From an optimization exercise on the open Yosys and OpenROAD flow, aimed at small area and a short achievable clock period; shortcuts taken in it are not production practice.
At most, simulation tests tie the RTL to the original design; equivalence was not proved.
Not every run is shown, and edits may drop behaviour that the tests do not exercise.
No functional check of the RTL was part of runs 1 and 2.
Power is estimated from default activity; no workload was simulated. The clock port is modelled as an ideal driver; clocking choices that lean on that would not hold on a real chip.

## flow/design.v in outline (module list and top-level ports)
// module eight_pt_fft: 2344 lines
module eight_pt_fft(a0,a1,a2,a3,a4,a5,a6,a7,clk,rst,
                    y0,yr1,yi1,yr2,yi2,yr3,yi3,y4,yr5,yi5,yr6,yi6,yr7,yi7);
  // ...
==> flow/flow/run.sh <==
#!/bin/bash
# Standard layout, except that synthesis maps adders to plain gates instead of
# the platform's full/half-adder cells (ADDER_MAP_FILE left empty). Registers,
# their names and cell types are the same as the standard synthesis.
set -euo pipefail
bash standard.sh ADDER_MAP_FILE= finish > run_make.log 2>&1
==> flow/standard.sh <==
#!/bin/bash
# synth_recipe.tcl (not shown) runs the flow's synth.tcl, then flattens the netlist and writes it again
# the make line also repeats each setting of config.mk as NAME=value (left out here)
make -C /OpenROAD-flow-scripts/flow DESIGN_CONFIG=/design/flow/config.mk WORK_HOME=/design/flow/orfs CLKGATE_MAP_FILE= SYNTH_SCRIPT=/design/flow/synth_recipe.tcl "${@:-finish}"
==> flow/config.mk <==
export PLATFORM = sky130hd
export DESIGN_NAME = eight_pt_fft
export DESIGN_NICKNAME = eight_pt_fft
export VERILOG_FILES = /design/flow/design.v
export SDC_FILE = /design/flow/constraint.sdc
export NUM_CORES = 4
export LEC_CHECK = 0
export ABC_AREA = 1
export CAP_MARGIN = 20
export CORE_MARGIN = 2
export CORE_UTILIZATION = 40
export SETUP_SLACK_MARGIN = 2.0
export SLEW_MARGIN = 20
==> flow/constraint.sdc <==
create_clock -name core_clock -period 4.0 [get_ports {clk}]
set_input_delay 0.8000 -clock core_clock [delete_from_list [all_inputs] [get_ports {clk}]]
set_output_delay 0.8000 -clock core_clock [all_outputs]
set_load 0.01 [all_outputs]
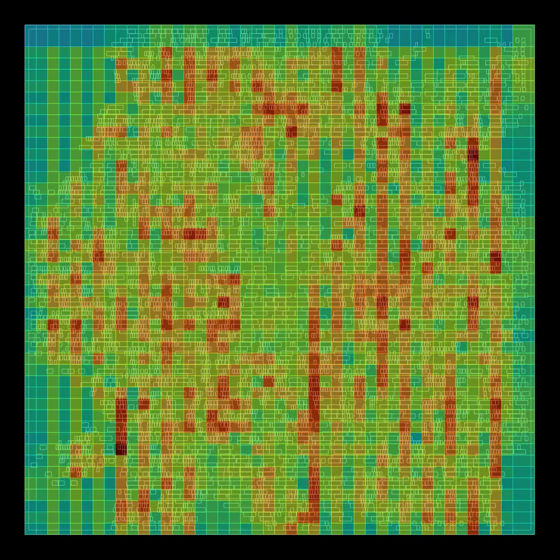
Run 1: track usage over the die
WL/cell: 12.4 um
Final Util: 48.0%
grt met1 use: 23.9%
met2 usage: 28.8%
met3 Track Usage GR: 2.99%

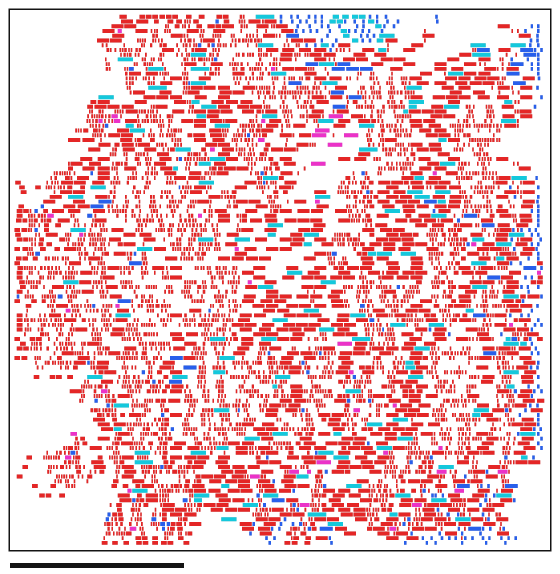
Run 1: sizing map
Bar = 100 um.
- x2: blue (cells 328; share 5.8%; most used buf_2)
- x3 and x4: magenta (cells 47; share 0.83%; most used clkinvlp_4)
- x1 and smaller: red (cells 5142; share 91%; most used nand2_1)
- x6 and larger: cyan (cells 153; share 2.7%; most used clkbuf_16)
Buffers, non-clock: 357
Design Area, Final: 44600 um^2
Layout area overhead: 19.3%
post-route setup slack: 2.04 ns

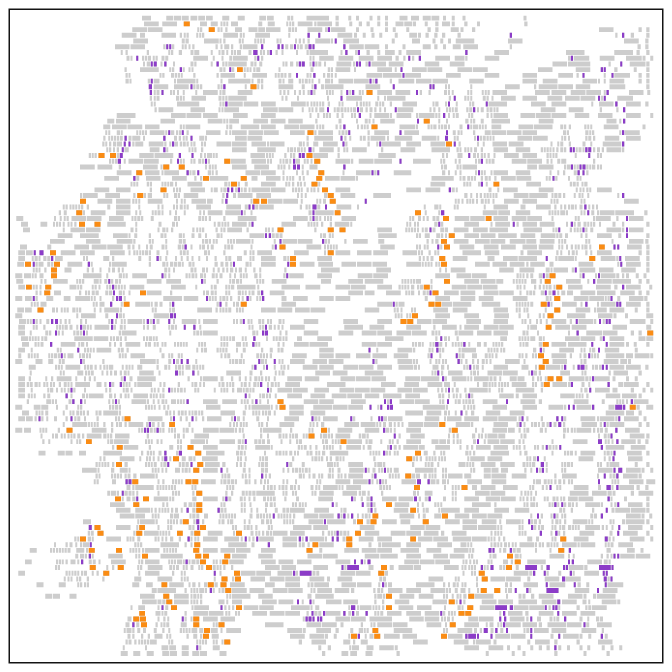
Run 1: gate-type map
- nor cells: purple (cells 517; where all over the die)
- xor and xnor cells: orange (cells 203; where all over the die)
most common cell after layout, fill and taps aside: nand2_1
multi-input combinational area share: 33.8%
Finished Layout Cells: 6926

==> results.txt, run 1 <==
share of the synthesized area in the top cell type=50.7%; WL met3=4560 um; heaviest power group=registers; status=timing/DRC/antenna clean; DIE HEIGHT=310 um; post-DP HPWL=67700 um; worst-path cell chain=buf_6; Most Crowded Layer GR=met2; Mapped Area=37400 um^2; Compound-Gate Fraction of Synth Area=4.72%; clock sink count=948; internal power=22.0 mW; Max clock buf depth=3; final slew viol count=0; dominant kind of cell=registers; vias in the first global route=27493; XOR/XNOR share of the synthesized area=4.75%; Cells after DPL=6741; Syn Area/Cell=7.18 um^2; Buffers on Ports=353; Crit Path Category=reg -> out; final setup violation count=0; Buf+Inv Stages, Crit Path=1; combinational power share=32.5%; Detailed Route Iter0 Violations=1533; total leakage power=24.6 nW; Synth Area in Adders=0%; Placed Area=42000 um^2; dpl ws=1.30 ns; # rows=112; fillcell total=9335; NumNets Final=5718; via count=30032; GRT Util Overall=17.7%; arrival time at the worst endpoint=1.16 ns; Tot Pwr=35.0 mW; total gr overflow=0; maxcap violations=0; P_seq=14.4 mW; Initial Utilization=40.2%; Async SR Flop Fraction=0%; R2R depth=11; die area=96000 um^2; Pwr per Cell Area=784 nW/um^2
Run 1, routed metal, one color a layer:
Bar = 100 um. Only two layers are drawn.
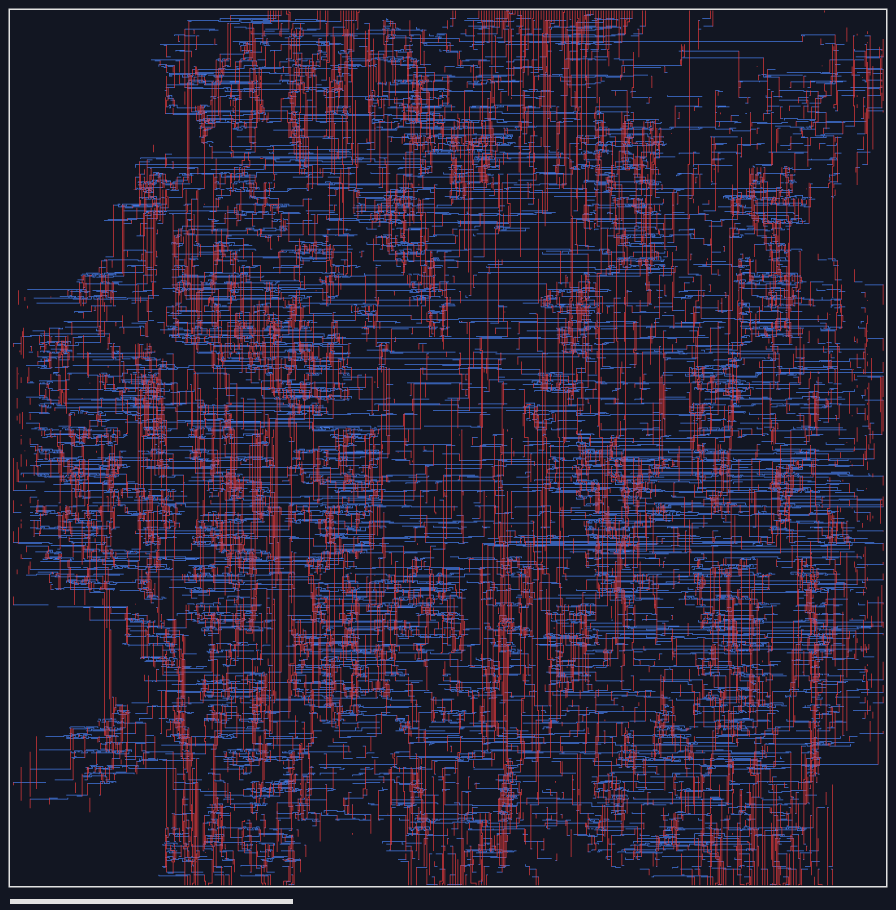

--- run 2: outline of the changes from run 1 ---
flow/design.v: 2344 -> 2029 lines; modules unchanged: 0
  eight_pt_fft: edited, 2344 -> 2029 lines
==> flow/run.sh (new file) <==
#!/bin/bash
# synth_recipe.tcl (not shown) runs the flow's synth.tcl, then flattens the netlist and writes it again
# the make line also repeats each setting of config.mk as NAME=value (left out here)
make -C /OpenROAD-flow-scripts/flow DESIGN_CONFIG=/design/flow/config.mk WORK_HOME=/design/flow/orfs CLKGATE_MAP_FILE= SYNTH_SCRIPT=/design/flow/synth_recipe.tcl finish
--- a/flow/config.mk
+++ b/flow/config.mk
@@ -6,5 +6,4 @@
 export NUM_CORES = 4
 export LEC_CHECK = 0
-export ABC_AREA = 1
 export CAP_MARGIN = 20
 export CORE_MARGIN = 2
removed: flow/flow/run.sh
removed: flow/standard.sh
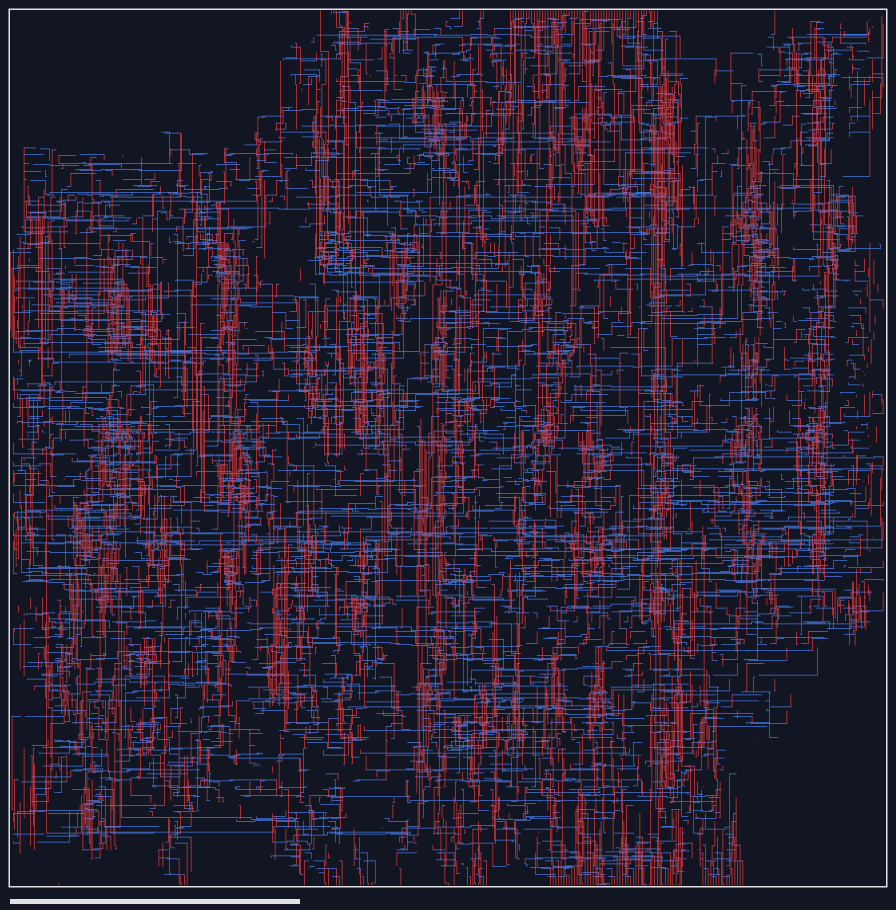
Run 2: routed metal, one color a layer
Bar = 100 um. Only two layers are drawn.
- M2: red (wire length 38.8 mm)
- M1: blue (wire length 31.7 mm)
GRT Util Overall: 16.9%
final wirelength: 76700 um
via count: 20452
WL/cell: 16.5 um

==> results.txt, run 2 <==
status=timing/DRC/antenna clean; NumNets Final=4107; post-DP HPWL=58600 um; XOR/XNOR share of the synthesized area=4.10%; Design Area, Final=47900 um^2; internal power=25.8 mW; Initial Utilization=40.2%; R2R depth=17; Syn Area/Cell=12.4 um^2; most common cell after layout, fill and taps aside=dfxtp_1; worst-path cell chain=inv_2 -> ha_4 -> ha_4 -> ha_4 -> ha_4 -> ha_4 -> ha_4 -> ha_4 -> ha_4 -> ha_4 -> ha_4 -> ha_4 -> ha_4 -> ha_4 -> ha_4 -> xor2_2 -> nor2_2; # rows=109; Crit Path Category=reg -> reg; heaviest power group=registers; post-route setup slack=1.05 ns; total gr overflow=0; Cells after DPL=4287; final setup violation count=0; Buffers on Ports=353; arrival time at the worst endpoint=3.49 ns; Final Util=54.4%; Buf+Inv Stages, Crit Path=1; Max clock buf depth=3; multi-input combinational area share=36.9%; Compound-Gate Fraction of Synth Area=5.62%; Tot Pwr=38.5 mW; die area=91000 um^2; met3 Track Usage GR=3.74%; final slew viol count=0; Placed Area=41700 um^2; Layout area overhead=35.3%; Async SR Flop Fraction=0%; share of the synthesized area in the top cell type=53.6%; vias in the first global route=22164; Synth Area in Adders=25.0%; dominant kind of cell=registers; Buffers, non-clock=549; clock sink count=948; total leakage power=21.5 nW; dpl ws=0.142 ns
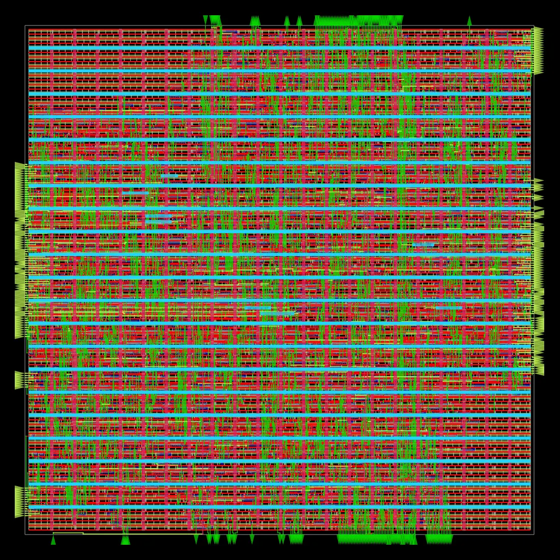
Run 2: top view of the die
Finished Layout Cells: 4662
Die X: 302 um
# IOs: 354

Run 2, layout detail:
Bar = 10 um. Region (136, 75) to (166, 105) um. Cells in gray, sequential cells in the stronger gray; small squares are vias.
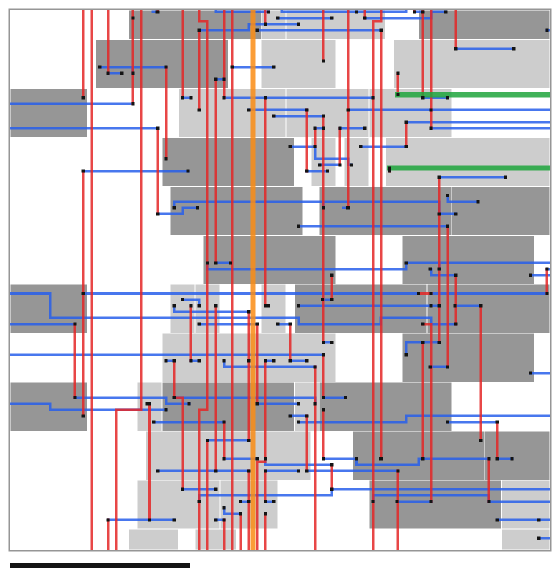

==> run 2 -> run 3 <==
--- a/flow/design.v
+++ b/flow/design.v
@@ -1949,54 +1949,105 @@
     always @(posedge clk) f2 <= e2;
     reg [15:0] f6;
     always @(posedge clk) f6 <= e6;
-    wire w_ni2_o1843 = f6[0];
-    wire w_ni2_o1844 = w_ni2_o1843 | f6[1];
-    wire w_ni2_o1845 = w_ni2_o1844 | f6[2];
-    wire w_ni2_o1846 = w_ni2_o1845 | f6[3];
-    wire w_ni2_o1847 = w_ni2_o1846 | f6[4];
-    wire w_ni2_o1848 = w_ni2_o1847 | f6[5];
-    wire w_ni2_o1849 = w_ni2_o1848 | f6[6];
-    wire w_ni2_o1850 = w_ni2_o1849 | f6[7];
-    wire w_ni2_o1851 = w_ni2_o1850 | f6[8];
-    wire w_ni2_o1852 = w_ni2_o1851 | f6[9];
-    wire w_ni2_o1853 = w_ni2_o1852 | f6[10];
-    wire w_ni2_o1854 = w_ni2_o1853 | f6[11];
-    wire w_ni2_o1855 = w_ni2_o1854 | f6[12];
-    wire w_ni2_o1856 = w_ni2_o1855 | f6[13];
-    wire w_ni2_o1857 = w_ni2_o1856 | f6[14];
-    wire [15:0] w_ni2 = {f6[15] ^ w_ni2_o1857, f6[14] ^ w_ni2_o1856, f6[13] ^ w_ni2_o1855, f6[12] ^ w_ni2_o1854, f6[11] ^ w_ni2_o1853, f6[10] ^ w_ni2_o1852, f6[9] ^ w_ni2_o1851, f6[8] ^ w_ni2_o1850, f6[7] ^ w_ni2_o1849, f6[6] ^ w_ni2_o1848, f6[5] ^ w_ni2_o1847, f6[4] ^ w_ni2_o1846, f6[3] ^ w_ni2_o1845, f6[2] ^ w_ni2_o1844, f6[1] ^ w_ni2_o1843, f6[0]};
-    wire w_ni5_o1858 = fi3[0];
-    wire w_ni5_o1859 = w_ni5_o1858 | fi3[1];
-    wire w_ni5_o1860 = w_ni5_o1859 | fi3[2];
-    wire w_ni5_o1861 = w_ni5_o1860 | fi3[3];
-    wire w_ni5_o1862 = w_ni5_o1861 | fi3[4];
-    wire w_ni5_o1863 = w_ni5_o1862 | fi3[5];
-    wire w_ni5_o1864 = w_ni5_o1863 | fi3[6];
-    wire w_ni5_o1865 = w_ni5_o1864 | fi3[7];
-    wire w_ni5_o1866 = w_ni5_o1865 | fi3[8];
-    wire w_ni5_o1867 = w_ni5_o1866 | fi3[9];
-    wire w_ni5_o1868 = w_ni5_o1867 | fi3[10];
-    wire w_ni5_o1869 = w_ni5_o1868 | fi3[11];
-    wire w_ni5_o1870 = w_ni5_o1869 | fi3[12];
-    wire w_ni5_o1871 = w_ni5_o1870 | fi3[13];
-    wire w_ni5_o1872 = w_ni5_o1871 | fi3[14];
-    wire [15:0] w_ni5 = {fi3[15] ^ w_ni5_o1872, fi3[14] ^ w_ni5_o1871, fi3[13] ^ w_ni5_o1870, fi3[12] ^ w_ni5_o1869, fi3[11] ^ w_ni5_o1868, fi3[10] ^ w_ni5_o1867, fi3[9] ^ w_ni5_o1866, fi3[8] ^ w_ni5_o1865, fi3[7] ^ w_ni5_o1864, fi3[6] ^ w_ni5_o1863, fi3[5] ^ w_ni5_o1862, fi3[4] ^ w_ni5_o1861, fi3[3] ^ w_ni5_o1860, fi3[2] ^ w_ni5_o1859, fi3[1] ^ w_ni5_o1858, fi3[0]};
-    wire w_ni1_o1873 = fi7[0];
-    wire w_ni1_o1874 = w_ni1_o1873 | fi7[1];
-    wire w_ni1_o1875 = w_ni1_o1874 | fi7[2];
-    wire w_ni1_o1876 = w_ni1_o1875 | fi7[3];
-    wire w_ni1_o1877 = w_ni1_o1876 | fi7[4];
-    wire w_ni1_o1878 = w_ni1_o1877 | fi7[5];
-    wire w_ni1_o1879 = w_ni1_o1878 | fi7[6];
-    wire w_ni1_o1880 = w_ni1_o1879 | fi7[7];
-    wire w_ni1_o1881 = w_ni1_o1880 | fi7[8];
-    wire w_ni1_o1882 = w_ni1_o1881 | fi7[9];
-    wire w_ni1_o1883 = w_ni1_o1882 | fi7[10];
-    wire w_ni1_o1884 = w_ni1_o1883 | fi7[11];
-    wire w_ni1_o1885 = w_ni1_o1884 | fi7[12];
-    wire w_ni1_o1886 = w_ni1_o1885 | fi7[13];
-    wire w_ni1_o1887 = w_ni1_o1886 | fi7[14];
-    wire [15:0] w_ni1 = {fi7[15] ^ w_ni1_o1887, fi7[14] ^ w_ni1_o1886, fi7[13] ^ w_ni1_o1885, fi7[12] ^ w_ni1_o1884, fi7[11] ^ w_ni1_o1883, fi7[10] ^ w_ni1_o1882, fi7[9] ^ w_ni1_o1881, fi7[8] ^ w_ni1_o1880, fi7[7] ^ w_ni1_o1879, fi7[6] ^ w_ni1_o1878, fi7[5] ^ w_ni1_o1877, fi7[4] ^ w_ni1_o1876, fi7[3] ^ w_ni1_o1875, fi7[2] ^ w_ni1_o1874, fi7[1] ^ w_ni1_o1873, fi7[0]};
+    wire w_ni2_o1843 = f6[1] | f6[0];
+    wire w_ni2_o1844 = f6[3] | f6[2];
+    wire w_ni2_o1845 = f6[5] | f6[4];
+    wire w_ni2_o1846 = f6[7] | f6[6];
+    wire w_ni2_o1847 = f6[9] | f6[8];
+    wire w_ni2_o1848 = f6[11] | f6[10];
+    wire w_ni2_o1849 = f6[13] | f6[12];
+    wire w_ni2_o1850 = f6[15] | f6[14];
+    wire w_ni2_o1851 = f6[2] | w_ni2_o1843;
+    wire w_ni2_o1852 = w_ni2_o1844 | w_ni2_o1843;
+    wire w_ni2_o1853 = f6[6] | w_ni2_o1845;
+    wire w_ni2_o1854 = w_ni2_o1846 | w_ni2_o1845;
+    wire w_ni2_o1855 = f6[10] | w_ni2_o1847;
+    wire w_ni2_o1856 = w_ni2_o1848 | w_ni2_o1847;
+    wire w_ni2_o1857 = f6[14] | w_ni2_o1849;
+    wire w_ni2_o1858 = w_ni2_o1850 | w_ni2_o1849;
+    wire w_ni2_o1859 = f6[4] | w_ni2_o1852;
+    wire w_ni2_o1860 = w_ni2_o1845 | w_ni2_o1852;
+    wire w_ni2_o1861 = w_ni2_o1853 | w_ni2_o1852;
+    wire w_ni2_o1862 = w_ni2_o1854 | w_ni2_o1852;
+    wire w_ni2_o1863 = f6[12] | w_ni2_o1856;
+    wire w_ni2_o1864 = w_ni2_o1849 | w_ni2_o1856;
+    wire w_ni2_o1865 = w_ni2_o1857 | w_ni2_o1856;
+    wire w_ni2_o1866 = w_ni2_o1858 | w_ni2_o1856;
+    wire w_ni2_o1867 = f6[8] | w_ni2_o1862;
+    wire w_ni2_o1868 = w_ni2_o1847 | w_ni2_o1862;
+    wire w_ni2_o1869 = w_ni2_o1855 | w_ni2_o1862;
+    wire w_ni2_o1870 = w_ni2_o1856 | w_ni2_o1862;
+    wire w_ni2_o1871 = w_ni2_o1863 | w_ni2_o1862;
+    wire w_ni2_o1872 = w_ni2_o1864 | w_ni2_o1862;
+    wire w_ni2_o1873 = w_ni2_o1865 | w_ni2_o1862;
+    wire w_ni2_o1874 = w_ni2_o1866 | w_ni2_o1862;
+    wire [15:0] w_ni2 = {f6[15] ^ w_ni2_o1873, f6[14] ^ w_ni2_o1872, f6[13] ^ w_ni2_o1871, f6[12] ^ w_ni2_o1870, f6[11] ^ w_ni2_o1869, f6[10] ^ w_ni2_o1868, f6[9] ^ w_ni2_o1867, f6[8] ^ w_ni2_o1862, f6[7] ^ w_ni2_o1861, f6[6] ^ w_ni2_o1860, f6[5] ^ w_ni2_o1859, f6[4] ^ w_ni2_o1852, f6[3] ^ w_ni2_o1851, f6[2] ^ w_ni2_o1843, f6[1] ^ f6[0], f6[0]};
+    wire w_ni5_o1875 = fi3[1] | fi3[0];
+    wire w_ni5_o1876 = fi3[3] | fi3[2];
+    wire w_ni5_o1877 = fi3[5] | fi3[4];
+    wire w_ni5_o1878 = fi3[7] | fi3[6];
+    wire w_ni5_o1879 = fi3[9] | fi3[8];
+    wire w_ni5_o1880 = fi3[11] | fi3[10];
+    wire w_ni5_o1881 = fi3[13] | fi3[12];
+    wire w_ni5_o1882 = fi3[15] | fi3[14];
+    wire w_ni5_o1883 = fi3[2] | w_ni5_o1875;
+    wire w_ni5_o1884 = w_ni5_o1876 | w_ni5_o1875;
+    wire w_ni5_o1885 = fi3[6] | w_ni5_o1877;
+    wire w_ni5_o1886 = w_ni5_o1878 | w_ni5_o1877;
+    wire w_ni5_o1887 = fi3[10] | w_ni5_o1879;
+    wire w_ni5_o1888 = w_ni5_o1880 | w_ni5_o1879;
+    wire w_ni5_o1889 = fi3[14] | w_ni5_o1881;
+    wire w_ni5_o1890 = w_ni5_o1882 | w_ni5_o1881;
+    wire w_ni5_o1891 = fi3[4] | w_ni5_o1884;
+    wire w_ni5_o1892 = w_ni5_o1877 | w_ni5_o1884;
+    wire w_ni5_o1893 = w_ni5_o1885 | w_ni5_o1884;
+    wire w_ni5_o1894 = w_ni5_o1886 | w_ni5_o1884;
+    wire w_ni5_o1895 = fi3[12] | w_ni5_o1888;
+    wire w_ni5_o1896 = w_ni5_o1881 | w_ni5_o1888;
+    wire w_ni5_o1897 = w_ni5_o1889 | w_ni5_o1888;
+    wire w_ni5_o1898 = w_ni5_o1890 | w_ni5_o1888;
+    wire w_ni5_o1899 = fi3[8] | w_ni5_o1894;
+    wire w_ni5_o1900 = w_ni5_o1879 | w_ni5_o1894;
+    wire w_ni5_o1901 = w_ni5_o1887 | w_ni5_o1894;
+    wire w_ni5_o1902 = w_ni5_o1888 | w_ni5_o1894;
+    wire w_ni5_o1903 = w_ni5_o1895 | w_ni5_o1894;
+    wire w_ni5_o1904 = w_ni5_o1896 | w_ni5_o1894;
+    wire w_ni5_o1905 = w_ni5_o1897 | w_ni5_o1894;
+    wire w_ni5_o1906 = w_ni5_o1898 | w_ni5_o1894;
+    wire [15:0] w_ni5 = {fi3[15] ^ w_ni5_o1905, fi3[14] ^ w_ni5_o1904, fi3[13] ^ w_ni5_o1903, fi3[12] ^ w_ni5_o1902, fi3[11] ^ w_ni5_o1901, fi3[10] ^ w_ni5_o1900, fi3[9] ^ w_ni5_o1899, fi3[8] ^ w_ni5_o1894, fi3[7] ^ w_ni5_o1893, fi3[6] ^ w_ni5_o1892, fi3[5] ^ w_ni5_o1891, fi3[4] ^ w_ni5_o1884, fi3[3] ^ w_ni5_o1883, fi3[2] ^ w_ni5_o1875, fi3[1] ^ fi3[0], fi3[0]};
+    wire w_ni1_o1907 = fi7[1] | fi7[0];
+    wire w_ni1_o1908 = fi7[3] | fi7[2];
+    wire w_ni1_o1909 = fi7[5] | fi7[4];
+    wire w_ni1_o1910 = fi7[7] | fi7[6];
+    wire w_ni1_o1911 = fi7[9] | fi7[8];
+    wire w_ni1_o1912 = fi7[11] | fi7[10];
+    wire w_ni1_o1913 = fi7[13] | fi7[12];
+    wire w_ni1_o1914 = fi7[15] | fi7[14];
+    wire w_ni1_o1915 = fi7[2] | w_ni1_o1907;
+    wire w_ni1_o1916 = w_ni1_o1908 | w_ni1_o1907;
+    wire w_ni1_o1917 = fi7[6] | w_ni1_o1909;
+    wire w_ni1_o1918 = w_ni1_o1910 | w_ni1_o1909;
+    wire w_ni1_o1919 = fi7[10] | w_ni1_o1911;
+    wire w_ni1_o1920 = w_ni1_o1912 | w_ni1_o1911;
+    wire w_ni1_o1921 = fi7[14] | w_ni1_o1913;
+    wire w_ni1_o1922 = w_ni1_o1914 | w_ni1_o1913;
+    wire w_ni1_o1923 = fi7[4] | w_ni1_o1916;
+    wire w_ni1_o1924 = w_ni1_o1909 | w_ni1_o1916;
+    wire w_ni1_o1925 = w_ni1_o1917 | w_ni1_o1916;
+    wire w_ni1_o1926 = w_ni1_o1918 | w_ni1_o1916;
+    wire w_ni1_o1927 = fi7[12] | w_ni1_o1920;
+    wire w_ni1_o1928 = w_ni1_o1913 | w_ni1_o1920;
+    wire w_ni1_o1929 = w_ni1_o1921 | w_ni1_o1920;
+    wire w_ni1_o1930 = w_ni1_o1922 | w_ni1_o1920;
+    wire w_ni1_o1931 = fi7[8] | w_ni1_o1926;
+    wire w_ni1_o1932 = w_ni1_o1911 | w_ni1_o1926;
+    wire w_ni1_o1933 = w_ni1_o1919 | w_ni1_o1926;
+    wire w_ni1_o1934 = w_ni1_o1920 | w_ni1_o1926;
+    wire w_ni1_o1935 = w_ni1_o1927 | w_ni1_o1926;
+    wire w_ni1_o1936 = w_ni1_o1928 | w_ni1_o1926;
+    wire w_ni1_o1937 = w_ni1_o1929 | w_ni1_o1926;
+    wire w_ni1_o1938 = w_ni1_o1930 | w_ni1_o1926;
+    wire [15:0] w_ni1 = {fi7[15] ^ w_ni1_o1937, fi7[14] ^ w_ni1_o1936, fi7[13] ^ w_ni1_o1935, fi7[12] ^ w_ni1_o1934, fi7[11] ^ w_ni1_o1933, fi7[10] ^ w_ni1_o1932, fi7[9] ^ w_ni1_o1931, fi7[8] ^ w_ni1_o1926, fi7[7] ^ w_ni1_o1925, fi7[6] ^ w_ni1_o1924, fi7[5] ^ w_ni1_o1923, fi7[4] ^ w_ni1_o1916, fi7[3] ^ w_ni1_o1915, fi7[2] ^ w_ni1_o1907, fi7[1] ^ fi7[0], fi7[0]};
     reg [15:0] o0;
     always @(posedge clk) o0 <= f0 & {16{ok}};
     reg [15:0] o4;
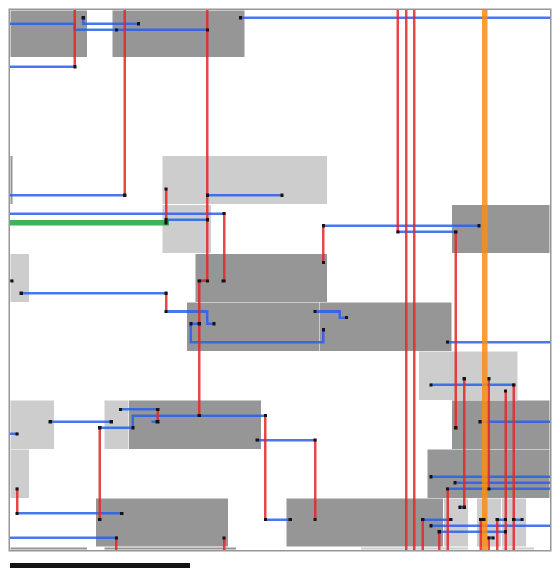
Run 3: layout detail
Bar = 10 um. Region (136, 76) to (166, 106) um. Cells in gray, sequential cells in the stronger gray; small squares are vias.
- M3: green
- M1: blue
- M4: orange
- M2: red
- most frequent: dfxtp_1 (10), inv_1 (4)
- sequential cells in the window: 11
- cells with their middle in the window: 19

==> results.txt, run 3 <==
via count=20409; arrival time at the worst endpoint=3.08 ns; Synth Area in Adders=23.9%; Post-Synth Simple-Gate Area=5.56%; f_max=386 MHz; number of remaining DRC errors=0; routed wl met2=37300 um; Mapped Area=35500 um^2; clock slew at reported path FFs=0.06 ns; Synth cell types=61; DIE HEIGHT=302 um; CTS Buf Count=93; Cells after DPL=4310; Pwr per Cell Area=811 nW/um^2; top cell types by occurrence after synthesis=948 x dfxtp_1, 455 x inv_1, 306 x ha_1; Avg Vias per Cell=4.37; RSZ-0062 raised after global routing=yes; Initial Utilization=40.2%; Max clock buf depth=3; Compound-Gate Fraction of Synth Area=5.87%; critical path peak fanout=9; final setup violation count=0; TritonCTS clock tree=done; # rows=109; Die X=302 um; synthesized net count=3559; register fraction of the total cell area=40.7%; Synth Flop Type=dfxtp_1; P_seq=15.4 mW; grt met1 use=21.2%; dominant kind of cell=registers; Max IR drop VDD=0.384 mV; CTS root buf=clkbuf_16; status=timing/DRC/antenna clean; initial antenna violation count=21; total gr overflow=0; later-pin clock latency in the skew report=0.63 ns; Slew HR=52.5%; combinational family with the most area after synthesis=adder cells; XOR/XNOR share of the synthesized area=4.52%; cell family with most CP delay=compound AO/OA/AOI/OAI gates; GRT Util Overall=16.7%; worst-path cell chain=inv_1 -> ha_2 -> inv_1 -> a211o_1 -> a21oi_1 -> o21bai_1 -> a221o_1 -> fa_2 -> xnor2_1; final wirelength=77100 um; met3 Track Usage GR=3.26%; number of H-tree levels=3; multi-input combinational area share=36.5%; internal power=25.5 mW; Async SR Flop Fraction=0%; multi-input gates=1384; total leakage power=21.3 nW; DRT antenna net count=0; Fin. Hold Viols=0; post-synthesis mux area share=0%; final slew viol count=0; YS warnings=1; vias in the first global route=21770; Tot Pwr=38.2 mW; reg2reg setup slack=1.41 ns; GPL Wtd Cong=0.820; most frequent cell after synthesis=dfxtp_1; heaviest power group=registers; WL/cell=16.5 um; NumNets Final=4087; Synth Register Bits=948; Largest stage delay, worst path=0.48 ns; fillcell total=7469; Critical Path Stages=9; first-pass GRT wire length=118000 um; share of cells above drive strength 1=35.1%; WL met3=3560 um; # IOs=354; sw frac=33.2%; Finished Layout Cells=4666; min-delay worst type=reg -> reg; Setup crit end kind=flop; min Tclk post-route=2.59 ns; Crit Path Category=reg -> reg; sequential cells=948; num tapcells=1165; drt pass-1 iters=5; met2 usage=28.4%; most common cell after layout, fill and taps aside=dfxtp_1; Final Util=53.5%; Switching Power=12.7 mW; Placed Area=41100 um^2; max layer used=met5; dpl ws=0.0973 ns; R2R depth=9; Buf+Inv Stages, Crit Path=2; Metal-1 WL=33700 um; ANT cells=2; post-DP HPWL=58800 um; maxcap violations=0; share of the synthesized area in the top cell type=53.5%; clock sink count=948; Worst-Margin Slew=0.707 ns; Most Crowded Layer GR=met2; post-synthesis sequential area ratio=53.5%; Detailed Route Iter0 Violations=726; combinational power share=35.5%; die area=91000 um^2; combinational gate power=13.6 mW; Worst Skew=0.0201 ns; clock share of power=24.3%; Syn Area/Cell=12.3 um^2; Buffers on Ports=353
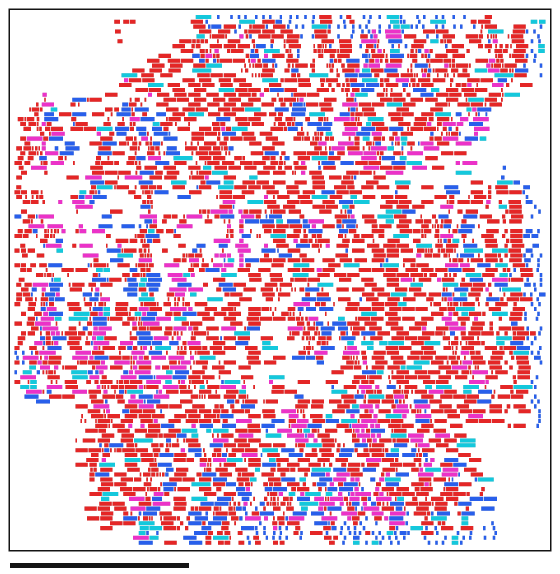
Run 3: sizing map
Bar = 100 um.
- x2: blue (cells 654; share 19%; most used buf_2)
- x1 and smaller: red (cells 2272; share 65%; most used dfxtp_1)
- x3 and x4: magenta (cells 358; share 10%; most used buf_4)
- x6 and larger: cyan (cells 215; share 6.1%; most used clkbuf_16)
Layout area overhead: 33.0%
post-route setup slack: 1.41 ns
Buffers, non-clock: 536
Design Area, Final: 47100 um^2

Run 3, gate-type map:
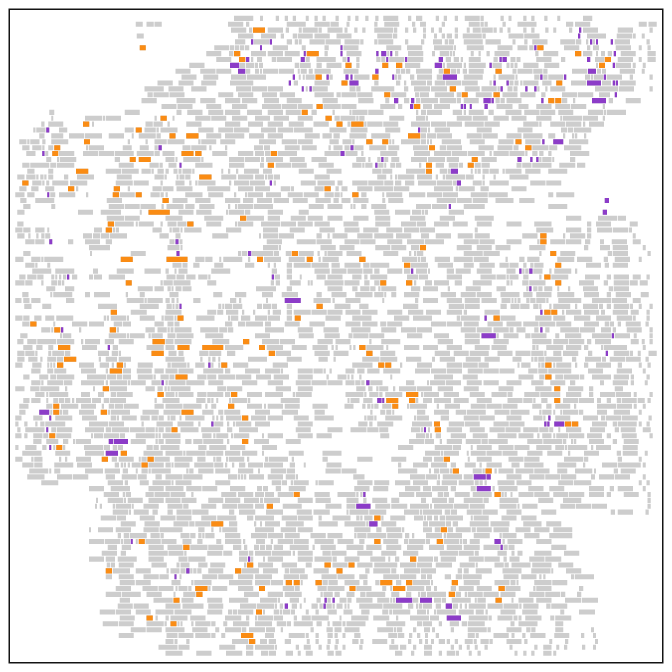

==> run 3 -> run 4 <==
==> flow/flow/run.sh (new file) <==
#!/bin/bash
# Standard layout, except that synthesis maps adders to plain gates instead of
# the platform's full/half-adder cells (ADDER_MAP_FILE left empty). Registers,
# their names and cell types are the same as the standard synthesis.
set -euo pipefail
bash standard.sh ADDER_MAP_FILE= finish > run_make.log 2>&1
==> flow/standard.sh (new file) <==
#!/bin/bash
# synth_recipe.tcl (not shown) runs the flow's synth.tcl, then flattens the netlist and writes it again
# the make line also repeats each setting of config.mk as NAME=value (left out here)
make -C /OpenROAD-flow-scripts/flow DESIGN_CONFIG=/design/flow/config.mk WORK_HOME=/design/flow/orfs CLKGATE_MAP_FILE= SYNTH_SCRIPT=/design/flow/synth_recipe.tcl "${@:-finish}"
removed: flow/run.sh
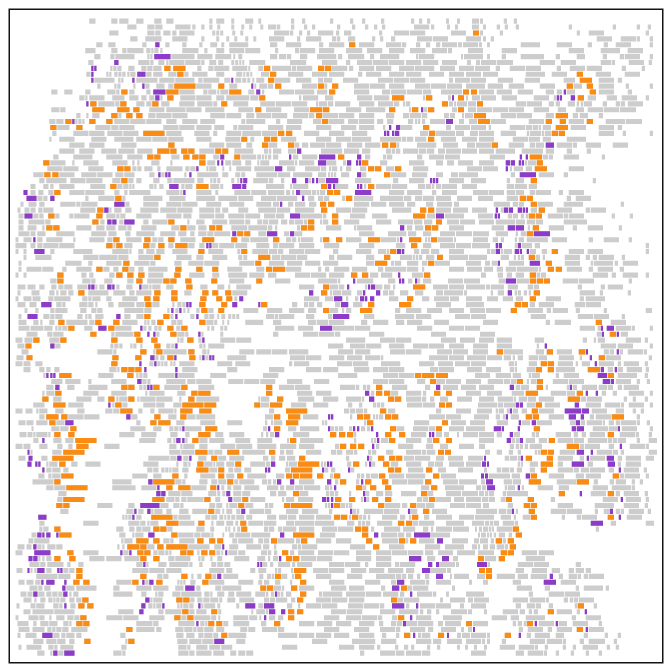
Run 4: gate-type map
- xor and xnor cells: orange (cells 588; where all over the die)
- nor cells: purple (cells 388; where all over the die)
multi-input combinational area share: 37.4%
most common cell after layout, fill and taps aside: dfxtp_1
Finished Layout Cells: 5328

==> results.txt, run 4 <==
dominant kind of cell=registers; num tapcells=1155; register fraction of the total cell area=39.2%; Setup crit end kind=flop; Max IR drop VDD=0.447 mV; Buffers, non-clock=755; Synth cell types=77; first-pass GRT wire length=130000 um; Syn Area/Cell=10.4 um^2; heaviest power group=combinational cells; post-synthesis mux area share=0%; reg2reg setup slack=0.86 ns; Fin. Hold Viols=0; min-delay worst type=reg -> reg; initial antenna violation count=20; final setup violation count=0; combinational power share=39.6%; routed wl met2=40800 um; later-pin clock latency in the skew report=0.64 ns; R2R depth=11; XOR/XNOR share of the synthesized area=14.7%; Compound-Gate Fraction of Synth Area=10.7%; die area=90200 um^2; f_max=318 MHz; arrival time at the worst endpoint=3.67 ns; P_seq=15.9 mW; Async SR Flop Fraction=0%; status=timing/DRC/antenna clean; Worst-Margin Slew=0.870 ns; Buf+Inv Stages, Crit Path=0; Metal-1 WL=37800 um; top cell types by occurrence after synthesis=948 x dfxtp_1, 402 x xnor2_1, 229 x nor2_1; Post-Synth Simple-Gate Area=13.1%; post-route setup slack=0.855 ns; Synth Register Bits=948; Cells after DPL=4828; combinational family with the most area after synthesis=XOR/XNOR gates; WL met3=4130 um; share of cells above drive strength 1=35.3%; clock sink count=948; ANT cells=5; multi-input gates=2167; met2 usage=30.5%; Pwr per Cell Area=851 nW/um^2; Max clock buf depth=3; critical path peak fanout=3; internal power=27.6 mW; total gr overflow=0; maxcap violations=0
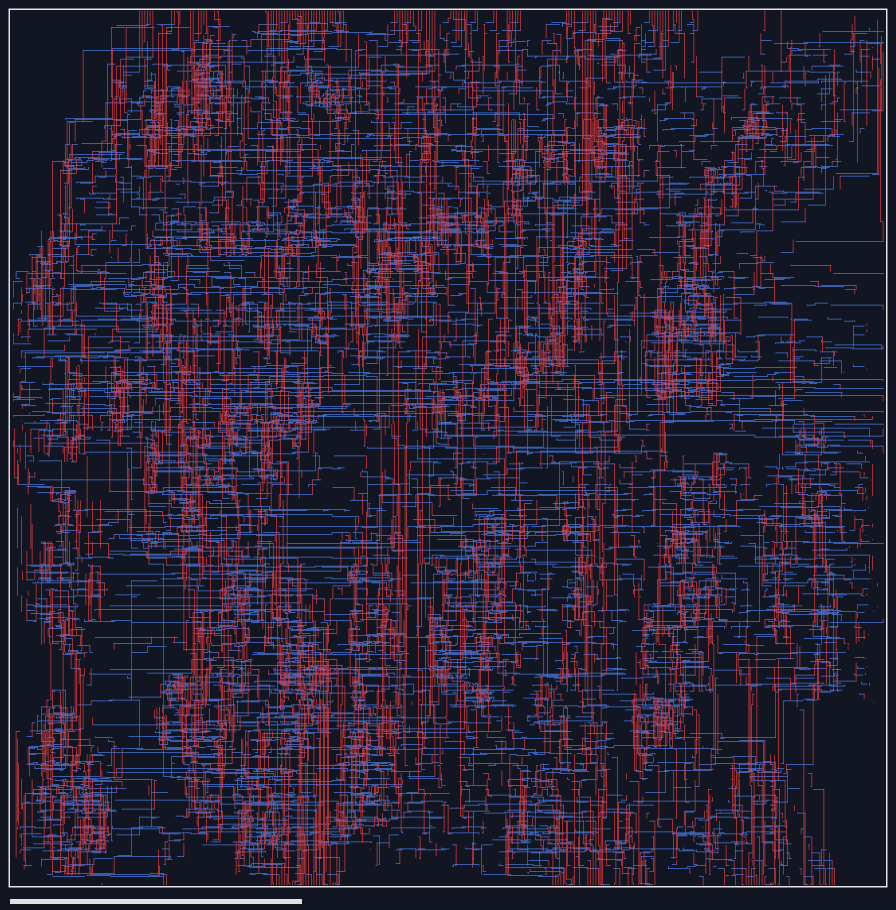
Run 4: routed metal, one color a layer
Bar = 100 um. Only two layers are drawn.
- M1: blue (wire length 37.8 mm)
- M2: red (wire length 40.8 mm)
WL/cell: 15.8 um
GRT Util Overall: 18.0%
final wirelength: 84100 um
via count: 24915

Run 4, track usage over the die:
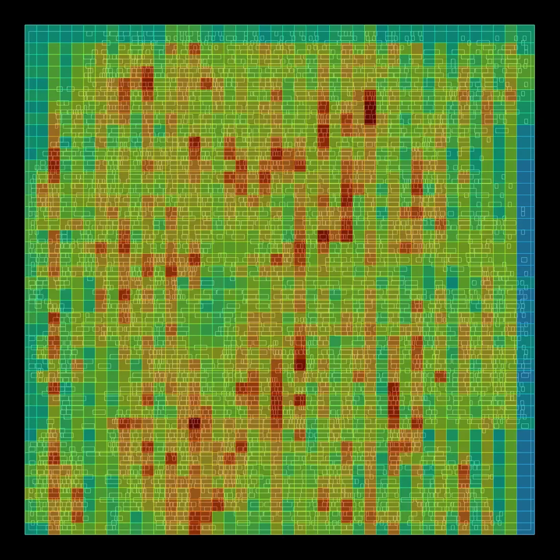

==> run 4 -> run 5 <==
--- a/flow/config.mk
+++ b/flow/config.mk
@@ -5,6 +5,7 @@
 export SDC_FILE = /design/flow/constraint.sdc
 export NUM_CORES = 4
 export LEC_CHECK = 0
+export ABC_AREA = 1
 export CAP_MARGIN = 20
 export CORE_MARGIN = 2
 export CORE_UTILIZATION = 40
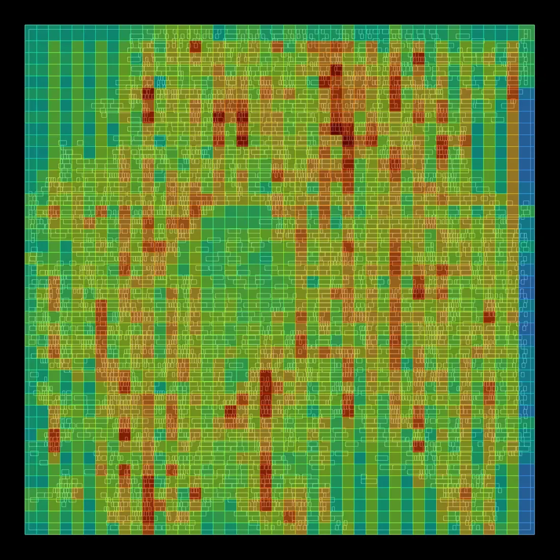
Run 5: track usage over the die
Most Crowded Layer GR: met2
Final Util: 49.2%
met2 usage: 27.6%
met3 Track Usage GR: 2.71%

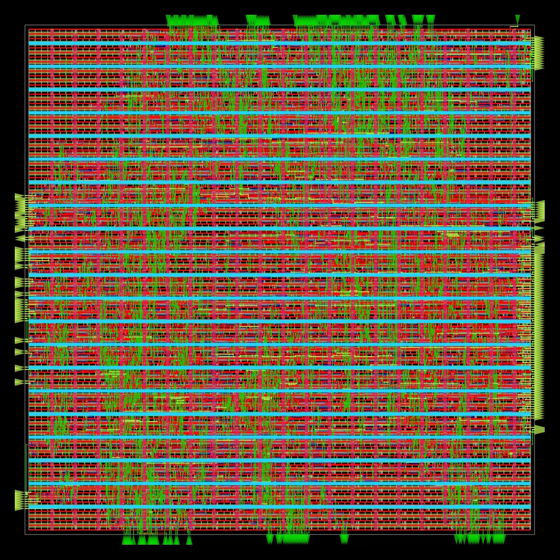
Run 5: top view of the die
final wirelength: 74900 um
# rows: 108
Design Area, Final: 42600 um^2
DIE HEIGHT: 299 um

==> results.txt, run 5 <==
Cells after DPL=5675; total gr overflow=0; most frequent cell after synthesis=nand2_1; first-pass GRT wire length=117000 um; num tapcells=1155; dpl ws=1.07 ns; Mapped Area=34800 um^2; post-route setup slack=2.01 ns; Layout area overhead=22.3%; multi-input gates=2613; Synth Register Bits=948; Synth Flop Type=dfxtp_1; Initial Utilization=40.3%; cell family with most CP delay=simple AND/OR/NAND/NOR gates; reg2reg setup slack=2.13 ns; ANT cells=2; TritonCTS clock tree=done; Switching Power=12.1 mW; Avg Vias per Cell=4.27; CTS Buf Count=95; Max IR drop VDD=0.410 mV; WL/cell=12.7 um; post-synthesis mux area share=0%; worst-path cell chain=clkdlybuf4s50_1 -> inv_1 -> nand2_1 -> nand2_2 -> nand2_1 -> nor3_2 -> nand2_1 -> nand2_4 -> nand2_1 -> nand2_2 -> nand2_1 -> nand2_1 -> nand2_1 -> nand3_1 -> nand2_1; top cell types by occurrence after synthesis=1227 x nand2_1, 948 x dfxtp_1, 589 x inv_1; grt met1 use=21.4%; clock share of power=26.3%; f_max=502 MHz; register fraction of the total cell area=44.7%; Finished Layout Cells=5896; clock sink count=948; later-pin clock latency in the skew report=0.64 ns; post-DP HPWL=57000 um; Pwr per Cell Area=812 nW/um^2; R2R depth=11; die area=89400 um^2; DRT antenna net count=0; status=timing/DRC/antenna clean; CTS root buf=clkbuf_16; most common cell after layout, fill and taps aside=nand2_1; Placed Area=39300 um^2; heaviest power group=registers; initial antenna violation count=5; Crit Path Category=in -> reg; Worst Skew=0.0261 ns; Max clock buf depth=3; WL met3=3030 um; Worst-Margin Slew=0.685 ns; combinational power share=31.5%; Tot Pwr=34.6 mW; total leakage power=22.6 nW; via count=25166; number of H-tree levels=3; post-synthesis sequential area ratio=54.5%; Detailed Route Iter0 Violations=1116; sequential cells=948
Run 5, layout detail:
Bar = 10 um. Region (135, 75) to (165, 105) um. Cells in gray, sequential cells in the stronger gray; small squares are vias.
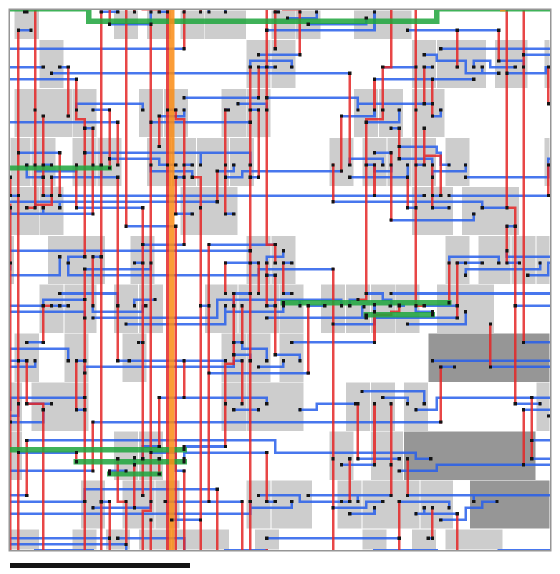

## Run 6: large edit since run 5, in outline
flow/design.v: 2080 -> 2087 lines; modules unchanged: 0
  eight_pt_fft: edited, 2080 -> 2087 lines
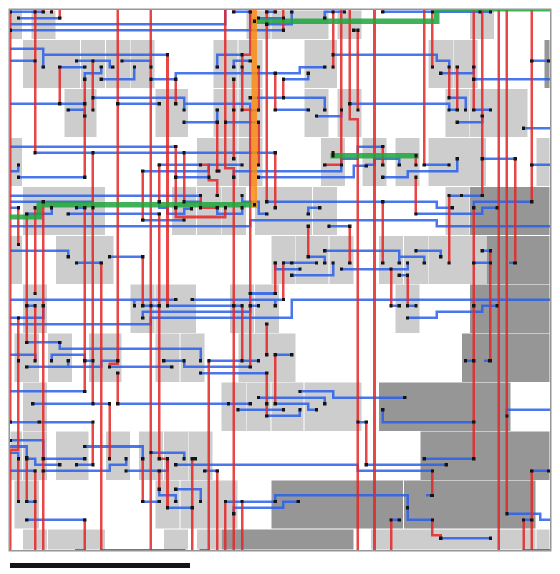
Run 6: layout detail
Bar = 10 um. Region (135, 75) to (165, 105) um. Cells in gray, sequential cells in the stronger gray; small squares are vias.
- M2: red
- M3: green
- M1: blue
- M4: orange
- most frequent: nand2_1 (40), inv_1 (9), xor2_1 (9)
- cells with their middle in the window: 78
- sequential cells in the window: 7

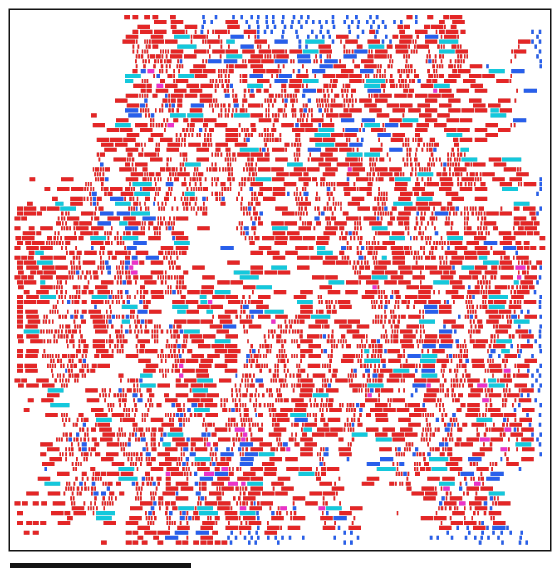
Run 6: sizing map
Bar = 100 um.
- x3 and x4: magenta (cells 39; share 0.83%; most used buf_4)
- x6 and larger: cyan (cells 144; share 3.1%; most used clkbuf_16)
- x1 and smaller: red (cells 4020; share 85%; most used nand2_1)
- x2: blue (cells 504; share 11%; most used buf_2)
Buffers, non-clock: 363
Design Area, Final: 42100 um^2
post-route setup slack: 2.06 ns

==> results.txt, run 6 <==
status=timing/DRC/antenna clean; max layer used=met5; DIE HEIGHT=299 um; Die X=299 um; combinational power share=31.3%; share of the synthesized area in the top cell type=54.6%; post-synthesis sequential area ratio=54.6%; Switching Power=12.2 mW; later-pin clock latency in the skew report=0.65 ns; WL met3=3580 um; Pwr per Cell Area=825 nW/um^2; Worst Skew=0.0274 ns; Synth cell types=40; Final Util=48.6%; sequential cells=950; Most Crowded Layer GR=met2; CTS root buf=clkbuf_16; post-synthesis mux area share=0%; number of remaining DRC errors=0; post-DP HPWL=57300 um; total leakage power=22.0 nW; number of H-tree levels=3; sw frac=35.1%; final setup violation count=0; NumNets Final=4758; R2R depth=11; cell family with most CP delay=flip-flops; DRT antenna net count=0; heaviest power group=registers; Slew HR=69.5%; total gr overflow=0; Synth Flop Type=dfxtp_1; P_seq=14.1 mW; Initial Utilization=40.3%; TritonCTS clock tree=done; vias in the first global route=23277; Finished Layout Cells=5862; Worst-Margin Slew=0.456 ns; top cell types by occurrence after synthesis=1227 x nand2_1, 950 x dfxtp_1, 601 x inv_1; min-delay worst type=reg -> reg; Tot Pwr=34.7 mW; Placed Area=39300 um^2
Run 6, track usage over the die:
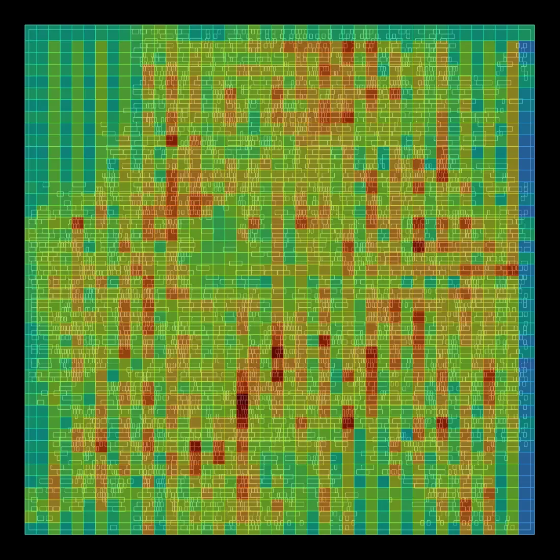

==> run 6 -> run 7 <==
==> flow/flow/run.sh (replaced) <==
#!/bin/bash
# Standard layout, except: synthesis maps adders to plain gates instead of the
# platform's full/half-adder cells (ADDER_MAP_FILE left empty).
# Registers, their names and cell types are the same as the standard synthesis.
set -euo pipefail
bash standard.sh ADDER_MAP_FILE=  finish > run_make.log 2>&1
--- a/flow/config.mk
+++ b/flow/config.mk
@@ -8,6 +8,7 @@
 export ABC_AREA = 1
 export CAP_MARGIN = 20
 export CORE_MARGIN = 2
-export CORE_UTILIZATION = 40
+export CORE_UTILIZATION = 65
+export PLACE_DENSITY = 0.75
 export SETUP_SLACK_MARGIN = 2.0
 export SLEW_MARGIN = 20
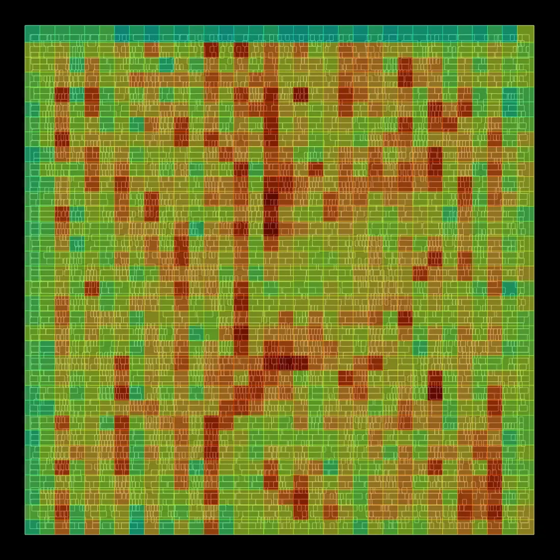
Run 7: track usage over the die
grt met1 use: 31.0%
Final Util: 77.4%
GRT Util Overall: 24.8%
met2 usage: 44.1%

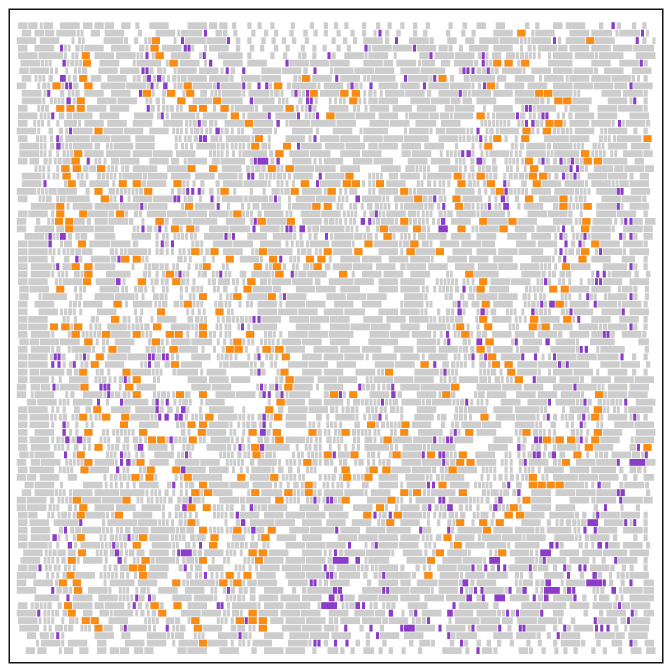
Run 7: gate-type map
- nor cells: purple (cells 458; where all over the die)
- xor and xnor cells: orange (cells 395; where all over the die)
Finished Layout Cells: 5371
multi-input combinational area share: 32.0%
most common cell after layout, fill and taps aside: nand2_1

==> results.txt, run 7 <==
most frequent cell after synthesis=nand2_1; number of remaining DRC errors=0; total leakage power=21.6 nW; cell family with most CP delay=flip-flops; number of H-tree levels=3; YS warnings=1; status=timing/DRC/antenna clean; # IOs=354; Die X=235 um; Mapped Area=34800 um^2; drt pass-1 iters=7; combinational gate power=10.8 mW; max layer used=met4; die area=55400 um^2; share of cells above drive strength 1=12.9%; num tapcells=688; Detailed Route Iter0 Violations=1292; final wirelength=69300 um; vias in the first global route=23695; heaviest power group=registers; min-delay worst type=reg -> reg; Crit Path Category=reg -> out; Syn Area/Cell=8.20 um^2; sw frac=35.9%; Fin. Hold Viols=0; Tot Pwr=33.1 mW; GPL Wtd Cong=0.878; clock slew at reported path FFs=0.06 ns; Synth Register Bits=950; reg2reg setup slack=2.11 ns; internal power=21.2 mW; post-synthesis sequential area ratio=54.6%; combinational power share=32.7%; multi-input gates=2604; first-pass GRT wire length=112000 um; ANT cells=0; Setup crit end kind=output pin; maxcap violations=0; initial antenna violation count=2; fillcell total=3842; critical path peak fanout=2; DIE HEIGHT=235 um; Most Crowded Layer GR=met2; R2R depth=13; Initial Utilization=66.0%; Buffers, non-clock=360; Buffers on Ports=353; Max IR drop VDD=0.436 mV; Synth Area in Adders=0%; Compound-Gate Fraction of Synth Area=4.85%; NumNets Final=4745; # rows=84; WL/cell=12.9 um
Run 7, sizing map:
Bar = 50 um.
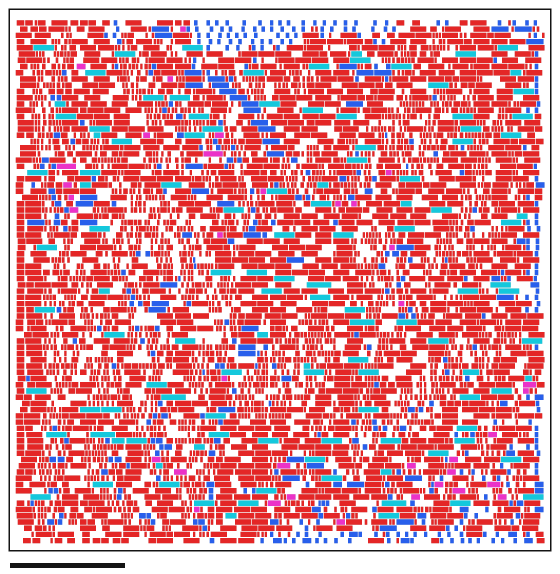

==> run 7 -> run 8 <==
==> flow/flow/run.sh (replaced) <==
#!/bin/bash
# Standard layout, except: synthesis maps adders to plain gates instead of the
# platform's full/half-adder cells (ADDER_MAP_FILE left empty); ports buffered with buf_2.
# Registers, their names and cell types are the same as the standard synthesis.
set -euo pipefail
bash standard.sh ADDER_MAP_FILE= 'BUFFER_PORTS_ARGS=-buffer_cell sky130_fd_sc_hd__buf_2' finish > run_make.log 2>&1
--- a/flow/config.mk
+++ b/flow/config.mk
@@ -9,6 +9,8 @@
 export CAP_MARGIN = 20
 export CORE_MARGIN = 2
 export CORE_UTILIZATION = 65
+export CTS_CLUSTER_DIAMETER = 50
+export CTS_CLUSTER_SIZE = 24
 export PLACE_DENSITY = 0.75
-export SETUP_SLACK_MARGIN = 2.0
+export SETUP_SLACK_MARGIN = 2.3
 export SLEW_MARGIN = 20
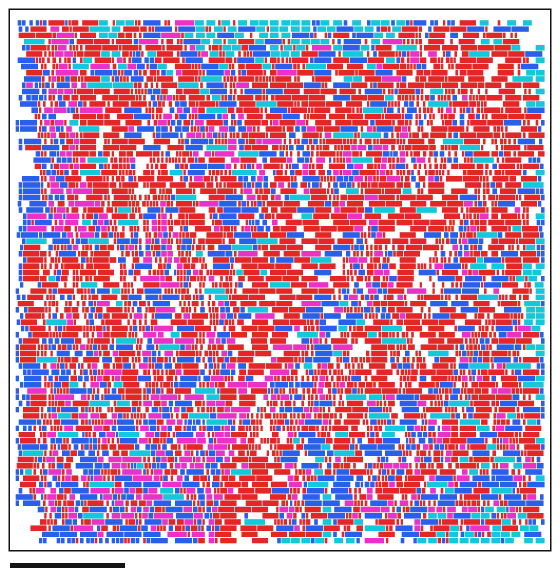
Run 8: sizing map
Bar = 50 um.
- x3 and x4: magenta (cells 464; share 9.5%; most used buf_4)
- x2: blue (cells 1064; share 22%; most used nand2_2)
- x1 and smaller: red (cells 3048; share 63%; most used nand2_1)
- x6 and larger: cyan (cells 296; share 6.1%; most used buf_6)
Buffers, non-clock: 587
Layout area overhead: 30.6%

==> results.txt, run 8 <==
status=timing/DRC/antenna clean; min Tclk post-route=1.92 ns; Buffers on Ports=353; critical path peak fanout=2; Post-Synth Simple-Gate Area=22.5%; Max clock buf depth=3; RSZ-0062 raised after global routing=yes; Buf+Inv Stages, Crit Path=1; CTS root buf=clkbuf_16; Pwr per Cell Area=783 nW/um^2; clock sink count=950; Critical Path Stages=1; drt pass-1 iters=6; total gr overflow=0; WL met3=4310 um; number of H-tree levels=3; Avg Vias per Cell=5.01; post-DP HPWL=49300 um; Placed Area=36900 um^2; Synth Register Bits=950; final slew viol count=0; reg2reg setup slack=2.16 ns; dpl ws=1.49 ns; final wirelength=83800 um; NumNets Final=4953; Detailed Route Iter0 Violations=1631; Synth cell types=40; max layer used=met4; met2 usage=42.4%; num tapcells=688; later-pin clock latency in the skew report=0.62 ns; Compound-Gate Fraction of Synth Area=4.85%; Final Util=86.2%; Crit Path Category=reg -> out; clock slew at reported path FFs=0.09 ns; Max IR drop VDD=0.472 mV; synthesized net count=4378; grt met1 use=31.0%; heaviest power group=registers; Finished Layout Cells=5560; cell family with most CP delay=flip-flops; multi-input gates=2604; Initial Utilization=66.0%; number of remaining DRC errors=0; share of the synthesized area in the top cell type=54.6%; final setup violation count=0; Largest stage delay, worst path=0.39 ns; via count=27872; P_seq=14.3 mW; multi-input combinational area share=34.3%; internal power=21.9 mW; Most Crowded Layer GR=met2; DRT antenna net count=0; post-synthesis mux area share=0%; Fin. Hold Viols=0; initial antenna violation count=6; Slew HR=61.4%; Synth Area in Adders=0%; # rows=84; f_max=520 MHz; arrival time at the worst endpoint=1.12 ns; WL/cell=15.1 um; YS warnings=1; Synth Flop Type=dfxtp_1; Mapped Area=34800 um^2; clock share of power=20.6%; Async SR Flop Fraction=0%; R2R depth=11; sequential cells=950; Setup crit end kind=output pin; Metal-1 WL=34100 um; Worst-Margin Slew=0.575 ns; # IOs=354; Worst Skew=0.0195 ns; top cell types by occurrence after synthesis=1227 x nand2_1, 950 x dfxtp_1, 601 x inv_1; combinational family with the most area after synthesis=simple AND/OR/NAND/NOR gates; Design Area, Final=45500 um^2; routed wl met2=42400 um; Tot Pwr=35.6 mW; XOR/XNOR share of the synthesized area=9.93%; fillcell total=2797; Die X=235 um; Syn Area/Cell=8.20 um^2; combinational gate power=13.9 mW; met3 Track Usage GR=4.00%; share of cells above drive strength 1=37.4%; GRT Util Overall=24.4%; most frequent cell after synthesis=nand2_1; post-synthesis sequential area ratio=54.6%; TritonCTS clock tree=done; Switching Power=13.8 mW
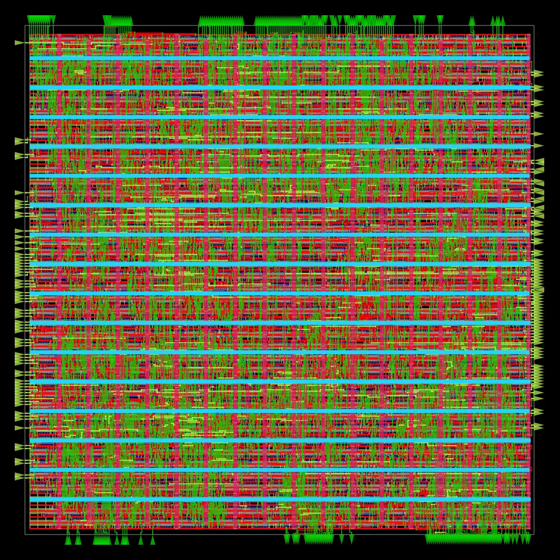
Run 8: top view of the die
DIE HEIGHT: 235 um
die area: 55400 um^2

Run 8, layout detail:
Bar = 10 um. Region (103, 56) to (133, 86) um. Cells in gray, sequential cells in the stronger gray; small squares are vias.
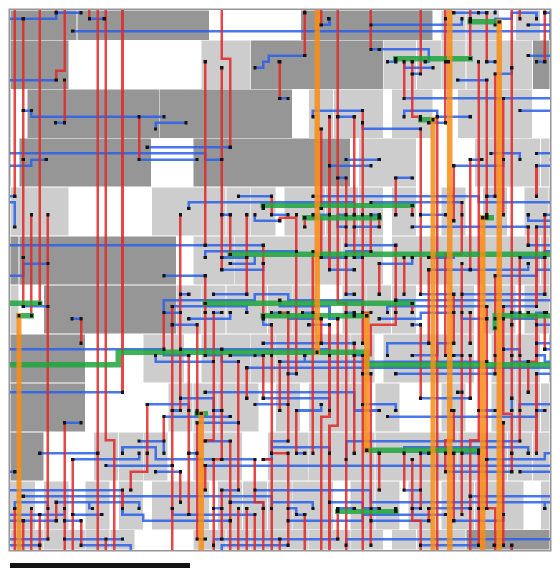

==> run 8 -> run 9 <==
--- a/flow/config.mk
+++ b/flow/config.mk
@@ -12,5 +12,5 @@
 export CTS_CLUSTER_DIAMETER = 50
 export CTS_CLUSTER_SIZE = 24
 export PLACE_DENSITY = 0.75
-export SETUP_SLACK_MARGIN = 2.3
+export SETUP_SLACK_MARGIN = 2.0
 export SLEW_MARGIN = 20
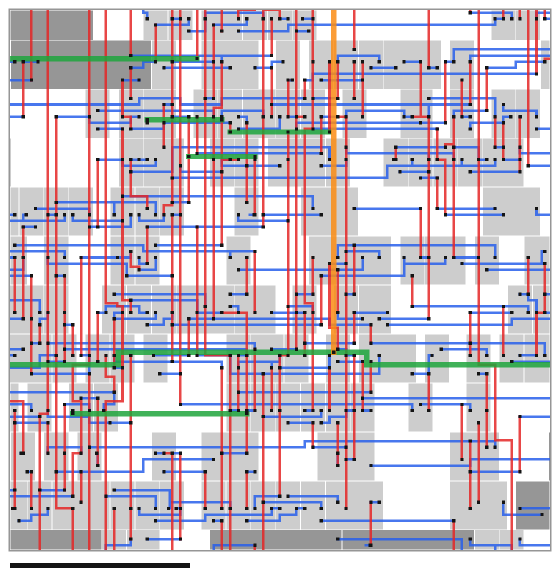
Run 9: layout detail
Bar = 10 um. Region (103, 56) to (133, 86) um. Cells in gray, sequential cells in the stronger gray; small squares are vias.
- M3: green
- M2: red
- M1: blue
- M4: orange
- cells with their middle in the window: 117
- sequential cells in the window: 2
- most frequent: nand2_1 (71), inv_1 (11), xor2_1 (11)

==> results.txt, run 9 <==
dpl ws=1.54 ns; max layer used=met4; post-route setup slack=2.08 ns; Initial Utilization=66.0%; Placed Area=36900 um^2; Max IR drop VDD=0.422 mV; Async SR Flop Fraction=0%; combinational gate power=10.6 mW; multi-input combinational area share=33.1%; sequential cells=950; Mapped Area=34800 um^2; Synth Area in Adders=0%; Max clock buf depth=3; Finished Layout Cells=5330; die area=55400 um^2; Setup crit end kind=output pin; vias in the first global route=22653; most common cell after layout, fill and taps aside=nand2_1; post-DP HPWL=49800 um; Worst Skew=0.0268 ns; Slew HR=64.3%; heaviest power group=registers; f_max=520 MHz; met2 usage=41.0%; final slew viol count=0; Compound-Gate Fraction of Synth Area=4.85%; # IOs=354; Synth Register Bits=950; WL met3=2650 um; clock share of power=22.9%; Tot Pwr=32.0 mW; Synth Flop Type=dfxtp_1; number of remaining DRC errors=0; clock sink count=950; combinational family with the most area after synthesis=simple AND/OR/NAND/NOR gates; Syn Area/Cell=8.20 um^2; post-synthesis mux area share=0%; Avg Vias per Cell=4.65; Detailed Route Iter0 Violations=1250; first-pass GRT wire length=106000 um; met3 Track Usage GR=3.41%; top cell types by occurrence after synthesis=1227 x nand2_1, 950 x dfxtp_1, 601 x inv_1; worst-path cell chain=buf_2; arrival time at the worst endpoint=1.12 ns; cell family with most CP delay=flip-flops; routed wl met2=31200 um; via count=24804; Synth cell types=40; dominant kind of cell=registers; ANT cells=0; grt met1 use=30.3%; # rows=84; sw frac=37.0%; RSZ-0062 raised after global routing=yes; XOR/XNOR share of the synthesized area=9.93%; status=timing/DRC/antenna clean; R2R depth=5; combinational power share=33.3%; number of H-tree levels=3; post-synthesis sequential area ratio=54.6%; Crit Path Category=reg -> out; num tapcells=688; later-pin clock latency in the skew report=0.61 ns; WL/cell=12.2 um; multi-input gates=2604; Cells after DPL=5208; CTS root buf=clkbuf_16; final setup violation count=0; min-delay worst type=in -> reg; Buffers, non-clock=355; drt pass-1 iters=5; Layout area overhead=13.4%; Most Crowded Layer GR=met2; P_seq=14.0 mW; most frequent cell after synthesis=nand2_1; synthesized net count=4378; Metal-1 WL=30100 um; Worst-Margin Slew=0.534 ns; GRT Util Overall=23.3%; min Tclk post-route=1.92 ns; Post-Synth Simple-Gate Area=22.5%; Critical Path Stages=1; clock slew at reported path FFs=0.09 ns
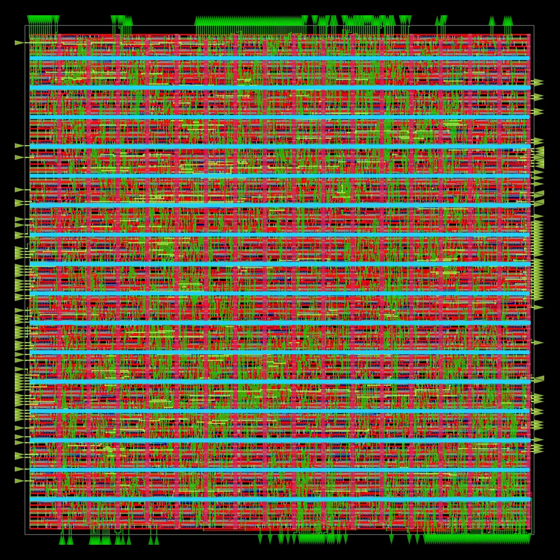
Run 9: top view of the die
final wirelength: 65100 um
Design Area, Final: 39500 um^2
Die X: 235 um
Final Util: 74.8%

Run 9, sizing map:
Bar = 50 um.
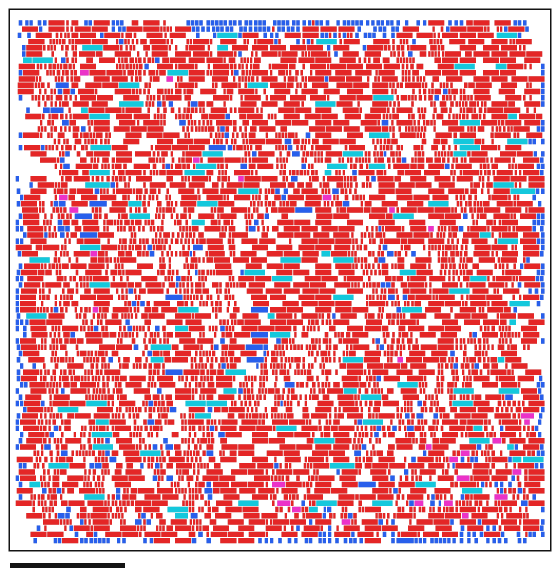

==> run 9 -> run 10 <==
--- a/flow/config.mk
+++ b/flow/config.mk
@@ -8,9 +8,9 @@
 export ABC_AREA = 1
 export CAP_MARGIN = 20
 export CORE_MARGIN = 2
-export CORE_UTILIZATION = 65
+export CORE_UTILIZATION = 75
 export CTS_CLUSTER_DIAMETER = 50
 export CTS_CLUSTER_SIZE = 24
-export PLACE_DENSITY = 0.75
+export PLACE_DENSITY = 0.85
 export SETUP_SLACK_MARGIN = 2.0
 export SLEW_MARGIN = 20
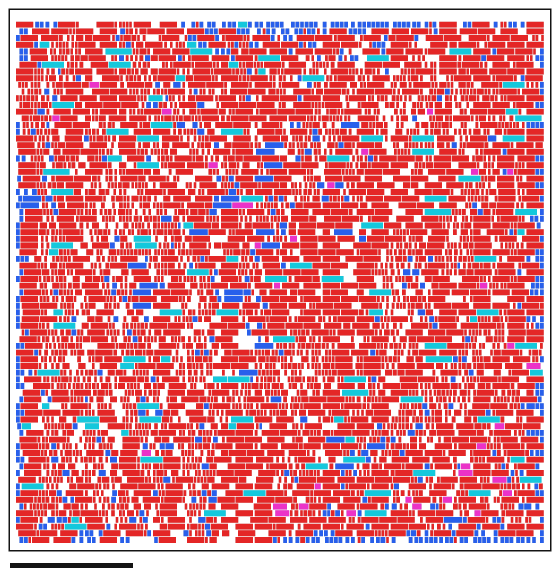
Run 10: sizing map
Bar = 50 um.
- x6 and larger: cyan (cells 98; share 2.1%; most used clkbuf_16)
- x1 and smaller: red (cells 3933; share 85%; most used nand2_1)
- x2: blue (cells 565; share 12%; most used buf_2)
- x3 and x4: magenta (cells 32; share 0.69%; most used clkinv_4)
post-route setup slack: 2.00 ns
Layout area overhead: 12.5%

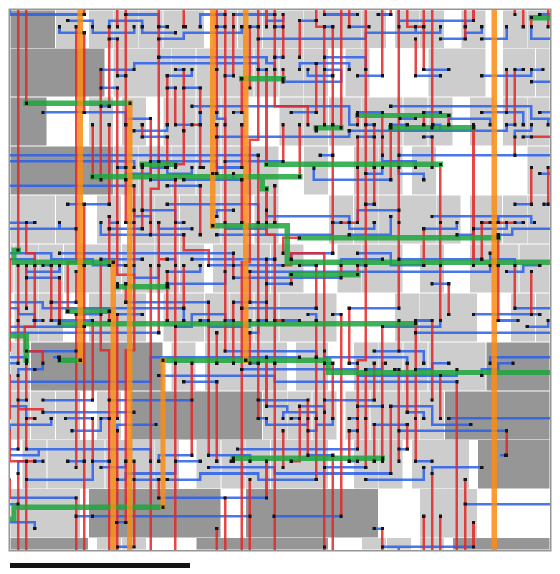
Run 10: layout detail
Bar = 10 um. Region (95, 51) to (125, 81) um. Cells in gray, sequential cells in the stronger gray; small squares are vias.
- M1: blue
- M3: green
- M2: red
- M4: orange
- most frequent: nand2_1 (72), xor2_1 (15), inv_1 (9)
- sequential cells in the window: 8
- cells with their middle in the window: 127

==> results.txt, run 10 <==
Finished Layout Cells=5232; YS warnings=1; Compound-Gate Fraction of Synth Area=4.85%; dpl ws=1.34 ns; P_seq=14.1 mW; clock sink count=950; sw frac=38.1%; Setup crit end kind=flop; heaviest power group=registers; Max clock buf depth=3; Buffers, non-clock=358; max layer used=met5; final slew viol count=0; total gr overflow=0; XOR/XNOR share of the synthesized area=9.93%; Most Crowded Layer GR=met2; most common cell after layout, fill and taps aside=nand2_1; routed wl met2=35700 um; Buf+Inv Stages, Crit Path=1; initial antenna violation count=9; GRT Util Overall=28.8%; met2 usage=52.9%; DIE HEIGHT=219 um; Synth Register Bits=950; Metal-1 WL=29200 um; cell family with most CP delay=simple AND/OR/NAND/NOR gates; min Tclk post-route=2.00 ns; register fraction of the total cell area=48.7%; DRT antenna net count=0; Pwr per Cell Area=815 nW/um^2; TritonCTS clock tree=done; met3 Track Usage GR=4.43%; fillcell total=2633; clock share of power=21.2%; sequential cells=950; ANT cells=4; Synth cell types=40; worst-path cell chain=inv_1 -> nand2_1 -> nand2_1 -> o21ai_0 -> a21oi_2 -> nand2_2 -> nand2_1 -> nand2_2 -> nand2_1 -> nand2_1 -> nand2_2 -> nand2_1 -> nand2_1 -> nand2_1; via count=26021; Worst Skew=0.0238 ns; Avg Vias per Cell=4.97; Buffers on Ports=353; Design Area, Final=39200 um^2; share of the synthesized area in the top cell type=54.6%; Die X=219 um; grt met1 use=33.8%; clock slew at reported path FFs=0.09 ns; Slew HR=62.5%; drt pass-1 iters=6; multi-input combinational area share=33.4%; Synth Area in Adders=0%; status=timing/DRC/antenna clean; Async SR Flop Fraction=0%; GPL Wtd Cong=0.903; CTS Buf Count=58; post-DP HPWL=50800 um; number of H-tree levels=2; Placed Area=36800 um^2; Final Util=85.9%; # IOs=354; multi-input gates=2604; Synth Flop Type=dfxtp_1; Worst-Margin Slew=0.560 ns; die area=48200 um^2; combinational family with the most area after synthesis=simple AND/OR/NAND/NOR gates; Post-Synth Simple-Gate Area=22.5%; num tapcells=600; vias in the first global route=24619; Syn Area/Cell=8.20 um^2
Run 10, gate-type map:
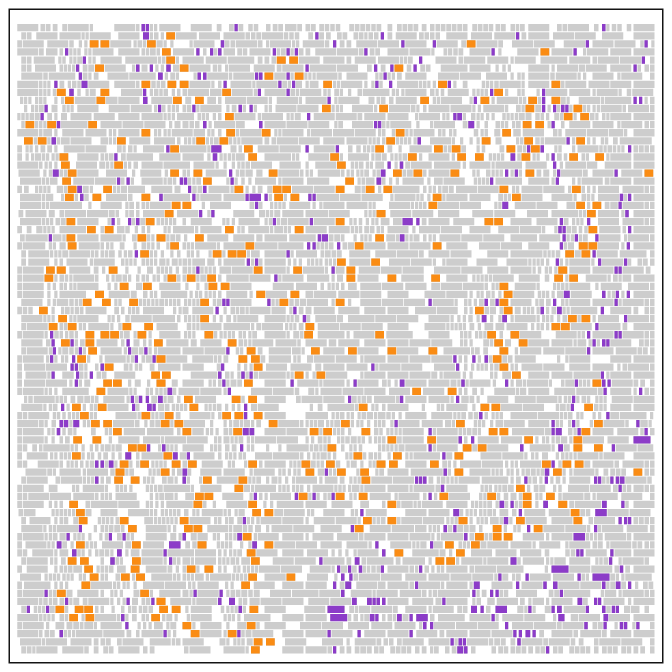

==> run 10 -> run 11 <==
==> flow/flow/run.sh (replaced) <==
#!/bin/bash
# Standard layout, except:
# - synthesis maps adders to plain gates instead of the platform's full/half-adder
#   cells (ADDER_MAP_FILE left empty);
# - ABC's area script gets a delay target (map -D 1700) so that it recovers area on
#   paths with slack;
# - ports are buffered with buf_2.
# Registers, their names and cell types are the same as the standard synthesis.
set -euo pipefail
rm -rf scripts_mod
cp -r "$FLOW_HOME/scripts" scripts_mod
printf 'strash\ndch\nmap -D 1700 -B 0.9\ntopo\nstime -c\nbuffer -c\nupsize -c\ndnsize -c\n' > scripts_mod/abc_area.script
bash standard.sh ADDER_MAP_FILE= SCRIPTS_DIR=$PWD/scripts_mod 'BUFFER_PORTS_ARGS=-buffer_cell sky130_fd_sc_hd__buf_2' finish > run_make.log 2>&1
--- a/flow/config.mk
+++ b/flow/config.mk
@@ -8,9 +8,9 @@
 export ABC_AREA = 1
 export CAP_MARGIN = 20
 export CORE_MARGIN = 2
-export CORE_UTILIZATION = 75
+export CORE_UTILIZATION = 65
 export CTS_CLUSTER_DIAMETER = 50
 export CTS_CLUSTER_SIZE = 24
-export PLACE_DENSITY = 0.85
+export PLACE_DENSITY = 0.75
 export SETUP_SLACK_MARGIN = 2.0
 export SLEW_MARGIN = 20
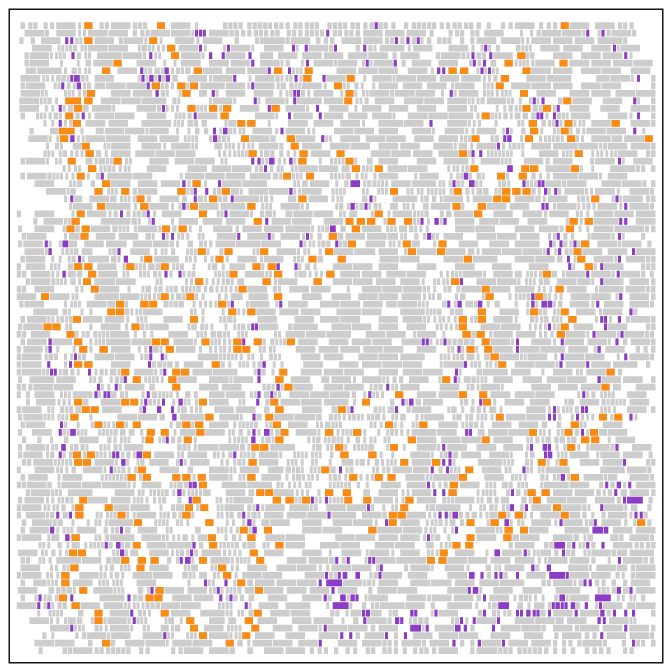
Run 11: gate-type map
- xor and xnor cells: orange (cells 395; where all over the die)
- nor cells: purple (cells 458; where all over the die)
multi-input combinational area share: 33.1%
Finished Layout Cells: 5330

==> results.txt, run 11 <==
Buffers, non-clock=355; Design Area, Final=39500 um^2; maxcap violations=0; status=timing/DRC/antenna clean; final setup violation count=0; Cells after DPL=5208; cell family with most CP delay=flip-flops; P_seq=14.0 mW; GPL Wtd Cong=0.896; share of cells above drive strength 1=14.6%; XOR/XNOR share of the synthesized area=9.93%; Max clock buf depth=3; YS warnings=1; post-synthesis mux area share=0%; DIE HEIGHT=235 um; NumNets Final=4720; post-route setup slack=2.08 ns; post-synthesis sequential area ratio=54.6%; Setup crit end kind=output pin; Avg Vias per Cell=4.65; Placed Area=36900 um^2; heaviest power group=registers; post-DP HPWL=49800 um; max layer used=met4; combinational gate power=10.6 mW; Metal-1 WL=30100 um; Max IR drop VDD=0.422 mV; grt met1 use=30.3%; min Tclk post-route=1.92 ns; Synth Register Bits=950; Die X=235 um; Buf+Inv Stages, Crit Path=1; multi-input gates=2604; combinational family with the most area after synthesis=simple AND/OR/NAND/NOR gates; Synth Area in Adders=0%; Compound-Gate Fraction of Synth Area=4.85%; initial antenna violation count=6; total gr overflow=0; Synth cell types=40; CTS root buf=clkbuf_16; dominant kind of cell=registers
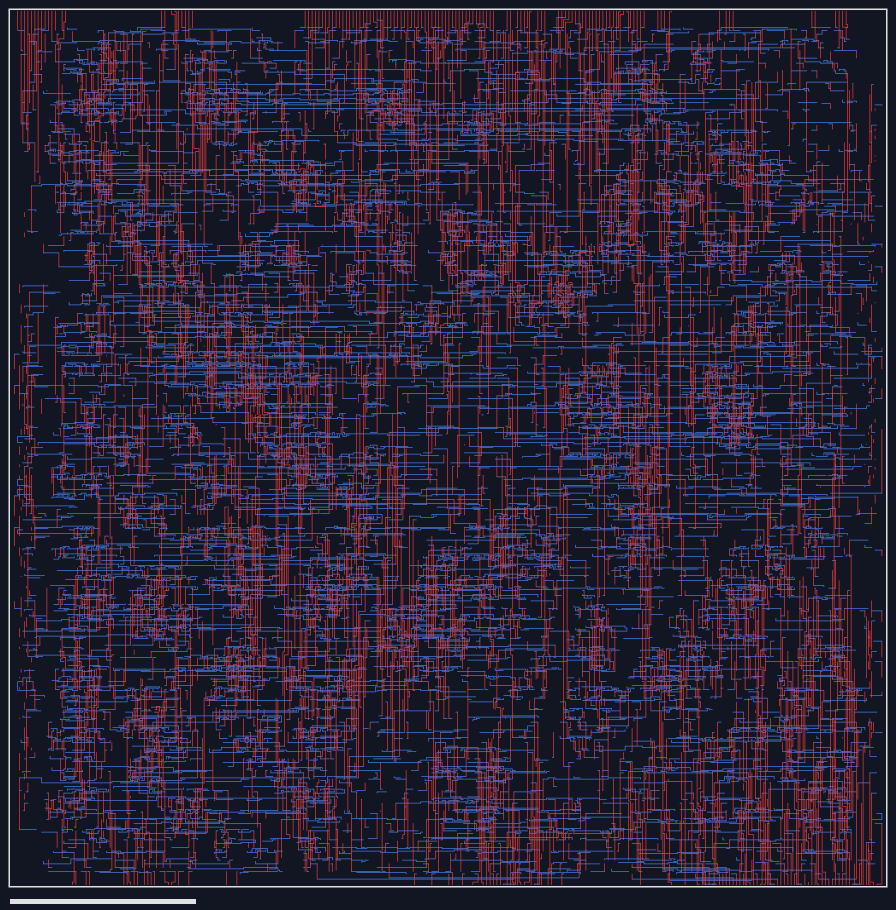
Run 11: routed metal, one color a layer
Bar = 50 um. Only two layers are drawn.
- M1: blue (wire length 30.1 mm)
- M2: red (wire length 31.2 mm)
WL/cell: 12.2 um
GRT Util Overall: 23.3%
via count: 24804

==> run 11 -> run 12 <==
==> flow/flow/run.sh (replaced) <==
#!/bin/bash
# Standard layout, except:
# - synthesis maps adders to plain gates instead of the platform's full/half-adder
#   cells (ADDER_MAP_FILE left empty);
# - ABC's area script gets a delay target (map -D 1400) so that it recovers area on
#   paths with slack;
# - ports are buffered with buf_2.
# Registers, their names and cell types are the same as the standard synthesis.
set -euo pipefail
rm -rf scripts_mod
cp -r "$FLOW_HOME/scripts" scripts_mod
printf 'strash\ndch\nmap -D 1400 -B 0.9\ntopo\nstime -c\nbuffer -c\nupsize -c\ndnsize -c\n' > scripts_mod/abc_area.script
bash standard.sh ADDER_MAP_FILE= SCRIPTS_DIR=$PWD/scripts_mod 'BUFFER_PORTS_ARGS=-buffer_cell sky130_fd_sc_hd__buf_2' finish > run_make.log 2>&1
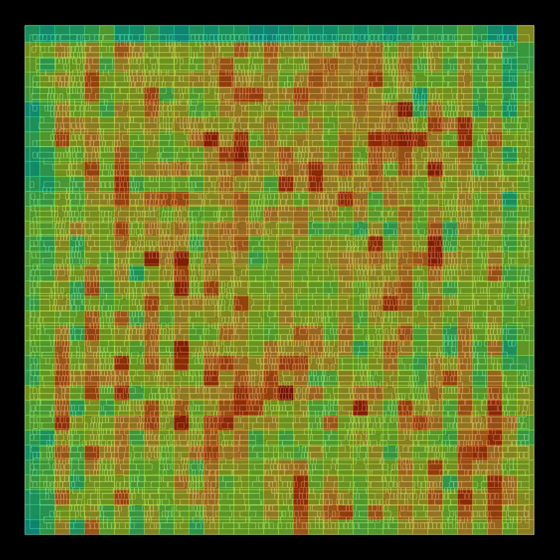
Run 12: track usage over the die
grt met1 use: 30.3%
met2 usage: 41.0%
met3 Track Usage GR: 3.41%

==> results.txt, run 12 <==
TritonCTS clock tree=done; Most Crowded Layer GR=met2; # IOs=354; Max clock buf depth=3; Avg Vias per Cell=4.65; internal power=20.1 mW; Tot Pwr=32.0 mW; final wirelength=65100 um; Metal-1 WL=30100 um; final setup violation count=0; WL met3=2650 um; register fraction of the total cell area=48.2%; RSZ-0062 raised after global routing=yes; Cells after DPL=5208; multi-input combinational area share=33.1%; # rows=84; Synth Flop Type=dfxtp_1; Critical Path Stages=1; clock slew at reported path FFs=0.09 ns; Buf+Inv Stages, Crit Path=1; fillcell total=4076; most frequent cell after synthesis=nand2_1; cell family with most CP delay=flip-flops; combinational gate power=10.6 mW; vias in the first global route=22653; post-route setup slack=2.08 ns; multi-input gates=2604; DRT antenna net count=0; post-synthesis mux area share=0%; Fin. Hold Viols=0; Post-Synth Simple-Gate Area=22.5%; num tapcells=688; f_max=520 MHz; total leakage power=21.4 nW; sequential cells=950; status=timing/DRC/antenna clean; initial antenna violation count=6; DIE HEIGHT=235 um; arrival time at the worst endpoint=1.12 ns; Worst Skew=0.0268 ns; post-synthesis sequential area ratio=54.6%; Crit Path Category=reg -> out; total gr overflow=0; Initial Utilization=66.0%; final slew viol count=0; CTS Buf Count=68; dpl ws=1.54 ns; maxcap violations=0; GRT Util Overall=23.3%; min-delay worst type=in -> reg; min Tclk post-route=1.92 ns; R2R depth=5; drt pass-1 iters=5; later-pin clock latency in the skew report=0.61 ns; Synth cell types=40; Die X=235 um; Compound-Gate Fraction of Synth Area=4.85%; first-pass GRT wire length=106000 um; NumNets Final=4720; Design Area, Final=39500 um^2; Synth Register Bits=950; XOR/XNOR share of the synthesized area=9.93%; Buffers, non-clock=355; share of the synthesized area in the top cell type=54.6%; combinational family with the most area after synthesis=simple AND/OR/NAND/NOR gates; Pwr per Cell Area=810 nW/um^2; Largest stage delay, worst path=0.37 ns; Finished Layout Cells=5330; CTS root buf=clkbuf_16; synthesized net count=4378; YS warnings=1; most common cell after layout, fill and taps aside=nand2_1
==> run 12 -> run 13 <==
==> flow/flow/run.sh (replaced) <==
#!/bin/bash
# Standard layout, except: synthesis maps adders to plain gates instead of the
# platform's full/half-adder cells (ADDER_MAP_FILE left empty); ports buffered with buf_2; clock tree without dummy loads.
# Registers, their names and cell types are the same as the standard synthesis.
set -euo pipefail
bash standard.sh ADDER_MAP_FILE= 'BUFFER_PORTS_ARGS=-buffer_cell sky130_fd_sc_hd__buf_2' 'CTS_ARGS=-sink_clustering_enable -repair_clock_nets -sink_clustering_size 24 -sink_clustering_max_diameter 50 -dont_use_dummy_load' finish > run_make.log 2>&1
--- a/flow/config.mk
+++ b/flow/config.mk
@@ -9,8 +9,6 @@
 export CAP_MARGIN = 20
 export CORE_MARGIN = 2
 export CORE_UTILIZATION = 65
-export CTS_CLUSTER_DIAMETER = 50
-export CTS_CLUSTER_SIZE = 24
 export PLACE_DENSITY = 0.75
 export SETUP_SLACK_MARGIN = 2.0
 export SLEW_MARGIN = 20
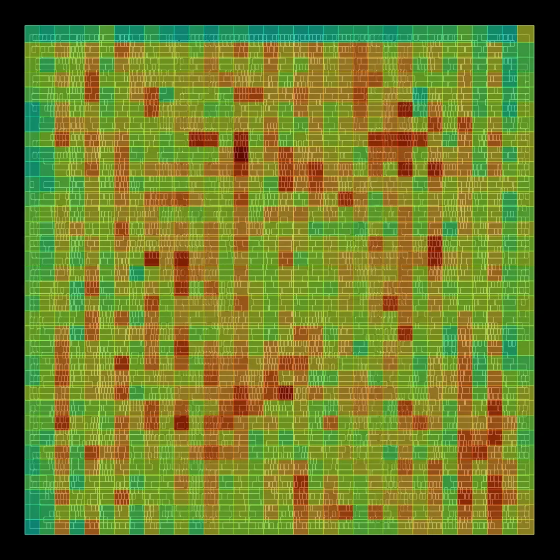
Run 13: track usage over the die
Final Util: 73.5%
GRT Util Overall: 23.1%
WL/cell: 12.2 um

==> results.txt, run 13 <==
# rows=84; arrival time at the worst endpoint=1.13 ns; number of H-tree levels=3; Placed Area=36900 um^2; Post-Synth Simple-Gate Area=22.5%; Synth Flop Type=dfxtp_1; # IOs=354; heaviest power group=registers; combinational gate power=10.6 mW; Avg Vias per Cell=4.67; met3 Track Usage GR=3.45%; sequential cells=950; reg2reg setup slack=2.13 ns; ANT cells=0; Largest stage delay, worst path=0.39 ns; DRT antenna net count=0; Finished Layout Cells=5278; clock sink count=950; total leakage power=21.1 nW; worst-path cell chain=buf_2; XOR/XNOR share of the synthesized area=9.93%; TritonCTS clock tree=done; initial antenna violation count=6; clock share of power=19.3%; final slew viol count=0; Tot Pwr=30.5 mW; DIE HEIGHT=235 um; f_max=517 MHz; Syn Area/Cell=8.20 um^2; Fin. Hold Viols=0; Buf+Inv Stages, Crit Path=1; cell family with most CP delay=flip-flops; routed wl met2=30700 um; Cells after DPL=5208; R2R depth=10; number of remaining DRC errors=0; Crit Path Category=reg -> out; Compound-Gate Fraction of Synth Area=4.85%; later-pin clock latency in the skew report=0.61 ns; Mapped Area=34800 um^2; Setup crit end kind=output pin; share of the synthesized area in the top cell type=54.6%; Max IR drop VDD=0.401 mV; share of cells above drive strength 1=13.9%; multi-input combinational area share=33.7%; Buffers on Ports=353; NumNets Final=4722; post-synthesis sequential area ratio=54.6%; dominant kind of cell=registers; vias in the first global route=22529; post-DP HPWL=49800 um; Signal buf overhead=4.67%; grt met1 use=30.0%; min Tclk post-route=1.93 ns; internal power=19.3 mW; Switching Power=11.2 mW; via count=24641; GPL Wtd Cong=0.896; num tapcells=688; Async SR Flop Fraction=0%; combinational power share=34.8%; fin crit share=48.3%; RSZ-0062 raised after global routing=yes; critical path peak fanout=4; Detailed Route Iter0 Violations=1212; max layer used=met4; synthesized net count=4378; Initial Utilization=66.0%; sw frac=36.6%; post-synthesis mux area share=0%; status=timing/DRC/antenna clean; Metal-1 WL=29800 um; Max clock buf depth=3; first-pass GRT wire length=105000 um; met2 usage=40.3%; YS warnings=1; top cell types by occurrence after synthesis=1227 x nand2_1, 950 x dfxtp_1, 601 x inv_1; fillcell total=4214; final wirelength=64400 um; combinational family with the most area after synthesis=simple AND/OR/NAND/NOR gates; Worst Skew=0.0541 ns; CTS Buf Count=68; Worst-Margin Slew=0.532 ns; Synth Area in Adders=0%; most frequent cell after synthesis=nand2_1; total gr overflow=0; Pwr per Cell Area=788 nW/um^2; Critical Path Stages=1; most common cell after layout, fill and taps aside=nand2_1; Most Crowded Layer GR=met2; CP Launch Type=flop; Synth Register Bits=950; Synth cell types=40
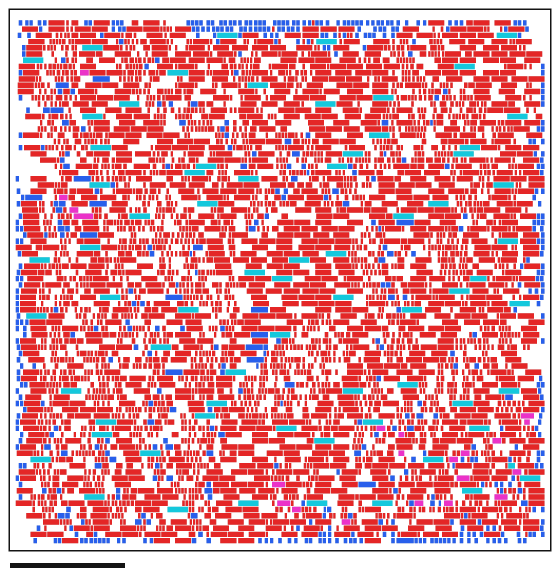
Run 13: sizing map
Bar = 50 um.
- x6 and larger: cyan (cells 70; share 1.5%; most used clkbuf_16)
- x2: blue (cells 546; share 12%; most used buf_2)
- x3 and x4: magenta (cells 21; share 0.46%; most used nand2_4)
- x1 and smaller: red (cells 3953; share 86%; most used nand2_1)
Design Area, Final: 38800 um^2
post-route setup slack: 2.07 ns
Layout area overhead: 11.3%
Buffers, non-clock: 357

Run 13, routed metal, one color a layer:
Bar = 50 um. Only two layers are drawn.
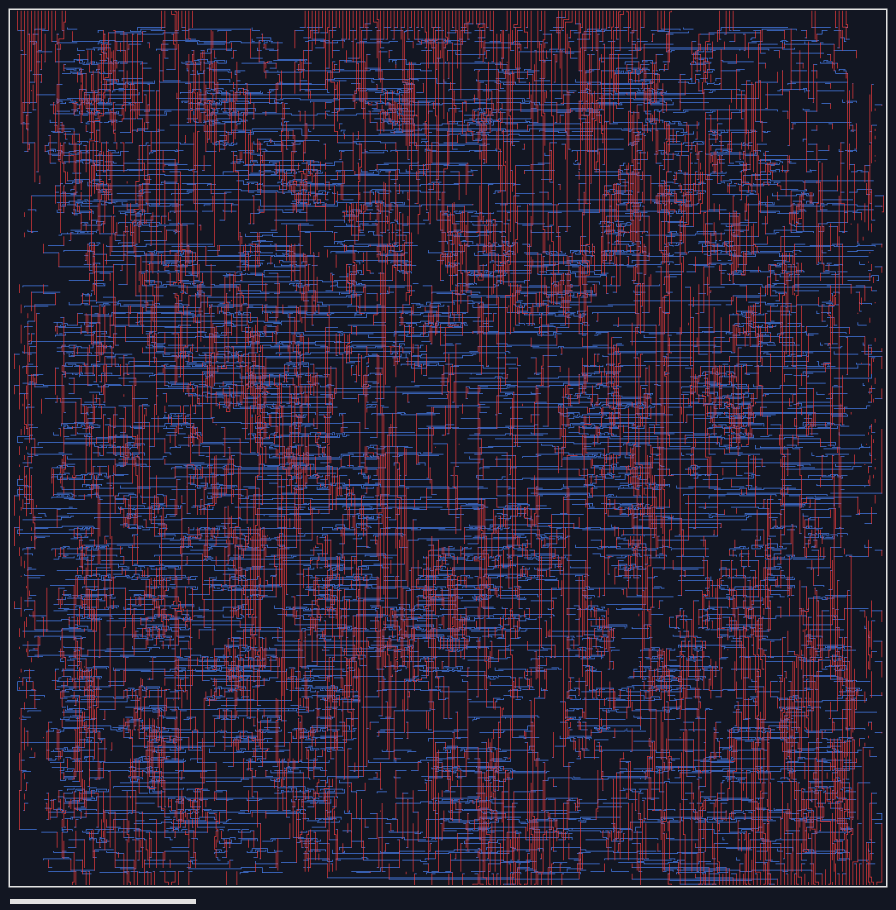

==> run 13 -> run 14 <==
--- a/flow/config.mk
+++ b/flow/config.mk
@@ -10,5 +10,5 @@
 export CORE_MARGIN = 2
 export CORE_UTILIZATION = 65
 export PLACE_DENSITY = 0.75
-export SETUP_SLACK_MARGIN = 2.0
+export SETUP_SLACK_MARGIN = 2.12
 export SLEW_MARGIN = 20
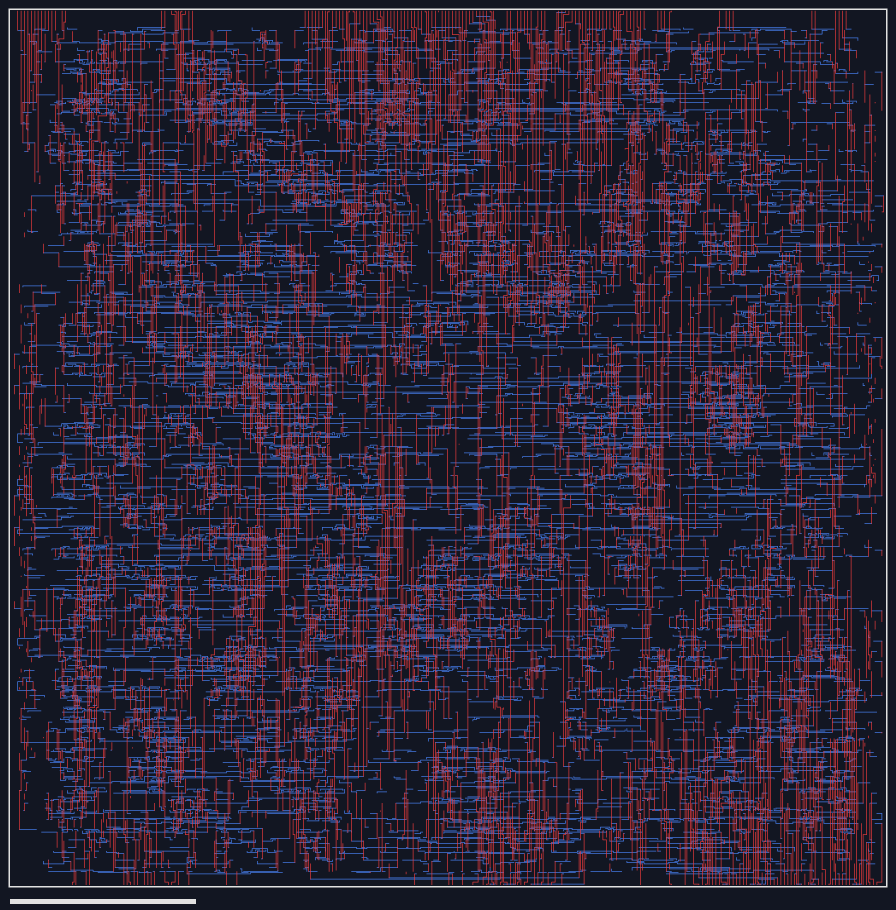
Run 14: routed metal, one color a layer
Bar = 50 um. Only two layers are drawn.
- M2: red (wire length 33.3 mm)
- M1: blue (wire length 30.5 mm)
WL/cell: 12.8 um
final wirelength: 68000 um
GRT Util Overall: 23.6%

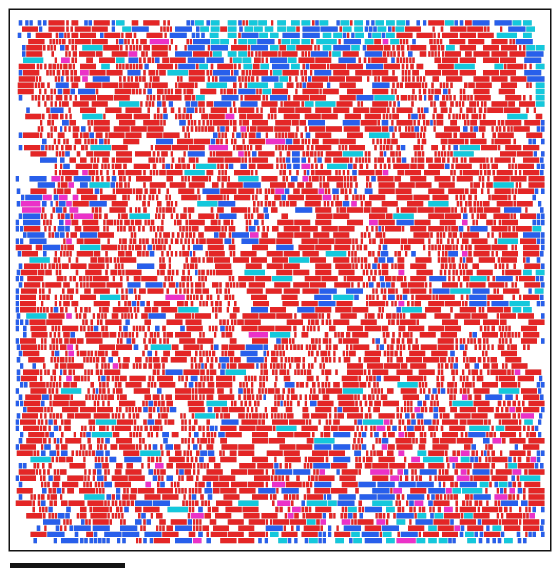
Run 14: sizing map
Bar = 50 um.
- x6 and larger: cyan (cells 190; share 4.1%; most used buf_6)
- x1 and smaller: red (cells 3708; share 80%; most used nand2_1)
- x2: blue (cells 646; share 14%; most used buf_2)
- x3 and x4: magenta (cells 86; share 1.9%; most used buf_4)
Buffers, non-clock: 397
Design Area, Final: 40400 um^2

==> results.txt, run 14 <==
status=timing/DRC/antenna clean; dpl ws=1.54 ns; drt pass-1 iters=5; Synth Area in Adders=0%; total gr overflow=0; met2 usage=41.8%; f_max=522 MHz; YS warnings=1; clock slew at reported path FFs=0.09 ns; RSZ-0062 raised after global routing=yes; Metal-1 WL=30500 um; Finished Layout Cells=5318; first-pass GRT wire length=107000 um; Buffers on Ports=353; R2R depth=12; final slew viol count=0; # IOs=354; multi-input combinational area share=33.2%; Slew HR=64.6%; Signal buf overhead=7.08%; XOR/XNOR share of the synthesized area=9.93%; DIE HEIGHT=235 um; met3 Track Usage GR=3.44%; num tapcells=688; max layer used=met4; total leakage power=21.4 nW; NumNets Final=4762; post-synthesis mux area share=0%; Initial Utilization=66.0%; Synth Register Bits=950; Most Crowded Layer GR=met2; Compound-Gate Fraction of Synth Area=4.85%; Buf+Inv Stages, Crit Path=1; share of the synthesized area in the top cell type=54.6%; synthesized net count=4378; Detailed Route Iter0 Violations=1187; Tot Pwr=31.1 mW; number of remaining DRC errors=0; multi-input gates=2604; min Tclk post-route=1.92 ns; CTS Buf Count=68; Die X=235 um; Crit Path Category=reg -> out; min-delay worst type=in -> reg; Synth Flop Type=dfxtp_1; Avg Vias per Cell=4.74; Critical Path Stages=1; combinational gate power=11.1 mW; maxcap violations=0; Fin. Hold Viols=0; post-route setup slack=2.08 ns; most frequent cell after synthesis=nand2_1; arrival time at the worst endpoint=1.12 ns; initial antenna violation count=6; Setup crit end kind=output pin; # rows=84; dominant kind of cell=registers; WL met3=2610 um; Max IR drop VDD=0.404 mV; vias in the first global route=22939; TritonCTS clock tree=done; die area=55400 um^2; Switching Power=11.5 mW; Post-Synth Simple-Gate Area=22.5%; reg2reg setup slack=2.16 ns; Worst-Margin Slew=0.530 ns; DRT antenna net count=0; Synth cell types=40; Worst Skew=0.0549 ns; Async SR Flop Fraction=0%; most common cell after layout, fill and taps aside=nand2_1; internal power=19.6 mW; GPL Wtd Cong=0.896; combinational power share=35.6%; clock sink count=950; via count=25202; Mapped Area=34800 um^2; post-synthesis sequential area ratio=54.6%; Pwr per Cell Area=770 nW/um^2; later-pin clock latency in the skew report=0.61 ns; Layout area overhead=16.0%; routed wl met2=33300 um; Final Util=76.5%; P_seq=14.1 mW
Run 14, track usage over the die:
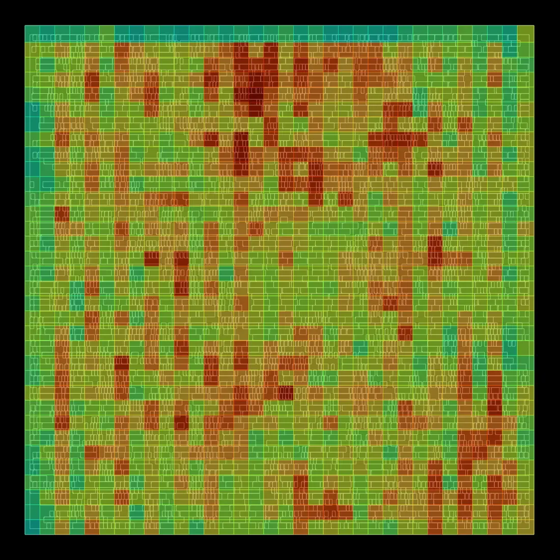

==> run 14 -> run 15 <==
==> flow/flow/run.sh (replaced) <==
#!/bin/bash
# Standard layout, except: synthesis maps adders to plain gates instead of the
# platform's full/half-adder cells (ADDER_MAP_FILE left empty); ports buffered with buf_2; clock tree without dummy loads.
# Registers, their names and cell types are the same as the standard synthesis.
set -euo pipefail
bash standard.sh ADDER_MAP_FILE= 'BUFFER_PORTS_ARGS=-buffer_cell sky130_fd_sc_hd__buf_2' 'CTS_ARGS=-sink_clustering_enable -repair_clock_nets -sink_clustering_size 16 -sink_clustering_max_diameter 40 -dont_use_dummy_load' finish > run_make.log 2>&1
--- a/flow/config.mk
+++ b/flow/config.mk
@@ -10,5 +10,5 @@
 export CORE_MARGIN = 2
 export CORE_UTILIZATION = 65
 export PLACE_DENSITY = 0.75
-export SETUP_SLACK_MARGIN = 2.12
+export SETUP_SLACK_MARGIN = 2.0
 export SLEW_MARGIN = 20
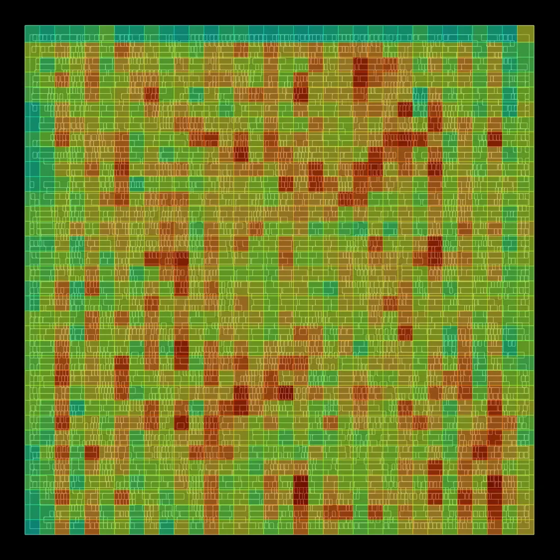
Run 15: track usage over the die
Final Util: 75.2%
WL/cell: 12.4 um

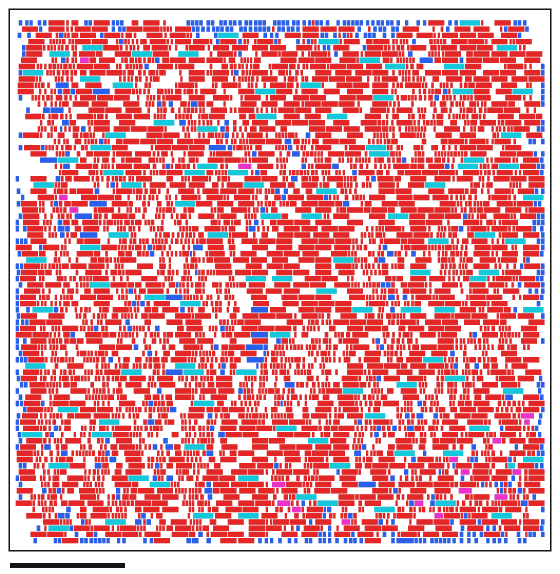
Run 15: sizing map
Bar = 50 um.
- x1 and smaller: red (cells 3959; share 86%; most used nand2_1)
- x2: blue (cells 541; share 12%; most used buf_2)
- x3 and x4: magenta (cells 18; share 0.39%; most used nand2_4)
- x6 and larger: cyan (cells 107; share 2.3%; most used clkbuf_16)
post-route setup slack: 2.06 ns
Buffers, non-clock: 355
Layout area overhead: 13.9%
Design Area, Final: 39700 um^2

==> results.txt, run 15 <==
status=timing/DRC/antenna clean; final setup violation count=0; Largest stage delay, worst path=0.36 ns; max layer used=met4; CP Launch Type=flop; Pwr per Cell Area=818 nW/um^2; internal power=20.9 mW; Tot Pwr=32.5 mW; post-synthesis mux area share=0%; Synth cell types=40; Synth Area in Adders=0%; Detailed Route Iter0 Violations=1143; NumNets Final=4757; DRT antenna net count=0; post-DP HPWL=49800 um; routed wl met2=31800 um; Switching Power=11.6 mW; Post-Synth Simple-Gate Area=22.5%; Critical Path Stages=1; Most Crowded Layer GR=met2; GRT Util Overall=23.6%; cell family with most CP delay=flip-flops; Worst-Margin Slew=0.519 ns; Placed Area=36900 um^2; met2 usage=41.7%; sw frac=35.7%; number of H-tree levels=3; clock share of power=23.9%; initial antenna violation count=5; clock slew at reported path FFs=0.06 ns; # IOs=354; min-delay worst type=in -> reg; maxcap violations=0; critical path peak fanout=2; Compound-Gate Fraction of Synth Area=4.85%; grt met1 use=29.8%; GPL Wtd Cong=0.896; f_max=515 MHz; combinational gate power=10.7 mW; fillcell total=4060; post-synthesis sequential area ratio=54.6%; RSZ-0062 raised after global routing=yes; sequential cells=950; synthesized net count=4378; Synth Register Bits=950; first-pass GRT wire length=107000 um
Run 15, layout detail:
Bar = 10 um. Region (103, 56) to (133, 86) um. Cells in gray, sequential cells in the stronger gray; small squares are vias.
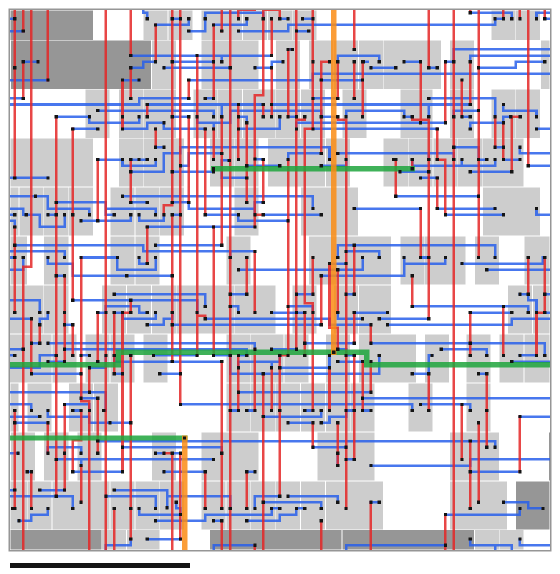

==> run 15 -> run 16 <==
==> flow/flow/run.sh (replaced) <==
#!/bin/bash
# Standard layout, except: synthesis maps adders to plain gates instead of the
# platform's full/half-adder cells (ADDER_MAP_FILE left empty); ports buffered with buf_2; clock tree without dummy loads.
# Registers, their names and cell types are the same as the standard synthesis.
set -euo pipefail
bash standard.sh ADDER_MAP_FILE= 'BUFFER_PORTS_ARGS=-buffer_cell sky130_fd_sc_hd__buf_2' 'CTS_ARGS=-sink_clustering_enable -repair_clock_nets -sink_clustering_size 40 -sink_clustering_max_diameter 70 -dont_use_dummy_load' finish > run_make.log 2>&1
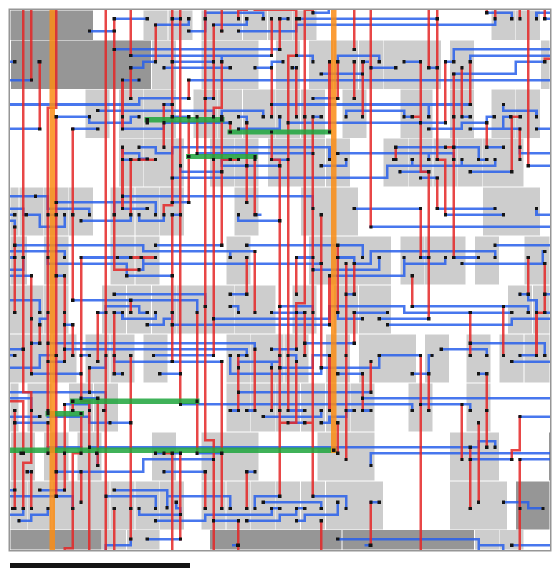
Run 16: layout detail
Bar = 10 um. Region (103, 56) to (133, 86) um. Cells in gray, sequential cells in the stronger gray; small squares are vias.
- M3: green
- M1: blue
- M4: orange
- M2: red
- cells with their middle in the window: 117
- most frequent: nand2_1 (71), inv_1 (11), xor2_1 (11)
- sequential cells in the window: 2

==> results.txt, run 16 <==
heaviest power group=registers; dpl ws=1.54 ns; Synth cell types=40; CTS Buf Count=38; # rows=84; total leakage power=20.7 nW; Finished Layout Cells=5246; maxcap violations=0; combinational family with the most area after synthesis=simple AND/OR/NAND/NOR gates; ANT cells=0; initial antenna violation count=6; final setup violation count=0; R2R depth=11; # IOs=354; GRT Util Overall=22.4%; worst-path cell chain=buf_2; share of the synthesized area in the top cell type=54.6%; CP Launch Type=flop; Initial Utilization=66.0%; die area=55400 um^2; XOR/XNOR share of the synthesized area=9.93%; Async SR Flop Fraction=0%; dominant kind of cell=registers; met2 usage=39.0%; combinational gate power=10.6 mW; number of remaining DRC errors=0; post-DP HPWL=49800 um; multi-input combinational area share=34.3%; status=timing/DRC/antenna clean; Critical Path Stages=1; Crit Path Category=reg -> out; Setup crit end kind=output pin; post-route setup slack=2.07 ns; routed wl met2=29800 um; num tapcells=688; Switching Power=10.9 mW; most frequent cell after synthesis=nand2_1; clock slew at reported path FFs=0.12 ns; first-pass GRT wire length=102000 um; post-synthesis mux area share=0%; reg2reg setup slack=2.11 ns; Synth Area in Adders=0%; top cell types by occurrence after synthesis=1227 x nand2_1, 950 x dfxtp_1, 601 x inv_1; Synth Flop Type=dfxtp_1; RSZ-0062 raised after global routing=yes; internal power=18.0 mW; fillcell total=4325; share of cells above drive strength 1=13.1%; Slew HR=64.0%
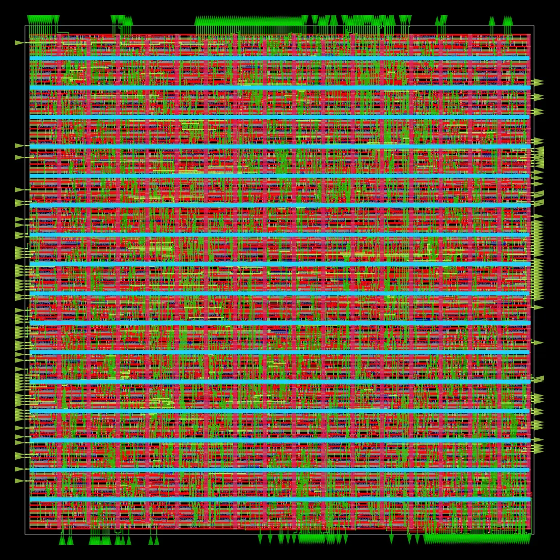
Run 16: top view of the die
Design Area, Final: 38000 um^2
Final Util: 72.0%

Run 16, sizing map:
Bar = 50 um.
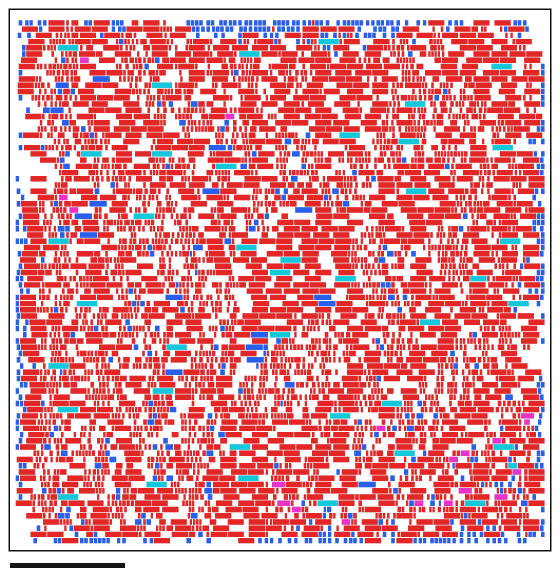

==> run 16 -> run 17 <==
==> flow/flow/run.sh (replaced) <==
#!/bin/bash
# Standard layout, except: synthesis maps adders to plain gates instead of the
# platform's full/half-adder cells (ADDER_MAP_FILE left empty); ports buffered with buf_2; clock tree without dummy loads.
# Registers, their names and cell types are the same as the standard synthesis.
set -euo pipefail
bash standard.sh ADDER_MAP_FILE= 'BUFFER_PORTS_ARGS=-buffer_cell sky130_fd_sc_hd__buf_2' 'CTS_ARGS=-sink_clustering_enable -repair_clock_nets -sink_clustering_size 32 -sink_clustering_max_diameter 60 -dont_use_dummy_load' finish > run_make.log 2>&1
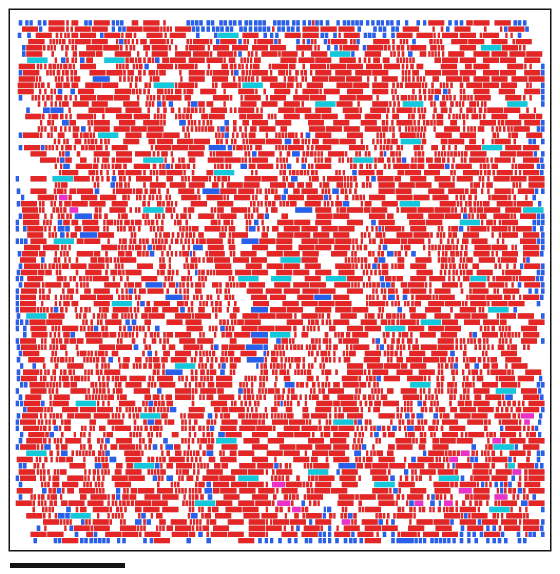
Run 17: sizing map
Bar = 50 um.
- x3 and x4: magenta (cells 16; share 0.35%; most used nand2_4)
- x1 and smaller: red (cells 3958; share 87%; most used nand2_1)
- x6 and larger: cyan (cells 51; share 1.1%; most used clkbuf_16)
- x2: blue (cells 544; share 12%; most used buf_2)
Design Area, Final: 38200 um^2
post-route setup slack: 2.06 ns
Layout area overhead: 9.83%

==> results.txt, run 17 <==
status=timing/DRC/antenna clean; Switching Power=11.0 mW; later-pin clock latency in the skew report=0.62 ns; Synth Flop Type=dfxtp_1; CTS Buf Count=49; combinational family with the most area after synthesis=simple AND/OR/NAND/NOR gates; Cells after DPL=5208; dominant kind of cell=registers; Synth cell types=40; YS warnings=1; share of the synthesized area in the top cell type=54.6%; sequential cells=950; Mapped Area=34800 um^2; Buffers, non-clock=355; XOR/XNOR share of the synthesized area=9.93%; # IOs=354; vias in the first global route=22398; Max IR drop VDD=0.423 mV; post-synthesis sequential area ratio=54.6%; Post-Synth Simple-Gate Area=22.5%; final setup violation count=0; CP Launch Type=flop; Compound-Gate Fraction of Synth Area=4.85%; nonclk inv count=611; Largest stage delay, worst path=0.37 ns; arrival time at the worst endpoint=1.14 ns; cell family with most CP delay=flip-flops; Crit Path Category=reg -> out; Placed Area=36900 um^2; Synth Area in Adders=0%; synthesized net count=4378; heaviest power group=registers; Finished Layout Cells=5257; Worst-Margin Slew=0.550 ns; Max clock buf depth=3; CTS root buf=clkbuf_16; post-DP HPWL=49800 um; multi-input gates=2604; P_seq=14.0 mW; number of remaining DRC errors=0; Tot Pwr=29.5 mW; Detailed Route Iter0 Violations=1118; Buffers on Ports=353; combinational power share=36.0%; fillcell total=4308; worst-path cell chain=buf_2; Fin. Hold Viols=0; Die X=235 um; Metal-1 WL=29700 um; share of cells above drive strength 1=13.4%; routed wl met2=30000 um; max layer used=met4; dpl ws=1.54 ns; Initial Utilization=66.0%; ANT cells=0; combinational gate power=10.6 mW; R2R depth=10; Most Crowded Layer GR=met2; Synth Register Bits=950; TritonCTS clock tree=done; reg2reg setup slack=2.13 ns; total leakage power=20.8 nW; multi-input combinational area share=34.1%; Syn Area/Cell=8.20 um^2; final wirelength=63800 um; min Tclk post-route=1.94 ns; critical path peak fanout=2; Pwr per Cell Area=772 nW/um^2; DRT antenna net count=0; grt met1 use=29.8%; num tapcells=688; internal power=18.5 mW; met3 Track Usage GR=2.92%; via count=24513; total gr overflow=0; min-delay worst type=in -> reg; Signal buf overhead=4.69%; Slew HR=63.2%; DIE HEIGHT=235 um; Worst Skew=0.0405 ns; maxcap violations=0; Critical Path Stages=1; post-synthesis mux area share=0%; Buf+Inv Stages, Crit Path=1; fin crit share=48.4%; NumNets Final=4701; number of H-tree levels=2; clock share of power=16.6%; Avg Vias per Cell=4.66; # rows=84; first-pass GRT wire length=104000 um; final slew viol count=0
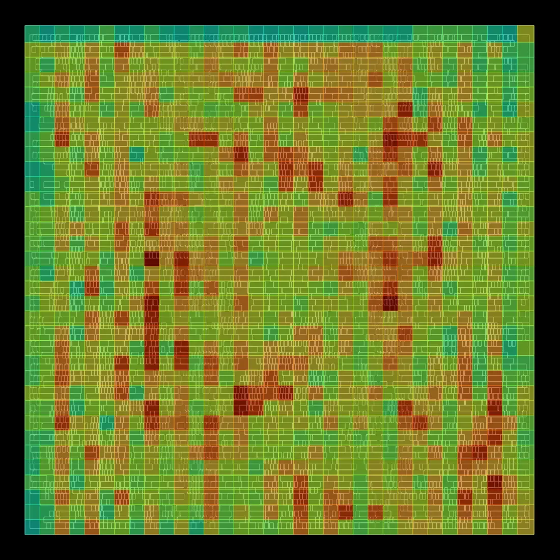
Run 17: track usage over the die
met2 usage: 39.5%
WL/cell: 12.1 um
GRT Util Overall: 22.8%
Final Util: 72.5%

Run 17, routed metal, one color a layer:
Bar = 50 um. Only two layers are drawn.
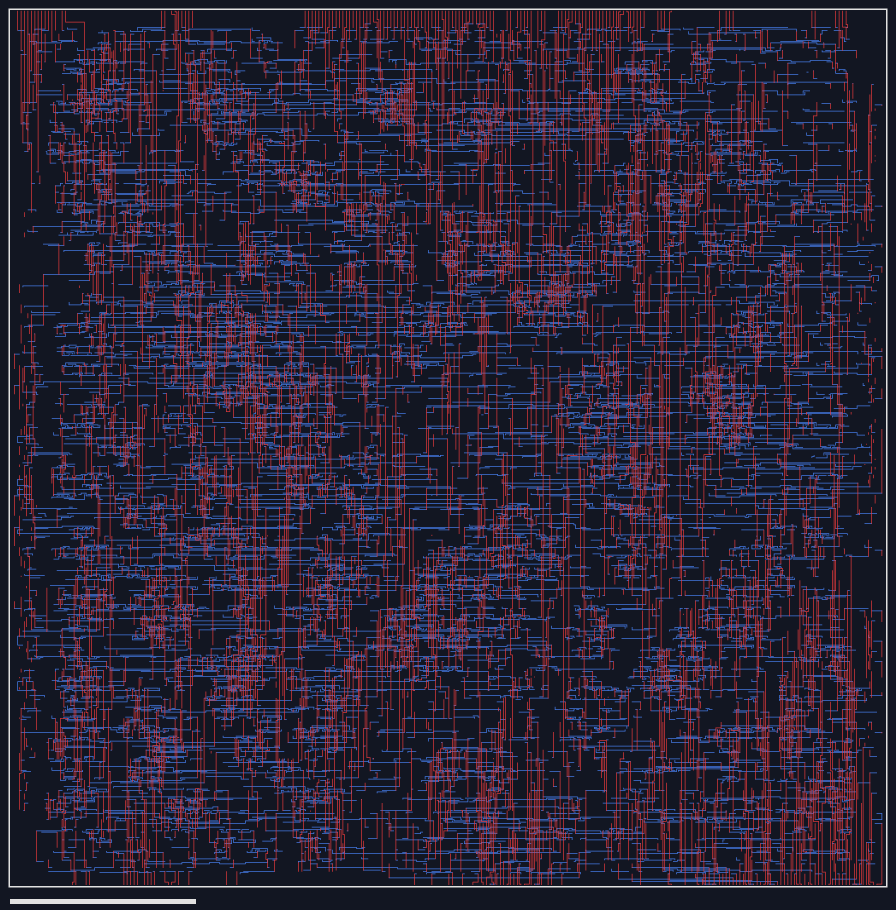

==> run 17 -> run 18 <==
==> flow/flow/run.sh (replaced) <==
#!/bin/bash
# Standard layout, except: synthesis maps adders to plain gates instead of the
# platform's full/half-adder cells (ADDER_MAP_FILE left empty); ports buffered with buf_2; clock tree without dummy loads.
# Registers, their names and cell types are the same as the standard synthesis.
set -euo pipefail
bash standard.sh ADDER_MAP_FILE= 'BUFFER_PORTS_ARGS=-buffer_cell sky130_fd_sc_hd__buf_2' 'CTS_ARGS=-sink_clustering_enable -repair_clock_nets -sink_clustering_size 30 -sink_clustering_max_diameter 120 -dont_use_dummy_load' finish > run_make.log 2>&1
--- a/flow/config.mk
+++ b/flow/config.mk
@@ -9,6 +9,7 @@
 export CAP_MARGIN = 20
 export CORE_MARGIN = 2
 export CORE_UTILIZATION = 65
+export GPL_TIMING_DRIVEN = 0
 export PLACE_DENSITY = 0.75
 export SETUP_SLACK_MARGIN = 2.0
 export SLEW_MARGIN = 20
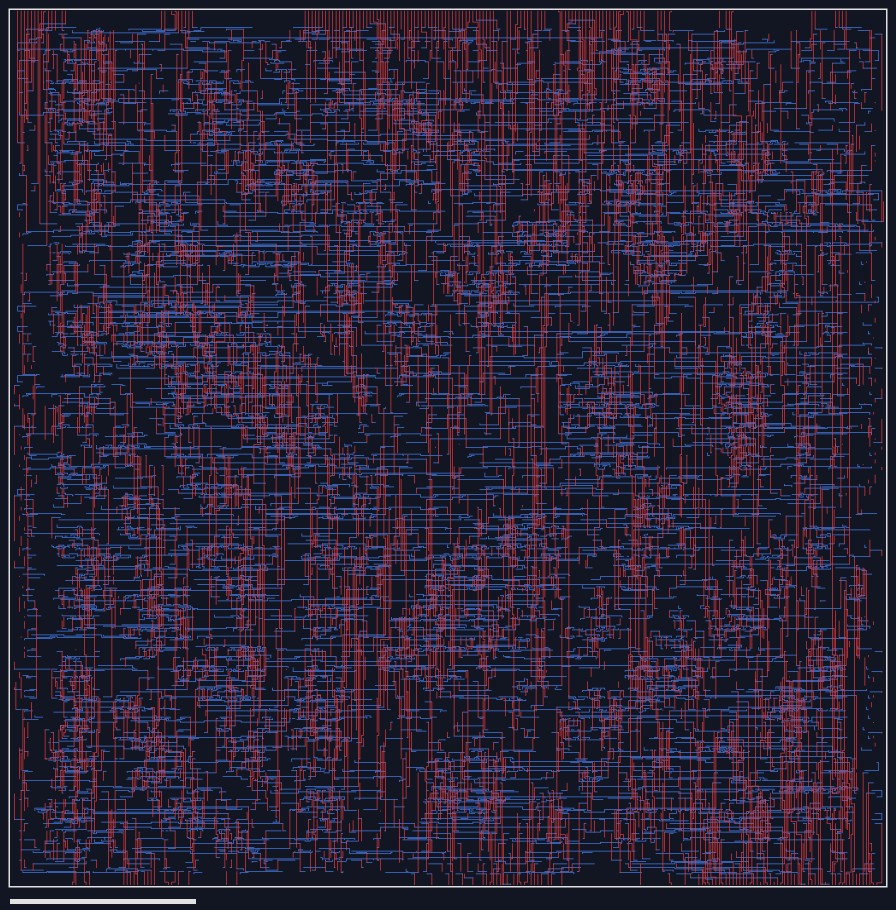
Run 18: routed metal, one color a layer
Bar = 50 um. Only two layers are drawn.
- M1: blue (wire length 30.7 mm)
- M2: red (wire length 32.0 mm)
via count: 24990
final wirelength: 66600 um
WL/cell: 12.5 um

==> results.txt, run 18 <==
status=timing/DRC/antenna clean; vias in the first global route=22570; setup_tns=0 ns; final slew viol count=0; clock sink count=950; heaviest power group=registers; routed wl met2=32000 um; drt pass-1 iters=5; P_seq=13.8 mW; Post-Synth Simple-Gate Area=22.5%; Metal-1 WL=30700 um; Final Util=73.7%; max layer used=met4; Synth Area in Adders=0%; first-pass GRT wire length=106000 um; met2 usage=41.5%; Flop pwr share=47.8%; Fin. Hold Viols=0; GPL Wtd Cong=0.910; multi-input gates=2604; post-synthesis mux area share=0%; fillcell total=4149; Critical Path Stages=2; Die X=235 um; Initial Utilization=66.0%; Worst-Margin Slew=0.716 ns; Detailed Route Iter0 Violations=1285; sw frac=37.6%; share of cells above drive strength 1=15.3%; grt met1 use=30.9%; GRT Util Overall=23.5%; arrival time at the worst endpoint=1.19 ns; initial antenna violation count=4; maxcap violations=0; share of the synthesized area in the top cell type=54.6%; DIE HEIGHT=235 um; min Tclk post-route=1.99 ns; Synth Flop Type=dfxtp_1; WL met3=2680 um; multi-input combinational area share=33.6%; NumNets Final=4771; DRT antenna net count=0; post-route setup slack=2.01 ns; reg2reg setup slack=2.03 ns; Buf+Inv Stages, Crit Path=2; final setup violation count=0; combinational gate power=10.8 mW; total gr overflow=0; Buffers on Ports=353; ANT cells=1; Signal buf overhead=6.80%; Finished Layout Cells=5328; Most Crowded Layer GR=met2; RSZ-0062 raised after global routing=yes; Max clock buf depth=3; fin crit share=49.8%; post-DP HPWL=52200 um; most frequent cell after synthesis=nand2_1; f_max=502 MHz; dominant kind of cell=registers; sequential cells=950; Tot Pwr=28.9 mW; number of remaining DRC errors=0; later-pin clock latency in the skew report=0.61 ns; min-delay worst type=in -> reg; Setup crit end kind=output pin; Compound-Gate Fraction of Synth Area=4.85%; Cells after DPL=5289; met3 Track Usage GR=2.85%; XOR/XNOR share of the synthesized area=9.93%; register fraction of the total cell area=49.1%; critical path peak fanout=2; die area=55400 um^2; internal power=18.1 mW; Async SR Flop Fraction=0%; worst-path cell chain=buf_4 -> buf_2; top cell types by occurrence after synthesis=1227 x nand2_1, 950 x dfxtp_1, 601 x inv_1; Avg Vias per Cell=4.69; combinational power share=37.4%; most common cell after layout, fill and taps aside=nand2_1; Syn Area/Cell=8.20 um^2; R2R depth=13; cell family with most CP delay=flip-flops; CP Launch Type=flop; Worst Skew=0.0478 ns; clock slew at reported path FFs=0.10 ns; TritonCTS clock tree=done; nonclk inv count=611; dpl ws=0.814 ns; num tapcells=688; Mapped Area=34800 um^2; YS warnings=1; total leakage power=21.1 nW; number of H-tree levels=2; clock share of power=14.8%; Synth Register Bits=950; Synth cell types=40; Layout area overhead=11.7%; Max IR drop VDD=0.407 mV; combinational family with the most area after synthesis=simple AND/OR/NAND/NOR gates; Crit Path Category=reg -> out; Placed Area=37500 um^2; synthesized net count=4378; CTS Buf Count=37; CTS root buf=clkbuf_16; Pwr per Cell Area=744 nW/um^2
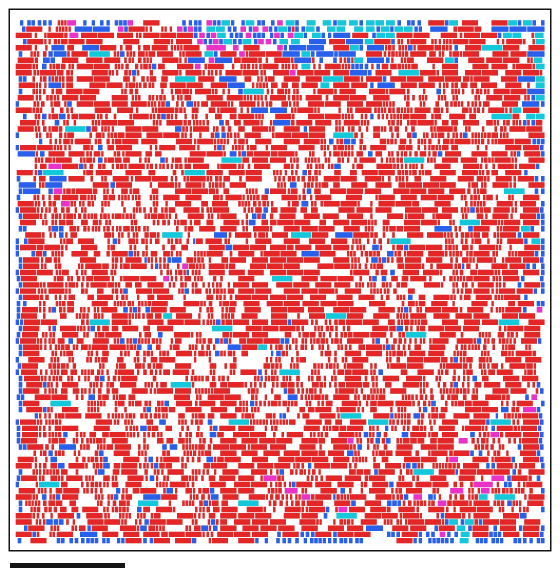
Run 18: sizing map
Bar = 50 um.
- x2: blue (cells 558; share 12%; most used buf_2)
- x3 and x4: magenta (cells 50; share 1.1%; most used buf_4)
- x6 and larger: cyan (cells 100; share 2.2%; most used buf_6)
- x1 and smaller: red (cells 3931; share 85%; most used nand2_1)
Design Area, Final: 38900 um^2
Buffers, non-clock: 437

[afterwards: timing with drivers on the ports]
No port has a modelled driver above. Below, the same layouts with a new extraction and two added sets of constraints. Step 1 sets driving cells, clkbuf_16 on the clock port and buf_2 on the other inputs (assumed; they add their load-dependent delay and slew). Step 2 adds t to the input delays and takes it off the output delays; t is the mean of the earliest and latest rising clock arrival at the registers after step 1. Input paths then give back, and output paths get back, about the clock's delay inside the block. a / b / c = ideal / step 1 / step 2; a / b = the first two.
run	shift t [ns]	setup WS [ns]	worst register clock-pin slew, ns
run 1	0.720	2.044 / 1.978 / 1.387	0.07 / 0.07
run 2	0.681	1.052 / 1.052 / 0.527	0.07 / 0.07
run 3	0.690	1.408 / 1.408 / 0.791	0.07 / 0.07
run 4	0.691	0.855 / 0.855 / 0.172	0.07 / 0.07
run 5	0.692	2.008 / 1.983 / 1.334	0.06 / 0.06
run 6	0.705	2.061 / 1.994 / 1.473	0.07 / 0.07
run 7	0.682	1.994 / 1.933 / 1.537	0.07 / 0.07
run 8	0.670	2.078 / 2.013 / 2.016	0.09 / 0.09
run 9	0.660	2.076 / 2.018 / 1.645	0.09 / 0.09
run 10	0.695	1.996 / 1.959 / 1.732	0.09 / 0.09
run 11	0.660	2.076 / 2.018 / 1.645	0.09 / 0.09
run 12	0.660	2.076 / 2.018 / 1.645	0.09 / 0.09
run 13	0.646	2.067 / 2.006 / 1.666	0.09 / 0.09
run 14	0.649	2.085 / 2.024 / 1.793	0.09 / 0.09
run 15	0.689	2.060 / 1.999 / 1.651	0.07 / 0.07
run 16	0.645	2.070 / 2.013 / 1.718	0.13 / 0.13
run 17	0.665	2.064 / 2.005 / 1.665	0.11 / 0.11
run 18	0.643	2.010 / 1.949 / 1.733	0.11 / 0.11
After both steps every run listed still meets setup and hold. For run 4, which loses most, drivers alone change the setup slack by 0.000 ns; drivers and shift together by -0.683 ns.
